Context: an optimization exercise on an open-source flow, tuned for small area. The choices shown serve that exercise and are no tape-out recipe. Only the layout flow was run in this run; the RTL was not checked for function there. Power figures rest on the tool's default switching activity, not on a simulated workload.

**M1 wires**

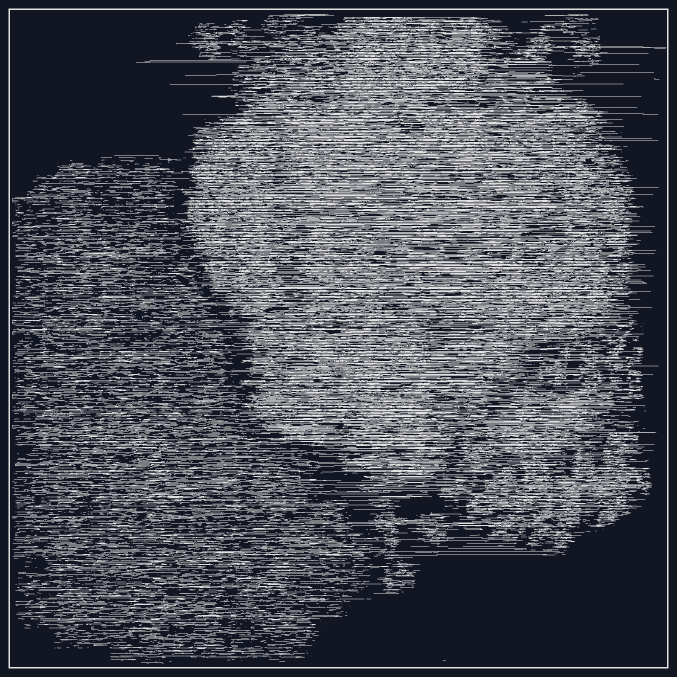
**Signal wires on met2**

Bar = 200 µm.
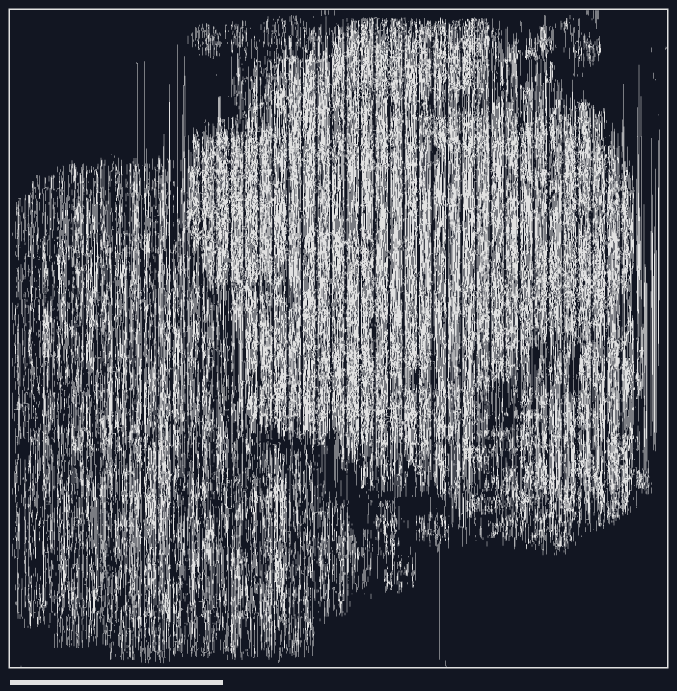
**The metal 3 layer**

Bar = 200 µm. Cells faint in the background.
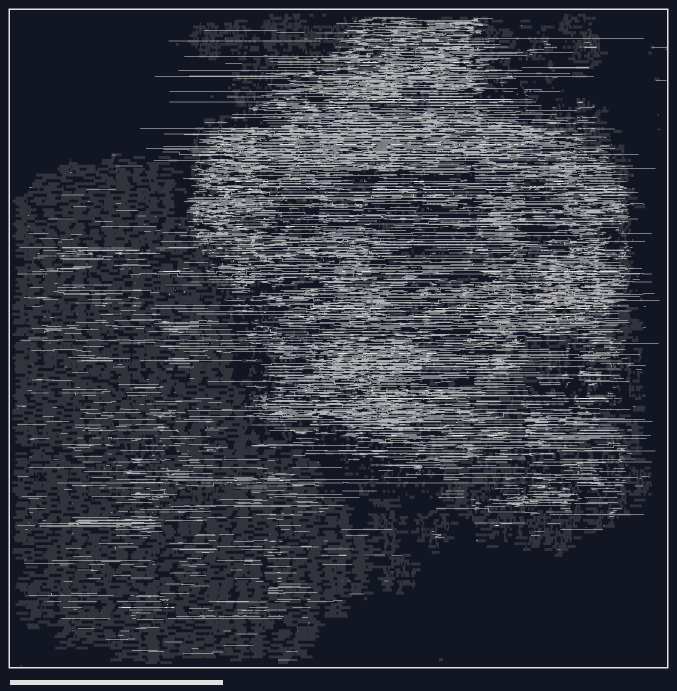
### design/flow/config.mk
export PLATFORM = sky130hd
export DESIGN_NAME = game2048
export DESIGN_NICKNAME = game2048
export VERILOG_FILES = /design/flow/design.v
export SDC_FILE = /design/flow/constraint.sdc
export NUM_CORES = 8
export LEC_CHECK = 0
export CAP_MARGIN = 40
export CORE_MARGIN = 2
export CORE_UTILIZATION = 35
export SLEW_MARGIN = 40
### design/flow/constraint.sdc
create_clock -name core_clock -period 10.0 [get_ports {clk}]
set_input_delay 2.0000 -clock core_clock [delete_from_list [all_inputs] [get_ports {clk}]]
set_output_delay 2.0000 -clock core_clock [all_outputs]
set_load 0.01 [all_outputs]
### design/flow/design.v
module game2048 (
    btnS, btnL, btnR, btnU, btnD, clk, RsRx, sw,      
    AN, SEG, RsTx                                    
);
parameter total_size = 192;
parameter block_size = 12;
parameter b1_start = 191;
parameter b1_end = 180;
parameter b2_start = 179;
parameter b2_end = 168;
parameter b3_start = 167;
parameter b3_end = 156;
parameter b4_start = 155;
parameter b4_end = 144;
parameter b5_start = 143;
parameter b5_end = 132;
parameter b6_start = 131;
parameter b6_end = 120;
parameter b7_start = 119;
parameter b7_end = 108;
parameter b8_start = 107;
parameter b8_end = 96;
parameter b9_start = 95;
parameter b9_end = 84;
parameter b10_start = 83;
parameter b10_end = 72;
parameter b11_start = 71;
parameter b11_end = 60;
parameter b12_start = 59;
parameter b12_end = 48;
parameter b13_start = 47;
parameter b13_end = 36;
parameter b14_start = 35;
parameter b14_end = 24;
parameter b15_start = 23;
parameter b15_end = 12;
parameter b16_start = 11;
parameter b16_end = 0;
parameter b1 = 15;
parameter b2 = 14;
parameter b3 = 13;
parameter b4 = 12;
parameter b5 = 11;
parameter b6 = 10;
parameter b7 = 9;
parameter b8 = 8;
parameter b9 = 7;
parameter b10 = 6;
parameter b11 = 5;
parameter b12 = 4;
parameter b13 = 3;
parameter b14 = 2;
parameter b15 = 1;
parameter b16 = 0;
input 	btnS, btnL, btnR, btnU, btnD, clk, RsRx;
input   [1:0]   sw;
output  [3:0]   AN;
output  [6:0]   SEG;
output  RsTx;
wire        rst;
wire        arst_i;
reg [1:0]   arst_ff;
reg         inst_vld;
wire        clk_fst;
wire        clk_fst_rise;
reg [11:0]  clk_dv;
wire [12:0]  clk_dv_inc;
reg         clk_en;
reg         clk_en_d;
reg         clk_en_dd;
reg         clk_en_ddd;
reg         clk_en_dddd;
reg [2:0]   step_d_L;
reg [2:0]   step_d_R;
reg [2:0]   step_d_U;
reg [2:0]   step_d_D;
wire    [total_size-1:0]     data;
wire    [block_size-1:0]      max;
wire                 game_tx_valid; 
wire [7:0]           uart_rx_data;            
wire                 uart_rx_valid;           
wire                 uart_tx_busy;            
assign arst_i = btnS;
assign rst = arst_ff[0];
always @ (posedge clk or posedge arst_i)
begin
    if (arst_i)
    arst_ff <= 2'b11;
    else
    arst_ff <= {1'b0, arst_ff[1]};
end
clk_div clk_div_ (
    .clk_fst        (clk_fst),
    .fst_rise       (clk_fst_rise),
    .clk             (clk), 
    .rst             (rst)
);
assign clk_dv_inc = clk_dv + 1;
always @ (posedge clk)
 if (rst)
   begin
      clk_dv   <= 0;
      clk_en   <= 1'b0;
      clk_en_d <= 1'b0;
      clk_en_dd <= 1'b0;
      clk_en_ddd <= 1'b0;
      clk_en_dddd <= 1'b0;
   end
 else
   begin
      clk_dv   <= clk_dv_inc[11:0];
      clk_en   <= clk_dv_inc[12];
      clk_en_d <= clk_en;
	  clk_en_dd <= clk_en_d;
	  clk_en_ddd <= clk_en_dd;
	  clk_en_dddd <= clk_en_ddd;
   end
always @ (posedge clk)
    if (rst)
    begin
        step_d_L[2:0]  <= 0;
        step_d_R[2:0]  <= 0;
        step_d_U[2:0]  <= 0;
        step_d_D[2:0]  <= 0;
    end
    else if (clk_en)  
    begin
        step_d_L[2:0]  <= {btnL, step_d_L[2:1]};
        step_d_R[2:0]  <= {btnR, step_d_R[2:1]};
        step_d_U[2:0]  <= {btnU, step_d_U[2:1]};
        step_d_D[2:0]  <= {btnD, step_d_D[2:1]};
    end
wire is_btnL_posedge;
wire is_btnR_posedge;
wire is_btnU_posedge;
wire is_btnD_posedge;
assign is_btnL_posedge = ~ step_d_L[0] & step_d_L[1];
assign is_btnR_posedge = ~ step_d_R[0] & step_d_R[1];
assign is_btnU_posedge = ~ step_d_U[0] & step_d_U[1];
assign is_btnD_posedge = ~ step_d_D[0] & step_d_D[1];
always @ (posedge clk)
 if (rst)
 begin
   inst_vld <= 1'b0;
 end
 else if (clk_en_dddd)
 begin
   inst_vld <= is_btnL_posedge | is_btnR_posedge | is_btnD_posedge | is_btnU_posedge;
 end 
 else
 begin
    inst_vld <= 0;
end
game_logic game_logic_ (
    .btnL(is_btnL_posedge), .btnR(is_btnR_posedge), .btnD(is_btnD_posedge), 
    .btnU(is_btnU_posedge), .rst(rst), .clk(clk), .diff(sw), 
    .i_tx_busy(uart_tx_busy),
    .i_valid(inst_vld),
    .data(data), .max(max), .o_valid(game_tx_valid)
);
display_controller display_controller_(
    .AN(AN), .SEG(SEG),
    .clk(clk), .clk_500hz(clk_fst_rise), .rst(rst), .value(max)
);
uart_top uart_top_ ( 
                   .o_tx            (RsTx),
                   .o_tx_busy       (uart_tx_busy),
                   .o_rx_data       (uart_rx_data[7:0]),
                   .o_rx_valid      (uart_rx_valid),
                   .i_rx            (RsRx),
                   .i_tx_data       (data[total_size-1:0]),
                   .i_tx_stb        (game_tx_valid),
                   .clk             (clk),
                   .rst             (rst));
endmodule 
module game_logic (
    btnL, btnR, btnD, btnU, rst, clk, diff, i_tx_busy, i_valid,
    data, max, o_valid
);
parameter total_size = 192;
parameter block_size = 12;
parameter b1_start = 191;
parameter b1_end = 180;
parameter b2_start = 179;
parameter b2_end = 168;
parameter b3_start = 167;
parameter b3_end = 156;
parameter b4_start = 155;
parameter b4_end = 144;
parameter b5_start = 143;
parameter b5_end = 132;
parameter b6_start = 131;
parameter b6_end = 120;
parameter b7_start = 119;
parameter b7_end = 108;
parameter b8_start = 107;
parameter b8_end = 96;
parameter b9_start = 95;
parameter b9_end = 84;
parameter b10_start = 83;
parameter b10_end = 72;
parameter b11_start = 71;
parameter b11_end = 60;
parameter b12_start = 59;
parameter b12_end = 48;
parameter b13_start = 47;
parameter b13_end = 36;
parameter b14_start = 35;
parameter b14_end = 24;
parameter b15_start = 23;
parameter b15_end = 12;
parameter b16_start = 11;
parameter b16_end = 0;
parameter b1 = 15;
parameter b2 = 14;
parameter b3 = 13;
parameter b4 = 12;
parameter b5 = 11;
parameter b6 = 10;
parameter b7 = 9;
parameter b8 = 8;
parameter b9 = 7;
parameter b10 = 6;
parameter b11 = 5;
parameter b12 = 4;
parameter b13 = 3;
parameter b14 = 2;
parameter b15 = 1;
parameter b16 = 0;
input rst, btnL, btnR, btnU, btnD, clk, i_tx_busy, i_valid;
input [1:0] diff;
output reg [total_size-1:0] data;
output reg [block_size-1:0] max;
output o_valid;
reg [2:0] state;
parameter S_init = 3'd0;
parameter S_merge = 3'd1;
parameter S_shift = 3'd2;
parameter S_gen = 3'd3;
parameter S_output = 3'd4;
reg win, lose, merge_success;
reg [15:0] bmap;    
reg [3:0]  ctrl;    
parameter first = 47;
parameter second = 35;
parameter third = 23;
parameter fourth = 11;
assign o_valid = (state[2:0] == S_output) & ~i_tx_busy;
reg new_clk_500hz;
reg [12:0] clk_500hz_counter;
parameter div_500hz = 13'd4167;
always @ (posedge clk)
begin 
	if(rst)
	begin
		clk_500hz_counter <= 13'd0;
		new_clk_500hz <= 1'b0;
	end
	else if(clk_500hz_counter == 13'd2083)
	begin
		clk_500hz_counter <= clk_500hz_counter + 1;
		new_clk_500hz <= 1'b1;
	end
	else if(clk_500hz_counter == (div_500hz - 1))
	begin
		clk_500hz_counter <= 0;
		new_clk_500hz <= 1'b0;
	end
	else 
	begin 
		clk_500hz_counter <= clk_500hz_counter + 1;
		new_clk_500hz <= 1'b0;
	end 
end
function [11:0] trunc12;
	input [12:0] val13;
	begin
		trunc12 = val13[11:0];
	end
endfunction
function [47:0] merge_action;
	input [47:0] num;
	begin
		if((num[first:second+1] == num[second:third+1]) && (num[third:fourth+1]==num[fourth:0]))   
			merge_action[47:0] = {trunc12(num[first:second+1]*2), trunc12(num[third:fourth+1]*2), 24'b0}; 
		else if(num[first:second+1] == num[second:third+1])     
			merge_action[47:0] = {trunc12(num[first:second+1]*2), num[third:fourth+1], num[fourth:0], 12'b0};
		else if((num[first:second+1] == num[third:fourth+1]) && (num[second:third+1] == 0))     
			merge_action[47:0] = {trunc12(num[first:second+1]*2), num[fourth:0], 24'b0};
		else if((num[first:second+1] == num[fourth:0]) && (num[second:third+1] == 0) &&(num[third:fourth+1] == 0))   
			merge_action[47:0] = {trunc12(num[first:second+1]*2), 36'b0};
		else if(num[second:third+1] == num[third:fourth+1])       
			merge_action[47:0] = {num[first:second+1], trunc12(num[second:third+1]*2), num[fourth:0], 12'b0};
		else if((num[second:third+1] == num[fourth:0]) && (num[third:fourth+1] == 0))     
			merge_action[47:0] = {num[first:second+1], trunc12(num[second:third+1]*2), 24'b0};
		else if(num[third:fourth+1] == num[fourth:0])     
			merge_action[47:0] = {num[first:second+1], num[second:third+1], trunc12(num[third:fourth+1]*2), 12'b0};
		else    
			merge_action[47:0] = num[47:0];
	end
endfunction
function [51:0] shift_action;     
	input [47:0] num;
	begin
        if (num[first:0] == 0)            
            shift_action = {4'b0000, num[first:0]};
        else if(num[second:0] == 0)       
            shift_action = {4'b1000, num[first:0]};
        else if(num[first:second+1] == 0  && num[second:third+1] != 0 && num[third:0] == 0)      
            shift_action = {4'b1000, num[second:0], num[first:second+1]};
        else if(num[first:third+1] == 0  && num[third:fourth+1] != 0 && num[fourth:0] == 0)      
            shift_action = {4'b1000, num[third:0], num[first:third+1]};
        else if(num[first:fourth+1] == 0)     
            shift_action = {4'b1000, num[fourth:0], num[first:fourth+1]};
        else if(num[first:second+1] != 0 && num[second:third+1] != 0 && num[third:0] == 0)     
            shift_action = {4'b1100, num[first:0]};
        else if(num[first:second+1] != 0 && num[second:third+1] == 0 && num[third:fourth+1] != 0 && num[fourth:0] == 0)     
            shift_action = {4'b1100, num[first:second+1], num[third:fourth+1], 24'd0};
        else if(num[first:second+1] != 0 && num[second:third+1] == 0 && num[third:fourth+1] == 0 && num[fourth:0] != 0)     
            shift_action = {4'b1100, num[first:second+1], num[fourth:0], 24'd0};
        else if(num[first:second+1] == 0 && num[second:third+1] != 0 && num[third:fourth+1] != 0 && num[fourth:0] == 0)     
            shift_action = {4'b1100, num[second:third+1], num[third:fourth+1], 24'd0};
        else if(num[first:second+1] == 0 && num[second:third+1] != 0 && num[third:fourth+1] == 0 && num[fourth:0] != 0)     
            shift_action = {4'b1100, num[second:third+1], num[fourth:0], 24'd0};
        else if(num[first:third+1] == 0 && num[third:fourth+1] != 0 && num[fourth:0] != 0)     
            shift_action = {4'b1100, num[third:0], 24'd0};
        else if(num[first:second+1] == 0 && num[second:third+1] != 0 && num[third:fourth+1] != 0 && num[fourth:0] != 0)     
            shift_action = {4'b1110, num[second:0], 12'd0};
        else if(num[first:second+1] != 0 && num[second:third+1] == 0 && num[third:fourth+1] != 0 && num[fourth:0] != 0)     
            shift_action = {4'b1110, num[first:second+1], num[third:0], 12'd0};
        else if(num[first:second+1] != 0 && num[second:third+1] != 0 && num[third:fourth+1] == 0 && num[fourth:0] != 0)     
            shift_action = {4'b1110, num[first:third+1], num[fourth:0], 12'd0};
        else if(num[first:second+1] != 0 && num[second:third+1] != 0 && num[third:fourth+1] != 0 && num[fourth:0] == 0)     
            shift_action = {4'b1110, num[first:0]};
        else       
            shift_action = {4'b1111, num[first:0]};
	end
endfunction 
function [total_size-1:0] genRU;
    input [total_size-1:0] data;   
    begin
        if (data[b4_start:b4_end] == 0)
            genRU = {data[b1_start:b3_end], 12'd2, data[b5_start:b16_end]};
        else if (data[b3_start:b3_end] == 0)
            genRU = {data[b1_start:b2_end], 12'd2, data[b4_start:b16_end]};
        else if (data[b8_start:b8_end] == 0)
            genRU = {data[b1_start:b7_end], 12'd2, data[b9_start:b16_end]};
        else if (data[b2_start:b2_end] == 0)
            genRU = {data[b1_start:b1_end], 12'd2, data[b3_start:b16_end]};
        else if (data[b7_start:b7_end] == 0)
            genRU = {data[b1_start:b6_end], 12'd2, data[b8_start:b16_end]};
        else if (data[b12_start:b12_end] == 0)
            genRU = {data[b1_start:b11_end], 12'd2, data[b13_start:b16_end]};
        else if (data[b1_start:b1_end] == 0)
            genRU = {12'd2, data[b2_start:b16_end]};
        else if (data[b6_start:b6_end] == 0)
            genRU = {data[b1_start:b5_end], 12'd2, data[b7_start:b16_end]};
        else if (data[b11_start:b11_end] == 0)
            genRU = {data[b1_start:b10_end], 12'd2, data[b12_start:b16_end]};
        else if (data[b16_start:b16_end] == 0)
            genRU = {data[b1_start:b15_end], 12'd2};
        else if (data[b5_start:b5_end] == 0)
            genRU = {data[b1_start:b4_end], 12'd2, data[b6_start:b16_end]};
        else if (data[b10_start:b10_end] == 0)
            genRU = {data[b1_start:b9_end], 12'd2, data[b11_start:b16_end]};
        else if (data[b15_start:b15_end] == 0)
            genRU = {data[b1_start:b14_end], 12'd2, data[b16_start:b16_end]};
        else if (data[b9_start:b9_end] == 0)
            genRU = {data[b1_start:b8_end], 12'd2, data[b10_start:b16_end]};
        else if (data[b14_start:b14_end] == 0)
            genRU = {data[b1_start:b13_end], 12'd2, data[b15_start:b16_end]};
        else if (data[b13_start:b13_end] == 0)
            genRU = {data[b1_start:b12_end], 12'd2, data[b14_start:b16_end]};
        else     
            genRU = data;
    end
endfunction
function [total_size-1:0] genLD;
    input [total_size-1:0] data;   
    begin
        if (data[b13_start:b13_end] == 0)
            genLD = {data[b1_start:b12_end], 12'd2, data[b14_start:b16_end]};
		else if (data[b14_start:b14_end] == 0)
            genLD = {data[b1_start:b13_end], 12'd2, data[b15_start:b16_end]};
		else if (data[b9_start:b9_end] == 0)
            genLD = {data[b1_start:b8_end], 12'd2, data[b10_start:b16_end]};
		else if (data[b15_start:b15_end] == 0)
            genLD = {data[b1_start:b14_end], 12'd2, data[b16_start:b16_end]};
		else if (data[b10_start:b10_end] == 0)
            genLD = {data[b1_start:b9_end], 12'd2, data[b11_start:b16_end]};
		else if (data[b5_start:b5_end] == 0)
            genLD = {data[b1_start:b4_end], 12'd2, data[b6_start:b16_end]};
		else if (data[b16_start:b16_end] == 0)
            genLD = {data[b1_start:b15_end], 12'd2};
		else if (data[b11_start:b11_end] == 0)
            genLD = {data[b1_start:b10_end], 12'd2, data[b12_start:b16_end]};
		else if (data[b6_start:b6_end] == 0)
            genLD = {data[b1_start:b5_end], 12'd2, data[b7_start:b16_end]};
		else if (data[b1_start:b1_end] == 0)
            genLD = {12'd2, data[b2_start:b16_end]};
		else if (data[b12_start:b12_end] == 0)
            genLD = {data[b1_start:b11_end], 12'd2, data[b13_start:b16_end]};
		else if (data[b7_start:b7_end] == 0)
            genLD = {data[b1_start:b6_end], 12'd2, data[b8_start:b16_end]};
		else if (data[b2_start:b2_end] == 0)
            genLD = {data[b1_start:b1_end], 12'd2, data[b3_start:b16_end]};
		else if (data[b8_start:b8_end] == 0)
            genLD = {data[b1_start:b7_end], 12'd2, data[b9_start:b16_end]};
		else if (data[b3_start:b3_end] == 0)
            genLD = {data[b1_start:b2_end], 12'd2, data[b4_start:b16_end]};
		else if (data[b4_start:b4_end] == 0)
            genLD = {data[b1_start:b3_end], 12'd2, data[b5_start:b16_end]};
        else     
            genLD = data;
    end
endfunction
always @(*)
begin
	if(rst)
	begin
		win = 0;
		lose = 0;
		max = 0;
	end
	else
	begin
		win = data[b1_start] | data[b2_start] | data[b3_start] | data[b4_start] | data[b5_start] | data[b6_start] | data[b7_start] | data[b8_start] | data[b9_start] | data[b10_start] | data[b11_start] | data[b12_start] | data[b13_start] | data[b14_start] | data[b15_start] | data[b16_start];
		lose = ((|data[b1_start:b1_end])&(|data[b2_start:b2_end])&(|data[b3_start:b3_end])&(|data[b4_start:b4_end])&(|data[b5_start:b5_end])&(|data[b6_start:b6_end])&(|data[b7_start:b7_end])&(|data[b8_start:b8_end])&(|data[b9_start:b9_end])&(|data[b10_start:b10_end])&(|data[b11_start:b11_end])&(|data[b12_start:b12_end])&(|data[b13_start:b13_end])&(|data[b14_start:b14_end])&(|data[b15_start:b15_end])&(|data[b16_start:b16_end])) 
				& (~merge_success);
		if(data[b1_start] | data[b2_start] | data[b3_start] | data[b4_start] | data[b5_start] | data[b6_start] | data[b7_start] | data[b8_start] | data[b9_start] | data[b10_start] | data[b11_start] | data[b12_start] | data[b13_start] | data[b14_start] | data[b15_start] | data[b16_start])
			max = 12'd2048;
		else if(data[b1_start-1] | data[b2_start-1] | data[b3_start-1] | data[b4_start-1] | data[b5_start-1] | data[b6_start-1] | data[b7_start-1] | data[b8_start-1] | data[b9_start-1] | data[b10_start-1] | data[b11_start-1] | data[b12_start-1] | data[b13_start-1] | data[b14_start-1] | data[b15_start-1] | data[b16_start-1])
			max = 12'd1024;
		else if(data[b1_start-2] | data[b2_start-2] | data[b3_start-2] | data[b4_start-2] | data[b5_start-2] | data[b6_start-2] | data[b7_start-2] | data[b8_start-2] | data[b9_start-2] | data[b10_start-2] | data[b11_start-2] | data[b12_start-2] | data[b13_start-2] | data[b14_start-2] | data[b15_start-2] | data[b16_start-2])
			max = 12'd512;
		else if(data[b1_start-3] | data[b2_start-3] | data[b3_start-3] | data[b4_start-3] | data[b5_start-3] | data[b6_start-3] | data[b7_start-3] | data[b8_start-3] | data[b9_start-3] | data[b10_start-3] | data[b11_start-3] | data[b12_start-3] | data[b13_start-3] | data[b14_start-3] | data[b15_start-3] | data[b16_start-3])
			max = 12'd256;
		else if(data[b1_start-4] | data[b2_start-4] | data[b3_start-4] | data[b4_start-4] | data[b5_start-4] | data[b6_start-4] | data[b7_start-4] | data[b8_start-4] | data[b9_start-4] | data[b10_start-4] | data[b11_start-4] | data[b12_start-4] | data[b13_start-4] | data[b14_start-4] | data[b15_start-4] | data[b16_start-4])
			max = 12'd128;
		else if(data[b1_start-5] | data[b2_start-5] | data[b3_start-5] | data[b4_start-5] | data[b5_start-5] | data[b6_start-5] | data[b7_start-5] | data[b8_start-5] | data[b9_start-5] | data[b10_start-5] | data[b11_start-5] | data[b12_start-5] | data[b13_start-5] | data[b14_start-5] | data[b15_start-5] | data[b16_start-5])
			max = 12'd64;
		else if(data[b1_start-6] | data[b2_start-6] | data[b3_start-6] | data[b4_start-6] | data[b5_start-6] | data[b6_start-6] | data[b7_start-6] | data[b8_start-6] | data[b9_start-6] | data[b10_start-6] | data[b11_start-6] | data[b12_start-6] | data[b13_start-6] | data[b14_start-6] | data[b15_start-6] | data[b16_start-6])
			max = 12'd32;
		else if(data[b1_start-7] | data[b2_start-7] | data[b3_start-7] | data[b4_start-7] | data[b5_start-7] | data[b6_start-7] | data[b7_start-7] | data[b8_start-7] | data[b9_start-7] | data[b10_start-7] | data[b11_start-7] | data[b12_start-7] | data[b13_start-7] | data[b14_start-7] | data[b15_start-7] | data[b16_start-7])
			max = 12'd16;
		else if(data[b1_start-8] | data[b2_start-8] | data[b3_start-8] | data[b4_start-8] | data[b5_start-8] | data[b6_start-8] | data[b7_start-8] | data[b8_start-8] | data[b9_start-8] | data[b10_start-8] | data[b11_start-8] | data[b12_start-8] | data[b13_start-8] | data[b14_start-8] | data[b15_start-8] | data[b16_start-8])
			max = 12'd8;
		else if(data[b1_start-9] | data[b2_start-9] | data[b3_start-9] | data[b4_start-9] | data[b5_start-9] | data[b6_start-9] | data[b7_start-9] | data[b8_start-9] | data[b9_start-9] | data[b10_start-9] | data[b11_start-9] | data[b12_start-9] | data[b13_start-9] | data[b14_start-9] | data[b15_start-9] | data[b16_start-9])
			max = 12'd4;
		else if(data[b1_start-10] | data[b2_start-10] | data[b3_start-10] | data[b4_start-10] | data[b5_start-10] | data[b6_start-10] | data[b7_start-10] | data[b8_start-10] | data[b9_start-10] | data[b10_start-10] | data[b11_start-10] | data[b12_start-10] | data[b13_start-10] | data[b14_start-10] | data[b15_start-10] | data[b16_start-10])
			max = 12'd2;
		else 
			max = 12'd0;
	end
end
always @(posedge clk)
begin
	if (rst)
	begin
		state <= S_gen;
		ctrl <= 4'b0000;
	end
	else if (state[2:0] == S_output)
		state <= S_init;
	else if ((state[2:0] == S_init) & (btnD | btnL | btnR | btnU) & new_clk_500hz & ~lose & ~win)
    begin
		state <= S_merge;
        ctrl <= {btnU, btnD, btnL, btnR};
    end
	else if (!(state[2:0] == S_init))
		state <= state + 1;
end
always @(posedge clk)       
begin
	if (rst)
	begin
		data [total_size-1:0] <= 0;
        bmap [15:0] <= 0;
        merge_success <= 1;
	end
	else
	begin
		case(state)
			S_init:
			begin
			end
			S_merge:
			begin
				if(btnU)
				begin
					{data[b1_start:b1_end],data[b5_start:b5_end],data[b9_start:b9_end],data[b13_start:b13_end]} 
						<= merge_action({data[b1_start:b1_end],data[b5_start:b5_end],data[b9_start:b9_end],data[b13_start:b13_end]});               
					{data[b2_start:b2_end],data[b6_start:b6_end],data[b10_start:b10_end],data[b14_start:b14_end]} 
						<= merge_action({data[b2_start:b2_end],data[b6_start:b6_end],data[b10_start:b10_end],data[b14_start:b14_end]});
					{data[b3_start:b3_end],data[b7_start:b7_end],data[b11_start:b11_end],data[b15_start:b15_end]} 
						<= merge_action({data[b3_start:b3_end],data[b7_start:b7_end],data[b11_start:b11_end],data[b15_start:b15_end]});
					{data[b4_start:b4_end],data[b8_start:b8_end],data[b12_start:b12_end],data[b16_start:b16_end]} 
						<= merge_action({data[b4_start:b4_end],data[b8_start:b8_end],data[b12_start:b12_end],data[b16_start:b16_end]});
				end
				else if(btnD)
				begin
					{data[b13_start:b13_end],data[b9_start:b9_end],data[b5_start:b5_end],data[b1_start:b1_end]} 
						<= merge_action({data[b13_start:b13_end],data[b9_start:b9_end],data[b5_start:b5_end],data[b1_start:b1_end]});
					{data[b14_start:b14_end],data[b10_start:b10_end],data[b6_start:b6_end],data[b2_start:b2_end]} 
						<= merge_action({data[b14_start:b14_end],data[b10_start:b10_end],data[b6_start:b6_end],data[b2_start:b2_end]});
					{data[b15_start:b15_end],data[b11_start:b11_end],data[b7_start:b7_end],data[b3_start:b3_end]}
						<= merge_action({data[b15_start:b15_end],data[b11_start:b11_end],data[b7_start:b7_end],data[b3_start:b3_end]});
					{data[b16_start:b16_end],data[b12_start:b12_end],data[b8_start:b8_end],data[b4_start:b4_end]}
						<= merge_action({data[b16_start:b16_end],data[b12_start:b12_end],data[b8_start:b8_end],data[b4_start:b4_end]});
				end
				else if(btnL)
				begin
					{data[b1_start:b1_end],data[b2_start:b2_end],data[b3_start:b3_end],data[b4_start:b4_end]}
						<= merge_action({data[b1_start:b1_end],data[b2_start:b2_end],data[b3_start:b3_end],data[b4_start:b4_end]});
					{data[b5_start:b5_end],data[b6_start:b6_end],data[b7_start:b7_end],data[b8_start:b8_end]}
						<= merge_action({data[b5_start:b5_end],data[b6_start:b6_end],data[b7_start:b7_end],data[b8_start:b8_end]});
					{data[b9_start:b9_end],data[b10_start:b10_end],data[b11_start:b11_end],data[b12_start:b12_end]}
						<= merge_action({data[b9_start:b9_end],data[b10_start:b10_end],data[b11_start:b11_end],data[b12_start:b12_end]});
					{data[b13_start:b13_end],data[b14_start:b14_end],data[b15_start:b15_end],data[b16_start:b16_end]}
						<= merge_action({data[b13_start:b13_end],data[b14_start:b14_end],data[b15_start:b15_end],data[b16_start:b16_end]});
				end
				else if(btnR)
				begin
					{data[b4_start:b4_end],data[b3_start:b3_end],data[b2_start:b2_end],data[b1_start:b1_end]}
						<= merge_action({data[b4_start:b4_end],data[b3_start:b3_end],data[b2_start:b2_end],data[b1_start:b1_end]});
					{data[b8_start:b8_end],data[b7_start:b7_end],data[b6_start:b6_end],data[b5_start:b5_end]}
						<= merge_action({data[b8_start:b8_end],data[b7_start:b7_end],data[b6_start:b6_end],data[b5_start:b5_end]});
					{data[b12_start:b12_end],data[b11_start:b11_end],data[b10_start:b10_end],data[b9_start:b9_end]}
						<= merge_action({data[b12_start:b12_end],data[b11_start:b11_end],data[b10_start:b10_end],data[b9_start:b9_end]});
					{data[b16_start:b16_end],data[b15_start:b15_end],data[b14_start:b14_end],data[b13_start:b13_end]}
						<= merge_action({data[b16_start:b16_end],data[b15_start:b15_end],data[b14_start:b14_end],data[b13_start:b13_end]});
				end
			end
			S_shift:
			begin
                if(btnU)
				begin
					{bmap[b1],bmap[b5],bmap[b9],bmap[b13],data[b1_start:b1_end],data[b5_start:b5_end],data[b9_start:b9_end],data[b13_start:b13_end]} 
						<= shift_action({data[b1_start:b1_end],data[b5_start:b5_end],data[b9_start:b9_end],data[b13_start:b13_end]});
					{bmap[b2],bmap[b6],bmap[b10],bmap[b14],data[b2_start:b2_end],data[b6_start:b6_end],data[b10_start:b10_end],data[b14_start:b14_end]} 
						<= shift_action({data[b2_start:b2_end],data[b6_start:b6_end],data[b10_start:b10_end],data[b14_start:b14_end]});
					{bmap[b3],bmap[b7],bmap[b11],bmap[b15],data[b3_start:b3_end],data[b7_start:b7_end],data[b11_start:b11_end],data[b15_start:b15_end]} 
						<= shift_action({data[b3_start:b3_end],data[b7_start:b7_end],data[b11_start:b11_end],data[b15_start:b15_end]});
					{bmap[b4],bmap[b8],bmap[b12],bmap[b16],data[b4_start:b4_end],data[b8_start:b8_end],data[b12_start:b12_end],data[b16_start:b16_end]} 
						<= shift_action({data[b4_start:b4_end],data[b8_start:b8_end],data[b12_start:b12_end],data[b16_start:b16_end]});
				end
				else if(btnD)
				begin
					{bmap[b13],bmap[b9],bmap[b5],bmap[b1],data[b13_start:b13_end],data[b9_start:b9_end],data[b5_start:b5_end],data[b1_start:b1_end]} 
						<= shift_action({data[b13_start:b13_end],data[b9_start:b9_end],data[b5_start:b5_end],data[b1_start:b1_end]});
					{bmap[b14],bmap[b10],bmap[b6],bmap[b2],data[b14_start:b14_end],data[b10_start:b10_end],data[b6_start:b6_end],data[b2_start:b2_end]} 
						<= shift_action({data[b14_start:b14_end],data[b10_start:b10_end],data[b6_start:b6_end],data[b2_start:b2_end]});
					{bmap[b15],bmap[b11],bmap[b7],bmap[b3],data[b15_start:b15_end],data[b11_start:b11_end],data[b7_start:b7_end],data[b3_start:b3_end]}
						<= shift_action({data[b15_start:b15_end],data[b11_start:b11_end],data[b7_start:b7_end],data[b3_start:b3_end]});
					{bmap[b16],bmap[b12],bmap[b8],bmap[b4],data[b16_start:b16_end],data[b12_start:b12_end],data[b8_start:b8_end],data[b4_start:b4_end]}
						<= shift_action({data[b16_start:b16_end],data[b12_start:b12_end],data[b8_start:b8_end],data[b4_start:b4_end]});
				end
				else if(btnL)
				begin
					{bmap[b1],bmap[b2],bmap[b3],bmap[b4],data[b1_start:b1_end],data[b2_start:b2_end],data[b3_start:b3_end],data[b4_start:b4_end]}
						<= shift_action({data[b1_start:b1_end],data[b2_start:b2_end],data[b3_start:b3_end],data[b4_start:b4_end]});
					{bmap[b5],bmap[b6],bmap[b7],bmap[b8],data[b5_start:b5_end],data[b6_start:b6_end],data[b7_start:b7_end],data[b8_start:b8_end]}
						<= shift_action({data[b5_start:b5_end],data[b6_start:b6_end],data[b7_start:b7_end],data[b8_start:b8_end]});
					{bmap[b9],bmap[b10],bmap[b11],bmap[b12],data[b9_start:b9_end],data[b10_start:b10_end],data[b11_start:b11_end],data[b12_start:b12_end]}
						<= shift_action({data[b9_start:b9_end],data[b10_start:b10_end],data[b11_start:b11_end],data[b12_start:b12_end]});
					{bmap[b13],bmap[b14],bmap[b15],bmap[b16],data[b13_start:b13_end],data[b14_start:b14_end],data[b15_start:b15_end],data[b16_start:b16_end]}
						<= shift_action({data[b13_start:b13_end],data[b14_start:b14_end],data[b15_start:b15_end],data[b16_start:b16_end]});
				end
				else if(btnR)
				begin
					{bmap[b4],bmap[b3],bmap[b2],bmap[b1],data[b4_start:b4_end],data[b3_start:b3_end],data[b2_start:b2_end],data[b1_start:b1_end]}
						<= shift_action({data[b4_start:b4_end],data[b3_start:b3_end],data[b2_start:b2_end],data[b1_start:b1_end]});
					{bmap[b8],bmap[b7],bmap[b6],bmap[b5],data[b8_start:b8_end],data[b7_start:b7_end],data[b6_start:b6_end],data[b5_start:b5_end]}
						<= shift_action({data[b8_start:b8_end],data[b7_start:b7_end],data[b6_start:b6_end],data[b5_start:b5_end]});
					{bmap[b12],bmap[b11],bmap[b10],bmap[b9],data[b12_start:b12_end],data[b11_start:b11_end],data[b10_start:b10_end],data[b9_start:b9_end]}
						<= shift_action({data[b12_start:b12_end],data[b11_start:b11_end],data[b10_start:b10_end],data[b9_start:b9_end]});
					{bmap[b16],bmap[b15],bmap[b14],bmap[b13],data[b16_start:b16_end],data[b15_start:b15_end],data[b14_start:b14_end],data[b13_start:b13_end]}
						<= shift_action({data[b16_start:b16_end],data[b15_start:b15_end],data[b14_start:b14_end],data[b13_start:b13_end]});
				end
			end
			S_gen:
			begin
				merge_success <= ~(&bmap[15:0]);
				if(!lose && !win)
				begin
				if (diff[0])  
				begin
					if (ctrl[3] | ctrl[0])	 
						data[b1_start:0] <= genLD(data[b1_start:0]);
					else 	 
						data[b1_start:0] <= genRU(data[b1_start:0]);
				end
				else  
					begin
						if (ctrl[3] | ctrl[0])	 
							data[b1_start:0] <= genRU(data[b1_start:0]);
						else  
							data[b1_start:0] <= genLD(data[b1_start:0]);
					end
					end
			end
		endcase
	end
end
endmodule 
module display_controller (
    AN, SEG,
    clk, clk_500hz, rst, value
);
input   clk;
input   clk_500hz;     
input   rst;
input   [11:0]  value;
output reg [3:0] AN;
output reg [6:0] SEG;
reg [1:0] LED_counter;
function [6:0] fnmaxsel2seg;
    input [11:0] num;
	input [1:0] pos;
    begin
		case(pos)
		2'b00:		 
		begin
			case(num)
			12'd2048: fnmaxsel2seg = 7'b0000000;
			12'd1024: fnmaxsel2seg = 7'b0011001;
			12'd512: fnmaxsel2seg = 7'b0100100;
			12'd256: fnmaxsel2seg = 7'b0000010;
			12'd128: fnmaxsel2seg = 7'b0000000;
			12'd64: fnmaxsel2seg = 7'b0011001;
			12'd32: fnmaxsel2seg = 7'b0100100;	
			12'd16: fnmaxsel2seg = 7'b0000010;
			12'd8: fnmaxsel2seg = 7'b0000000;
			12'd4: fnmaxsel2seg = 7'b0011001;
			12'd2: fnmaxsel2seg = 7'b0100100;
			default: fnmaxsel2seg = 7'b0000110;     
			endcase
		end
        2'b01:		 
		begin
			case(num)
			12'd2048: fnmaxsel2seg = 7'b0011001;
			12'd1024: fnmaxsel2seg = 7'b0100100;
			12'd512: fnmaxsel2seg = 7'b1111001;
			12'd256: fnmaxsel2seg = 7'b0010010;
			12'd128: fnmaxsel2seg = 7'b0100100;
			12'd64: fnmaxsel2seg = 7'b0000010;
			12'd32: fnmaxsel2seg = 7'b0110000;
			12'd16: fnmaxsel2seg = 7'b1111001; 
			12'd8: fnmaxsel2seg = 7'b1111111;      
			12'd4: fnmaxsel2seg = 7'b1111111;
			12'd2: fnmaxsel2seg = 7'b1111111;
			default: fnmaxsel2seg = 7'b0010010;     
			endcase
		end
        2'b10:		 
		begin
			case(num)
			12'd2048: fnmaxsel2seg = 7'b1000000; 
			12'd1024: fnmaxsel2seg = 7'b1000000; 
			12'd512: fnmaxsel2seg = 7'b0010010;
			12'd256: fnmaxsel2seg = 7'b0100100;
			12'd128: fnmaxsel2seg = 7'b1111001; 
			12'd64: fnmaxsel2seg = 7'b1111111;     
			12'd32: fnmaxsel2seg = 7'b1111111;
			12'd16: fnmaxsel2seg = 7'b1111111;
			12'd8: fnmaxsel2seg = 7'b1111111;
			12'd4: fnmaxsel2seg = 7'b1111111;
			12'd2: fnmaxsel2seg = 7'b1111111;
			default: fnmaxsel2seg = 7'b1000000;     
			endcase
		end
        2'b11:		 
		begin
			case(num)
			12'd2048: fnmaxsel2seg = 7'b0100100;
			12'd1024: fnmaxsel2seg = 7'b1111001; 
			12'd512: fnmaxsel2seg = 7'b1111111;    
			12'd256: fnmaxsel2seg = 7'b1111111;
			12'd128: fnmaxsel2seg = 7'b1111111;
			12'd64: fnmaxsel2seg = 7'b1111111;
			12'd32: fnmaxsel2seg = 7'b1111111;
			12'd16: fnmaxsel2seg = 7'b1111111;
			12'd8: fnmaxsel2seg = 7'b1111111;
			12'd4: fnmaxsel2seg = 7'b1111111;
			12'd2: fnmaxsel2seg = 7'b1111111;
			default: fnmaxsel2seg = 7'b1000111;     
			endcase
		end
		endcase
    end
endfunction
function [3:0] fncounter2an;
    input [1:0] counter;
    begin
        case(counter)
        2'b00: fncounter2an = 4'b1110;      
        2'b01: fncounter2an = 4'b1101;
        2'b10: fncounter2an = 4'b1011;
        2'b11: fncounter2an = 4'b0111;
        endcase
    end
endfunction
always @(posedge clk)
begin
    if(rst)
        LED_counter [1:0] <= 0;
    else if (clk_500hz)
        LED_counter <= LED_counter + 1;
end
always @(*)
begin
	AN [3:0] = fncounter2an(LED_counter[1:0]);
	SEG [6:0] = fnmaxsel2seg((value), (LED_counter[1:0]));
end
endmodule    
module clk_div (
    clk_fst, fst_rise,
    clk, rst
);
output reg clk_fst;      
output     fst_rise;     
input       clk;
input       rst;
reg [11:0] fst;
parameter dividerf = 12'd3125;
assign fst_rise = ~rst & (fst == (dividerf - 1)) & ~clk_fst;
always @ (posedge clk)
begin 
	if(rst)
	begin
		fst <= 12'd0;
		clk_fst <= 1'b0;
	end
	else
	begin
		if(fst == (dividerf - 1))
		begin
			fst <= 12'd0;
			clk_fst <= ~clk_fst;
		end
		else		
		begin
			fst <= fst + 1;
			clk_fst <= clk_fst;     
		end
	end
end
endmodule  
module uart_top ( 
   o_tx, o_tx_busy, o_rx_data, o_rx_valid,
   i_rx, i_tx_data, i_tx_stb, clk, rst
   );
parameter total_size = 192;
parameter block_size = 12;
parameter b1_start = 191;
parameter b1_end = 180;
parameter b2_start = 179;
parameter b2_end = 168;
parameter b3_start = 167;
parameter b3_end = 156;
parameter b4_start = 155;
parameter b4_end = 144;
parameter b5_start = 143;
parameter b5_end = 132;
parameter b6_start = 131;
parameter b6_end = 120;
parameter b7_start = 119;
parameter b7_end = 108;
parameter b8_start = 107;
parameter b8_end = 96;
parameter b9_start = 95;
parameter b9_end = 84;
parameter b10_start = 83;
parameter b10_end = 72;
parameter b11_start = 71;
parameter b11_end = 60;
parameter b12_start = 59;
parameter b12_end = 48;
parameter b13_start = 47;
parameter b13_end = 36;
parameter b14_start = 35;
parameter b14_end = 24;
parameter b15_start = 23;
parameter b15_end = 12;
parameter b16_start = 11;
parameter b16_end = 0;
parameter b1 = 15;
parameter b2 = 14;
parameter b3 = 13;
parameter b4 = 12;
parameter b5 = 11;
parameter b6 = 10;
parameter b7 = 9;
parameter b8 = 8;
parameter b9 = 7;
parameter b10 = 6;
parameter b11 = 5;
parameter b12 = 4;
parameter b13 = 3;
parameter b14 = 2;
parameter b15 = 1;
parameter b16 = 0;
parameter stIdle = 0;
parameter stClear1 = 1;     
parameter stClear2 = 2;
parameter stClear3 = 3;
parameter stClear4 = 4;
parameter stClear5 = 5;     
parameter stClear6 = 6;
parameter stClear7 = 7;
parameter stData1 = 8;
parameter stLine1 = 9;
parameter stData2 = 10;
parameter stLine2 = 11;
parameter stData3 = 12;
parameter stLine3 = 13;
parameter stData4 = 14;
parameter stLine4 = 15;
parameter stField1_1 = 0;
parameter stField1_2 = 1;
parameter stField1_3 = 2;
parameter stField1_4 = 3;
parameter stSep1 = 4;
parameter stField2_1 = 5;
parameter stField2_2 = 6;
parameter stField2_3 = 7;
parameter stField2_4 = 8;
parameter stSep2 = 9;
parameter stField3_1 = 10;
parameter stField3_2 = 11;
parameter stField3_3 = 12;
parameter stField3_4 = 13;
parameter stSep3 = 14;
parameter stField4_1 = 15;
parameter stField4_2 = 16;
parameter stField4_3 = 17;
parameter stField4_4 = 18;
parameter stNL = 19;
parameter stCR = 20;
   output                   o_tx;  
   input                    i_rx;  
   output                   o_tx_busy;
   output [7:0]             o_rx_data;
   output                   o_rx_valid;
   input [total_size-1:0]   i_tx_data;
   input                    i_tx_stb;
   input                    clk;
   input                    rst;
   wire                 tfifo_empty;             
   wire                 tfifo_full;              
   wire [7:0]           tfifo_out;               
   reg [7:0]            tfifo_in;
   wire                 tx_active;
   wire                 tfifo_rd;
   reg                  tfifo_rd_z;
   reg [total_size-1:0]  tx_data;
   reg [3:0]        	top_state;   	 	 
   reg [4:0]  			line_state;   		 
   assign o_tx_busy = (top_state!=stIdle);
	always @ (posedge clk)
	begin 
		if(rst)
		begin
			top_state <= stIdle;
			line_state <= stField1_1;
		end
		else
		begin
			case (top_state)
			stIdle:
				if (i_tx_stb)
				begin
					top_state <= stClear1;
					tx_data <= i_tx_data;
				end
			stData1:
				if (~tfifo_full)
				begin
					case (line_state)
					stCR:
						begin
							top_state <= stLine1;
							line_state <= stField1_1;
						end 
					default: 
						begin
							top_state <= top_state;
							line_state <= line_state + 1;
						end
					endcase     
				end
			stLine1:
				if (~tfifo_full)
				begin
					case (line_state)
					stCR:
						begin
							top_state <= stData2;
							line_state <= stField1_1;
						end 
					default: 
						begin
							top_state <= top_state;
							line_state <= line_state + 1;
						end
					endcase     
				end
			stData2:
				if (~tfifo_full)
				begin
					case (line_state)
					stCR:
						begin
							top_state <= stLine2;
							line_state <= stField1_1;
						end 
					default: 
						begin
							top_state <= top_state;
							line_state <= line_state + 1;
						end
					endcase     
				end
			stLine2:
				if (~tfifo_full)
				begin
					case (line_state)
					stCR:
						begin
							top_state <= stData3;
							line_state <= stField1_1;
						end 
					default: 
						begin
							top_state <= top_state;
							line_state <= line_state + 1;
						end
					endcase     
				end
			stData3:
				if (~tfifo_full)
				begin
					case (line_state)
					stCR:
						begin
							top_state <= stLine3;
							line_state <= stField1_1;
						end 
					default: 
						begin
							top_state <= top_state;
							line_state <= line_state + 1;
						end
					endcase     
				end
			stLine3:
				if (~tfifo_full)
				begin
					case (line_state)
					stCR:
						begin
							top_state <= stData4;
							line_state <= stField1_1;
						end 
					default: 
						begin
							top_state <= top_state;
							line_state <= line_state + 1;
						end
					endcase     
				end
			stData4:
				if (~tfifo_full)
				begin
					case (line_state)
					stCR:
						begin
							top_state <= stLine4;
							line_state <= stField1_1;
						end 
					default: 
						begin
							top_state <= top_state;
							line_state <= line_state + 1;
						end
					endcase     
				end
			stLine4:
				if (~tfifo_full)
				begin
					case (line_state)
					stCR:
						begin
							top_state <= stIdle;
							line_state <= stField1_1;
						end 
					default: 
						begin
							top_state <= top_state;
							line_state <= line_state + 1;
						end
					endcase     
				end
			default:      
				if (~tfifo_full)
					top_state <= top_state + 1;
			endcase    
		end
	end 
	function [7:0] fnBlockPos2ASCII;
		input [block_size-1:0] num;     
		input [1:0]  pos;     
		begin
			case (pos)
			2'd0:     
				case (num)
				12'd2048: fnBlockPos2ASCII = "2";
				12'd1024: fnBlockPos2ASCII = "1";
				default: fnBlockPos2ASCII = " ";
				endcase   
			2'd1:
				case (num)
				12'd2048: fnBlockPos2ASCII = "0";
				12'd1024: fnBlockPos2ASCII = "0";
				12'd512: fnBlockPos2ASCII = "5";
				12'd256: fnBlockPos2ASCII = "2";
				12'd128: fnBlockPos2ASCII = "1";
				12'd64: fnBlockPos2ASCII = "6";
				12'd32: fnBlockPos2ASCII = "3";
				12'd16: fnBlockPos2ASCII = "1";
				default: fnBlockPos2ASCII = " ";
				endcase   
			2'd2:
				case (num)
				12'd2048: fnBlockPos2ASCII = "4";
				12'd1024: fnBlockPos2ASCII = "2";
				12'd512: fnBlockPos2ASCII = "1";
				12'd256: fnBlockPos2ASCII = "5";
				12'd128: fnBlockPos2ASCII = "2";
				12'd64: fnBlockPos2ASCII = "4";
				12'd32: fnBlockPos2ASCII = "2";
				12'd16: fnBlockPos2ASCII = "6";
				12'd8: fnBlockPos2ASCII = "8";
				12'd4: fnBlockPos2ASCII = "4";
				12'd2: fnBlockPos2ASCII = "2";
				default: fnBlockPos2ASCII = " ";
				endcase   
			2'd3:
				case (num)
				12'd2048: fnBlockPos2ASCII = "8";
				12'd1024: fnBlockPos2ASCII = "4";
				12'd512: fnBlockPos2ASCII = "2";
				12'd256: fnBlockPos2ASCII = "6";
				12'd128: fnBlockPos2ASCII = "8";
				default: fnBlockPos2ASCII = " ";
				endcase   
			endcase   
		end
	endfunction
   always @(*)
   begin
	tfifo_in = 0;     
	case(top_state)
		stIdle: 	tfifo_in = 0;    	 
		stClear1:	tfifo_in = 8'd27;	 
		stClear2:	tfifo_in = "[";
		stClear3:	tfifo_in = "2";
		stClear4:	tfifo_in = "J";
		stClear5:	tfifo_in = 8'd27;	 
		stClear6:	tfifo_in = "[";
		stClear7:	tfifo_in = "H";
		stData1:
			case (line_state)
				stField1_1:		tfifo_in = fnBlockPos2ASCII( (tx_data[b1_start:b1_end]), (2'd0));
				stField1_2:		tfifo_in = fnBlockPos2ASCII( (tx_data[b1_start:b1_end]), (2'd1));
				stField1_3:		tfifo_in = fnBlockPos2ASCII( (tx_data[b1_start:b1_end]), (2'd2));
				stField1_4:		tfifo_in = fnBlockPos2ASCII( (tx_data[b1_start:b1_end]), (2'd3));
				stSep1:			tfifo_in = "|";
				stField2_1:		tfifo_in = fnBlockPos2ASCII( (tx_data[b2_start:b2_end]), (2'd0));
				stField2_2:		tfifo_in = fnBlockPos2ASCII( (tx_data[b2_start:b2_end]), (2'd1));
				stField2_3:		tfifo_in = fnBlockPos2ASCII( (tx_data[b2_start:b2_end]), (2'd2));
				stField2_4:		tfifo_in = fnBlockPos2ASCII( (tx_data[b2_start:b2_end]), (2'd3));
				stSep2:			tfifo_in = "|";
				stField3_1:		tfifo_in = fnBlockPos2ASCII( (tx_data[b3_start:b3_end]), (2'd0));
				stField3_2:		tfifo_in = fnBlockPos2ASCII( (tx_data[b3_start:b3_end]), (2'd1));
				stField3_3:		tfifo_in = fnBlockPos2ASCII( (tx_data[b3_start:b3_end]), (2'd2));
				stField3_4:		tfifo_in = fnBlockPos2ASCII( (tx_data[b3_start:b3_end]), (2'd3));
				stSep3:			tfifo_in = "|";
				stField4_1:		tfifo_in = fnBlockPos2ASCII( (tx_data[b4_start:b4_end]), (2'd0));
				stField4_2:		tfifo_in = fnBlockPos2ASCII( (tx_data[b4_start:b4_end]), (2'd1));
				stField4_3:		tfifo_in = fnBlockPos2ASCII( (tx_data[b4_start:b4_end]), (2'd2));
				stField4_4:		tfifo_in = fnBlockPos2ASCII( (tx_data[b4_start:b4_end]), (2'd3));
				stNL: 			tfifo_in = "\n";
				stCR:			tfifo_in = "\r";
			endcase    
		stLine1:
			case (line_state)
				stField1_1:		tfifo_in = "-";
				stField1_2:		tfifo_in = "-";
				stField1_3:		tfifo_in = "-";
				stField1_4:		tfifo_in = "-";
				stSep1:			tfifo_in = "+";
				stField2_1:		tfifo_in = "-";
				stField2_2:		tfifo_in = "-";
				stField2_3:		tfifo_in = "-";
				stField2_4:		tfifo_in = "-";
				stSep2:			tfifo_in = "+";
				stField3_1:		tfifo_in = "-";
				stField3_2:		tfifo_in = "-";
				stField3_3:		tfifo_in = "-";
				stField3_4:		tfifo_in = "-";
				stSep3:			tfifo_in = "+";
				stField4_1:		tfifo_in = "-";
				stField4_2:		tfifo_in = "-";
				stField4_3:		tfifo_in = "-";
				stField4_4:		tfifo_in = "-";
				stNL: 			tfifo_in = "\n";
				stCR:			tfifo_in = "\r";
			endcase    
		stData2:
			case (line_state)
				stField1_1:		tfifo_in = fnBlockPos2ASCII( (tx_data[b5_start:b5_end]), (2'd0));
				stField1_2:		tfifo_in = fnBlockPos2ASCII( (tx_data[b5_start:b5_end]), (2'd1));
				stField1_3:		tfifo_in = fnBlockPos2ASCII( (tx_data[b5_start:b5_end]), (2'd2));
				stField1_4:		tfifo_in = fnBlockPos2ASCII( (tx_data[b5_start:b5_end]), (2'd3));
				stSep1:			tfifo_in = "|";
				stField2_1:		tfifo_in = fnBlockPos2ASCII( (tx_data[b6_start:b6_end]), (2'd0));
				stField2_2:		tfifo_in = fnBlockPos2ASCII( (tx_data[b6_start:b6_end]), (2'd1));
				stField2_3:		tfifo_in = fnBlockPos2ASCII( (tx_data[b6_start:b6_end]), (2'd2));
				stField2_4:		tfifo_in = fnBlockPos2ASCII( (tx_data[b6_start:b6_end]), (2'd3));
				stSep2:			tfifo_in = "|";
				stField3_1:		tfifo_in = fnBlockPos2ASCII( (tx_data[b7_start:b7_end]), (2'd0));
				stField3_2:		tfifo_in = fnBlockPos2ASCII( (tx_data[b7_start:b7_end]), (2'd1));
				stField3_3:		tfifo_in = fnBlockPos2ASCII( (tx_data[b7_start:b7_end]), (2'd2));
				stField3_4:		tfifo_in = fnBlockPos2ASCII( (tx_data[b7_start:b7_end]), (2'd3));
				stSep3:			tfifo_in = "|";
				stField4_1:		tfifo_in = fnBlockPos2ASCII( (tx_data[b8_start:b8_end]), (2'd0));
				stField4_2:		tfifo_in = fnBlockPos2ASCII( (tx_data[b8_start:b8_end]), (2'd1));
				stField4_3:		tfifo_in = fnBlockPos2ASCII( (tx_data[b8_start:b8_end]), (2'd2));
				stField4_4:		tfifo_in = fnBlockPos2ASCII( (tx_data[b8_start:b8_end]), (2'd3));
				stNL: 			tfifo_in = "\n";
				stCR:			tfifo_in = "\r";
			endcase    
		stLine2:
			case (line_state)
				stField1_1:		tfifo_in = "-";
				stField1_2:		tfifo_in = "-";
				stField1_3:		tfifo_in = "-";
				stField1_4:		tfifo_in = "-";
				stSep1:			tfifo_in = "+";
				stField2_1:		tfifo_in = "-";
				stField2_2:		tfifo_in = "-";
				stField2_3:		tfifo_in = "-";
				stField2_4:		tfifo_in = "-";
				stSep2:			tfifo_in = "+";
				stField3_1:		tfifo_in = "-";
				stField3_2:		tfifo_in = "-";
				stField3_3:		tfifo_in = "-";
				stField3_4:		tfifo_in = "-";
				stSep3:			tfifo_in = "+";
				stField4_1:		tfifo_in = "-";
				stField4_2:		tfifo_in = "-";
				stField4_3:		tfifo_in = "-";
				stField4_4:		tfifo_in = "-";
				stNL: 			tfifo_in = "\n";
				stCR:			tfifo_in = "\r";
			endcase    
		stData3:
			case (line_state)
				stField1_1:		tfifo_in = fnBlockPos2ASCII( (tx_data[b9_start:b9_end]), (2'd0));
				stField1_2:		tfifo_in = fnBlockPos2ASCII( (tx_data[b9_start:b9_end]), (2'd1));
				stField1_3:		tfifo_in = fnBlockPos2ASCII( (tx_data[b9_start:b9_end]), (2'd2));
				stField1_4:		tfifo_in = fnBlockPos2ASCII( (tx_data[b9_start:b9_end]), (2'd3));
				stSep1:			tfifo_in = "|";
				stField2_1:		tfifo_in = fnBlockPos2ASCII( (tx_data[b10_start:b10_end]), (2'd0));
				stField2_2:		tfifo_in = fnBlockPos2ASCII( (tx_data[b10_start:b10_end]), (2'd1));
				stField2_3:		tfifo_in = fnBlockPos2ASCII( (tx_data[b10_start:b10_end]), (2'd2));
				stField2_4:		tfifo_in = fnBlockPos2ASCII( (tx_data[b10_start:b10_end]), (2'd3));
				stSep2:			tfifo_in = "|";
				stField3_1:		tfifo_in = fnBlockPos2ASCII( (tx_data[b11_start:b11_end]), (2'd0));
				stField3_2:		tfifo_in = fnBlockPos2ASCII( (tx_data[b11_start:b11_end]), (2'd1));
				stField3_3:		tfifo_in = fnBlockPos2ASCII( (tx_data[b11_start:b11_end]), (2'd2));
				stField3_4:		tfifo_in = fnBlockPos2ASCII( (tx_data[b11_start:b11_end]), (2'd3));
				stSep3:			tfifo_in = "|";
				stField4_1:		tfifo_in = fnBlockPos2ASCII( (tx_data[b12_start:b12_end]), (2'd0));
				stField4_2:		tfifo_in = fnBlockPos2ASCII( (tx_data[b12_start:b12_end]), (2'd1));
				stField4_3:		tfifo_in = fnBlockPos2ASCII( (tx_data[b12_start:b12_end]), (2'd2));
				stField4_4:		tfifo_in = fnBlockPos2ASCII( (tx_data[b12_start:b12_end]), (2'd3));
				stNL: 			tfifo_in = "\n";
				stCR:			tfifo_in = "\r";
			endcase    
		stLine3:
			case (line_state)
				stField1_1:		tfifo_in = "-";
				stField1_2:		tfifo_in = "-";
				stField1_3:		tfifo_in = "-";
				stField1_4:		tfifo_in = "-";
				stSep1:			tfifo_in = "+";
				stField2_1:		tfifo_in = "-";
				stField2_2:		tfifo_in = "-";
				stField2_3:		tfifo_in = "-";
				stField2_4:		tfifo_in = "-";
				stSep2:			tfifo_in = "+";
				stField3_1:		tfifo_in = "-";
				stField3_2:		tfifo_in = "-";
				stField3_3:		tfifo_in = "-";
				stField3_4:		tfifo_in = "-";
				stSep3:			tfifo_in = "+";
				stField4_1:		tfifo_in = "-";
				stField4_2:		tfifo_in = "-";
				stField4_3:		tfifo_in = "-";
				stField4_4:		tfifo_in = "-";
				stNL: 			tfifo_in = "\n";
				stCR:			tfifo_in = "\r";
			endcase    
		stData4:
			case (line_state)
				stField1_1:		tfifo_in = fnBlockPos2ASCII( (tx_data[b13_start:b13_end]), (2'd0));
				stField1_2:		tfifo_in = fnBlockPos2ASCII( (tx_data[b13_start:b13_end]), (2'd1));
				stField1_3:		tfifo_in = fnBlockPos2ASCII( (tx_data[b13_start:b13_end]), (2'd2));
				stField1_4:		tfifo_in = fnBlockPos2ASCII( (tx_data[b13_start:b13_end]), (2'd3));
				stSep1:			tfifo_in = "|";
				stField2_1:		tfifo_in = fnBlockPos2ASCII( (tx_data[b14_start:b14_end]), (2'd0));
				stField2_2:		tfifo_in = fnBlockPos2ASCII( (tx_data[b14_start:b14_end]), (2'd1));
				stField2_3:		tfifo_in = fnBlockPos2ASCII( (tx_data[b14_start:b14_end]), (2'd2));
				stField2_4:		tfifo_in = fnBlockPos2ASCII( (tx_data[b14_start:b14_end]), (2'd3));
				stSep2:			tfifo_in = "|";
				stField3_1:		tfifo_in = fnBlockPos2ASCII( (tx_data[b15_start:b15_end]), (2'd0));
				stField3_2:		tfifo_in = fnBlockPos2ASCII( (tx_data[b15_start:b15_end]), (2'd1));
				stField3_3:		tfifo_in = fnBlockPos2ASCII( (tx_data[b15_start:b15_end]), (2'd2));
				stField3_4:		tfifo_in = fnBlockPos2ASCII( (tx_data[b15_start:b15_end]), (2'd3));
				stSep3:			tfifo_in = "|";
				stField4_1:		tfifo_in = fnBlockPos2ASCII( (tx_data[b16_start:b16_end]), (2'd0));
				stField4_2:		tfifo_in = fnBlockPos2ASCII( (tx_data[b16_start:b16_end]), (2'd1));
				stField4_3:		tfifo_in = fnBlockPos2ASCII( (tx_data[b16_start:b16_end]), (2'd2));
				stField4_4:		tfifo_in = fnBlockPos2ASCII( (tx_data[b16_start:b16_end]), (2'd3));
				stNL: 			tfifo_in = "\n";
				stCR:			tfifo_in = "\r";
			endcase    
			stLine4: 
				tfifo_in = "\0";
	endcase   
   end
   wire                 tfifo_wr;
   assign tfifo_rd = ~tfifo_empty & ~tx_active & ~tfifo_rd_z;
   assign tfifo_wr = ~tfifo_full & (top_state!=stIdle);
   uart_fifo tfifo_ ( 
                     .fifo_cnt          (),
                     .fifo_out          (tfifo_out[7:0]),
                     .fifo_full         (tfifo_full),
                     .fifo_empty        (tfifo_empty),
                     .fifo_in           (tfifo_in[7:0]),
                     .fifo_rd           (tfifo_rd),
                     .fifo_wr           (tfifo_wr),
                     .clk               (clk),
                     .rst               (rst));
   always @ (posedge clk)
     if (rst)
       tfifo_rd_z <= 1'b0;
     else
       tfifo_rd_z <= tfifo_rd;
   uart uart_ ( 
               .received                (o_rx_valid),
               .rx_byte                 (o_rx_data[7:0]),
               .is_receiving            (),
               .is_transmitting         (tx_active),
               .recv_error              (),
               .tx                      (o_tx),
               .rx                      (i_rx),
               .transmit                (tfifo_rd_z),
               .tx_byte                 (tfifo_out[7:0]),
               .clk                     (clk),
               .rst                     (rst));
endmodule  
module uart_fifo ( 
   fifo_cnt, fifo_out, fifo_full, fifo_empty,
   fifo_in, fifo_rd, fifo_wr, clk, rst
   );
   parameter size  = 256;
   parameter sizew = 8;
   output [sizew-1:0] fifo_cnt;
   output [7:0]       fifo_out;
   output             fifo_full;
   output             fifo_empty;
   input [7:0]        fifo_in;
   input              fifo_rd;
   input              fifo_wr;
   input              clk;
   input              rst;
   reg [7:0] mem [0:size-1];
   reg [sizew-1:0] wp;
   reg [sizew-1:0] rp;
   reg [sizew-1:0] fifo_cnt;
   reg             fifo_full;
   reg             fifo_empty;   
   reg [7:0]       fifo_out;
   wire            wr;
   wire            rd;
   assign wr = (fifo_wr & ~fifo_full);
   assign rd = (fifo_rd & ~fifo_empty);
   always @ (posedge clk)
     if (rst)
       begin
          wp[sizew-1:0]       <= {(sizew){1'b0}};
          rp[sizew-1:0]       <= {(sizew){1'b0}};
          fifo_cnt[sizew-1:0] <= {(sizew){1'b0}};
          fifo_full           <= 1'b0;
          fifo_empty          <= 1'b1;
       end
     else
       begin
          wp[sizew-1:0]  <= wp[sizew-1:0] + wr;
          rp[sizew-1:0]  <= rp[sizew-1:0] + rd;
          case ({wr,rd})
            2'b10: 
              begin
                 fifo_cnt   <= fifo_cnt + 1;
                 fifo_full  <= (fifo_cnt==(size-2));
                 fifo_empty <= 1'b0;
              end
            2'b01:
              begin
                 fifo_cnt   <= fifo_cnt - 1;
                 fifo_full  <= 1'b0;
                 fifo_empty <= (fifo_cnt==1);
              end
          endcase  
       end  
   always @ (posedge clk)
     if (fifo_wr & ~fifo_full)
       mem[wp] <= fifo_in[7:0];
   always @ (posedge clk)
     fifo_out[7:0] <= mem[rp];
endmodule  
module uart(
    input clk,  
    input rst,  
    input rx,  
    output tx,  
    input transmit,  
    input [7:0] tx_byte,  
    output received,  
    output [7:0] rx_byte,  
    output is_receiving,  
    output is_transmitting,  
    output recv_error  
    );
parameter CLOCK_DIVIDE = 1;  
parameter RX_IDLE = 0;
parameter RX_CHECK_START = 1;
parameter RX_READ_BITS = 2;
parameter RX_CHECK_STOP = 3;
parameter RX_DELAY_RESTART = 4;
parameter RX_ERROR = 5;
parameter RX_RECEIVED = 6;
parameter TX_IDLE = 0;
parameter TX_SENDING = 1;
parameter TX_DELAY_RESTART = 2;
reg [10:0] rx_clk_divider;
reg [10:0] tx_clk_divider;
reg [2:0] recv_state;
reg [5:0] rx_countdown;
reg [3:0] rx_bits_remaining;
reg [7:0] rx_data;
reg tx_out;
reg [1:0] tx_state;
reg [5:0] tx_countdown;
reg [3:0] tx_bits_remaining;
reg [7:0] tx_data;
assign received = recv_state == RX_RECEIVED;
assign recv_error = recv_state == RX_ERROR;
assign is_receiving = recv_state != RX_IDLE;
assign rx_byte = rx_data;
assign tx = tx_out;
assign is_transmitting = tx_state != TX_IDLE;
always @(posedge clk) begin
        if (rst) begin
                recv_state = RX_IDLE;
                tx_state = TX_IDLE;
                rx_clk_divider = CLOCK_DIVIDE;
                tx_clk_divider = CLOCK_DIVIDE;
                tx_out = 1'b1;
        end else begin
        rx_clk_divider = rx_clk_divider - 1;
        if (!rx_clk_divider) begin
                rx_clk_divider = CLOCK_DIVIDE;
                rx_countdown = rx_countdown - 1;
        end
        tx_clk_divider = tx_clk_divider - 1;
        if (!tx_clk_divider) begin
                tx_clk_divider = CLOCK_DIVIDE;
                tx_countdown = tx_countdown - 1;
        end
        case (recv_state)
                RX_IDLE: begin
                        if (!rx) begin
                                rx_clk_divider = CLOCK_DIVIDE;
                                rx_countdown = 2;
                                recv_state = RX_CHECK_START;
                        end
                end
                RX_CHECK_START: begin
                        if (!rx_countdown) begin
                                if (!rx) begin
                                        rx_countdown = 4;
                                        rx_bits_remaining = 8;
                                        recv_state = RX_READ_BITS;
                                end else begin
                                        recv_state = RX_ERROR;
                                end
                        end
                end
                RX_READ_BITS: begin
                        if (!rx_countdown) begin
                                rx_data = {rx, rx_data[7:1]};
                                rx_countdown = 4;
                                rx_bits_remaining = rx_bits_remaining - 1;
                                recv_state = rx_bits_remaining ? RX_READ_BITS : RX_CHECK_STOP;
                        end
                end
                RX_CHECK_STOP: begin
                        if (!rx_countdown) begin
                                recv_state = rx ? RX_RECEIVED : RX_ERROR;
                        end
                end
                RX_DELAY_RESTART: begin
                        recv_state = rx_countdown ? RX_DELAY_RESTART : RX_IDLE;
                end
                RX_ERROR: begin
                        rx_countdown = 8;
                        recv_state = RX_DELAY_RESTART;
                end
                RX_RECEIVED: begin
                        recv_state = RX_IDLE;
                end
        endcase
        case (tx_state)
                TX_IDLE: begin
                        if (transmit) begin
                                tx_data = tx_byte;
                                tx_clk_divider = CLOCK_DIVIDE;
                                tx_countdown = 4;
                                tx_out = 0;
                                tx_bits_remaining = 8;
                                tx_state = TX_SENDING;
                        end
                end
                TX_SENDING: begin
                        if (!tx_countdown) begin
                                if (tx_bits_remaining) begin
                                        tx_bits_remaining = tx_bits_remaining - 1;
                                        tx_out = tx_data[0];
                                        tx_data = {1'b0, tx_data[7:1]};
                                        tx_countdown = 4;
                                        tx_state = TX_SENDING;
                                end else begin
                                        tx_out = 1;
                                        tx_countdown = 8;
                                        tx_state = TX_DELAY_RESTART;
                                end
                        end
                end
                TX_DELAY_RESTART: begin
                        tx_state = tx_countdown ? TX_DELAY_RESTART : TX_IDLE;
                end
        endcase
        end
end
endmodule
### design/flow/run.sh
#!/bin/bash
# synth_recipe.tcl (not shown) runs the flow's synth.tcl, then flattens the netlist and writes it again
# the make line also repeats each setting of config.mk as NAME=value (left out here)
make -C /OpenROAD-flow-scripts/flow DESIGN_CONFIG=/design/flow/config.mk WORK_HOME=/design/flow/orfs CLKGATE_MAP_FILE= SYNTH_SCRIPT=/design/flow/synth_recipe.tcl finish
==> impl_results.md <==
* Maxcap violations at 0
* Max Used Layer: met5
* Total Die Area at around 0.38 mm²
* Synth Instances at 11,600
* Pleak at 46.33 nW
* CTS max path bufs at 4
* Max Transition Viols Final at 0
* Synth Area in Simple Gates at roughly 12%
* GR Overflow Total at 0
* Count of cell types in the netlist at between 100 and 150
* CTS Buf Count at about 270
* Chip width at between 600 and 700 µm
* Flip-flop and latch area at 0.06680 mm²
* Reg2Reg Depth at 12
* Via density at between 7 and 8
* Hold path depth at 0
* Status: no timing/DRC/antenna violations
* Die Ht at about 600 µm
* CTS Sinks at roughly 2,300
* Yosys Warn Count at 7
* H-tree depth at 5
* Post-synth EDFFs at around 2,000
* Core Util, Final at between 30% and 40%
* Worst-path fanout max at 18
* Syn Area/Cell at roughly 11 µm²
* Post-DRT Antenna Nets at 0
* Clock latency (worst-skew pair) at 1000 ps
* Largest family of logic cells by synthesized area: compound AO/OA/AOI/OAI gates
* Final Cycle Share at between 80% and 90%
* DR WL met3 at ~100,000 µm
* Post-CTS Setup Inserts at 0
* DR DRC count at 0
Notes on 'M1 wires' above:
wire length on this layer: 260 mm
nets with wire on the layer: 10,954
longest straight run: 153 µm
share of all routed wire: 36%
main direction: horizontal
vias post-DR: 117,000
final WL: 715,800 µm
met1 Use GR: 44.79%

Notes on 'signal wires on met2' above:
share of all routed wire: 40%
longest straight run: 265 µm
main direction: vertical
global routing usage on met2: 50.10%

Notes on 'the metal 3 layer' above:
share of all routed wire: 14%
main direction: horizontal
wire length on this layer: 103 mm

[synthesized netlist by cell type, drive strengths merged, types with 65 or more instances]
library cell	instances	area, µm²
edfxtp	2001	60090
mux2i	101	1011
xnor2	388	3398
o22ai	145	907.1
clkbuf	966	3627
a31oi	169	1064
a221o	65	650.6
nand4	181	1132
dfxtp	330	6606
inv	143	536.8
o211ai	88	660.6
a22o	71	621.9
xor2	366	3206
a21oi	675	3378
and3	81	506.7
a22oi	108	810.8
mux4	592	13330
nand3	278	1396
nand2	804	3018
buf	262	1104
nor4	280	1864
a211oi	161	1219
o21ai	634	3177
nor3	247	1251
nor2	964	3631
a221oi	214	1874
[cell families after synthesis]
family,Yosys count
buffers and inverters,1373
DFF,2333
muxes,706
AOI/OAI and AO/OA,3104
other,1
xor gates and xnor gates,754
adders and majority gates,55
and+or+nand+nor,3270
[registers in the layout (all words and copies together), names as in the netlist, 4 cells and up, named ones only]
register and cells:
uart_top_.uart_.tx_bits_remaining 4, uart_top_.uart_.tx_data 7, game_logic_.bmap 16, uart_top_.uart_.tx_countdown 6
clk_div_.fst 12, uart_top_.tfifo_.rp 8, uart_top_.tx_data 192, clk_dv 12
uart_top_.tfifo_.wp 8, uart_top_.line_state 5, game_logic_.data 192, uart_top_.top_state 4
uart_top_.tfifo_.mem 1792, uart_top_.uart_.tx_clk_divider 11, uart_top_.tfifo_.fifo_out 7, game_logic_.clk_500hz_counter 13
uart_top_.tfifo_.fifo_cnt 8
[critical path, cell delays in order (launching register included)]
cell and delay (ps):
dfxtp_1 290, buf_4 260, inv_1 200, ha_1 440, nor3b_1 260, nand4_1 720, nor4_1 830, nand2_1 240
nor3_1 400, nand3_1 140, nor4b_1 200, a31oi_1 390, o21bai_1 180, clkdlybuf4s50_1 640
[report_power, final]
part / total (W) / internal [W] / switching, W / leakage, nW
sequential: 0.0121 / 0.0117 / 0.000388 / 20.8
combinational: 0.0371 / 0.00923 / 0.0278 / 21.3
clock: 0.0100 / 0.00575 / 0.00429 / 4.22
total: 0.0592 / 0.0267 / 0.0325 / 46.3
[layer usage]
metal  vias to the layer above  GRT usage (%)
met2                     10350          50.10
met3                      3339          17.29
met1                     58310          44.79
met4                        64          26.27
li1                      44970              -
met5                         -          2.462
[path summary, 6_finish.rpt]
path / start / slack [ps] / end
setup / recovery: game_logic_.data[178] / 1830 / SEG[0]
hold / removal: arst_ff[1] / 360 / arst_ff[0]
setup reg to reg: game_logic_.data[98] / 3530 / game_logic_.data[3]
hold reg to reg: arst_ff[1] / 360 / arst_ff[0]
max in group asynchronous: btnS / 8560 / arst_ff[1]
min in group asynchronous: btnS / 1420 / arst_ff[1]
[stage by stage]
| step | area (µm²) | instances | total power, W | hold slack (ps) | setup WS [ps] |
|---|---|---|---|---|---|
| 6_report | 148400 | 16600 | 0.05918 | 357.6 | 1828 |
| 5_1_grt | 148200 | 16510 | 0.05937 | 359.9 | 1530 |
| 4_1_cts | 147700 | 16490 | 0.05595 | 359.4 | 2005 |
| 3_5_place_dp | 139000 | 16020 | 0.04593 | 349.8 | 2984 |
| 3_3_place_gp | 138200 | 16000 | 0.04568 | 348.0 | 2683 |
| 2_1_floorplan | 130900 | 11600 | 0.03094 | 345.2 | 2.409 |
[cells in the final DEF (no fill, tap or decap), drive strengths merged, types with 58 or more instances in the layout]
cell     instances
buf            674
and3            81
xnor2          388
inv            159
a211oi         161
mux2i          101
nand3          278
edfxtp        2001
clkbuf         332
a2111oi         59
diode           94
o2bb2ai         64
o211ai          88
o221ai          58
o21ai          634
a221oi         214
xor2           366
a221o           65
a32oi           63
clkinv          92
nor3           247
a31oi          169
a22o            71
nor2           964
nor4           280
mux4           592
nand4          181
nand2          804
a21oi          675
o22ai          145
dfxtp          330
a22oi          108
[layout make-up]
cell class / instances / area share (%)
antenna: 94 / 0.1585
clock buffer: 332 / 4.865
clock inverter: 139 / 0.9939
inverter: 145 / 0.3667
multi-input combinational: 7890 / 40.56
sequential: 2333 / 45.00
tap: 4972 / 4.191
timing repair buffer: 692 / 3.864

## static timing again, ports no longer ideal
How much do the figures lean on ideal ports? The routed layout below was timed once more, with nothing changed but the port constraints.
Step 1 (the two cells are an assumption about what drives the block):
set clk [get_ports {clk}]
set_driving_cell -lib_cell sky130_fd_sc_hd__clkbuf_16 $clk
set_driving_cell -lib_cell sky130_fd_sc_hd__buf_2 [delete_from_list [all_inputs] $clk]
Step 2, shift: input delay + t, output delay - t, t = (earliest + latest rising clock arrival at the registers) / 2. This alone moves slack from input paths to output paths.
a / b / c = ideal / step 1 / step 2; a / b = the first two.
shift t [ns]: 1.041
slack for setup (ns): 1.828 / 1.711 / 2.752
slew at the worst register clock pin (ns): 0.07 / 0.07
After both steps this run still meets setup and hold. The setup slack of this run moves by -0.117 ns with the drivers and by +0.924 ns with both steps.
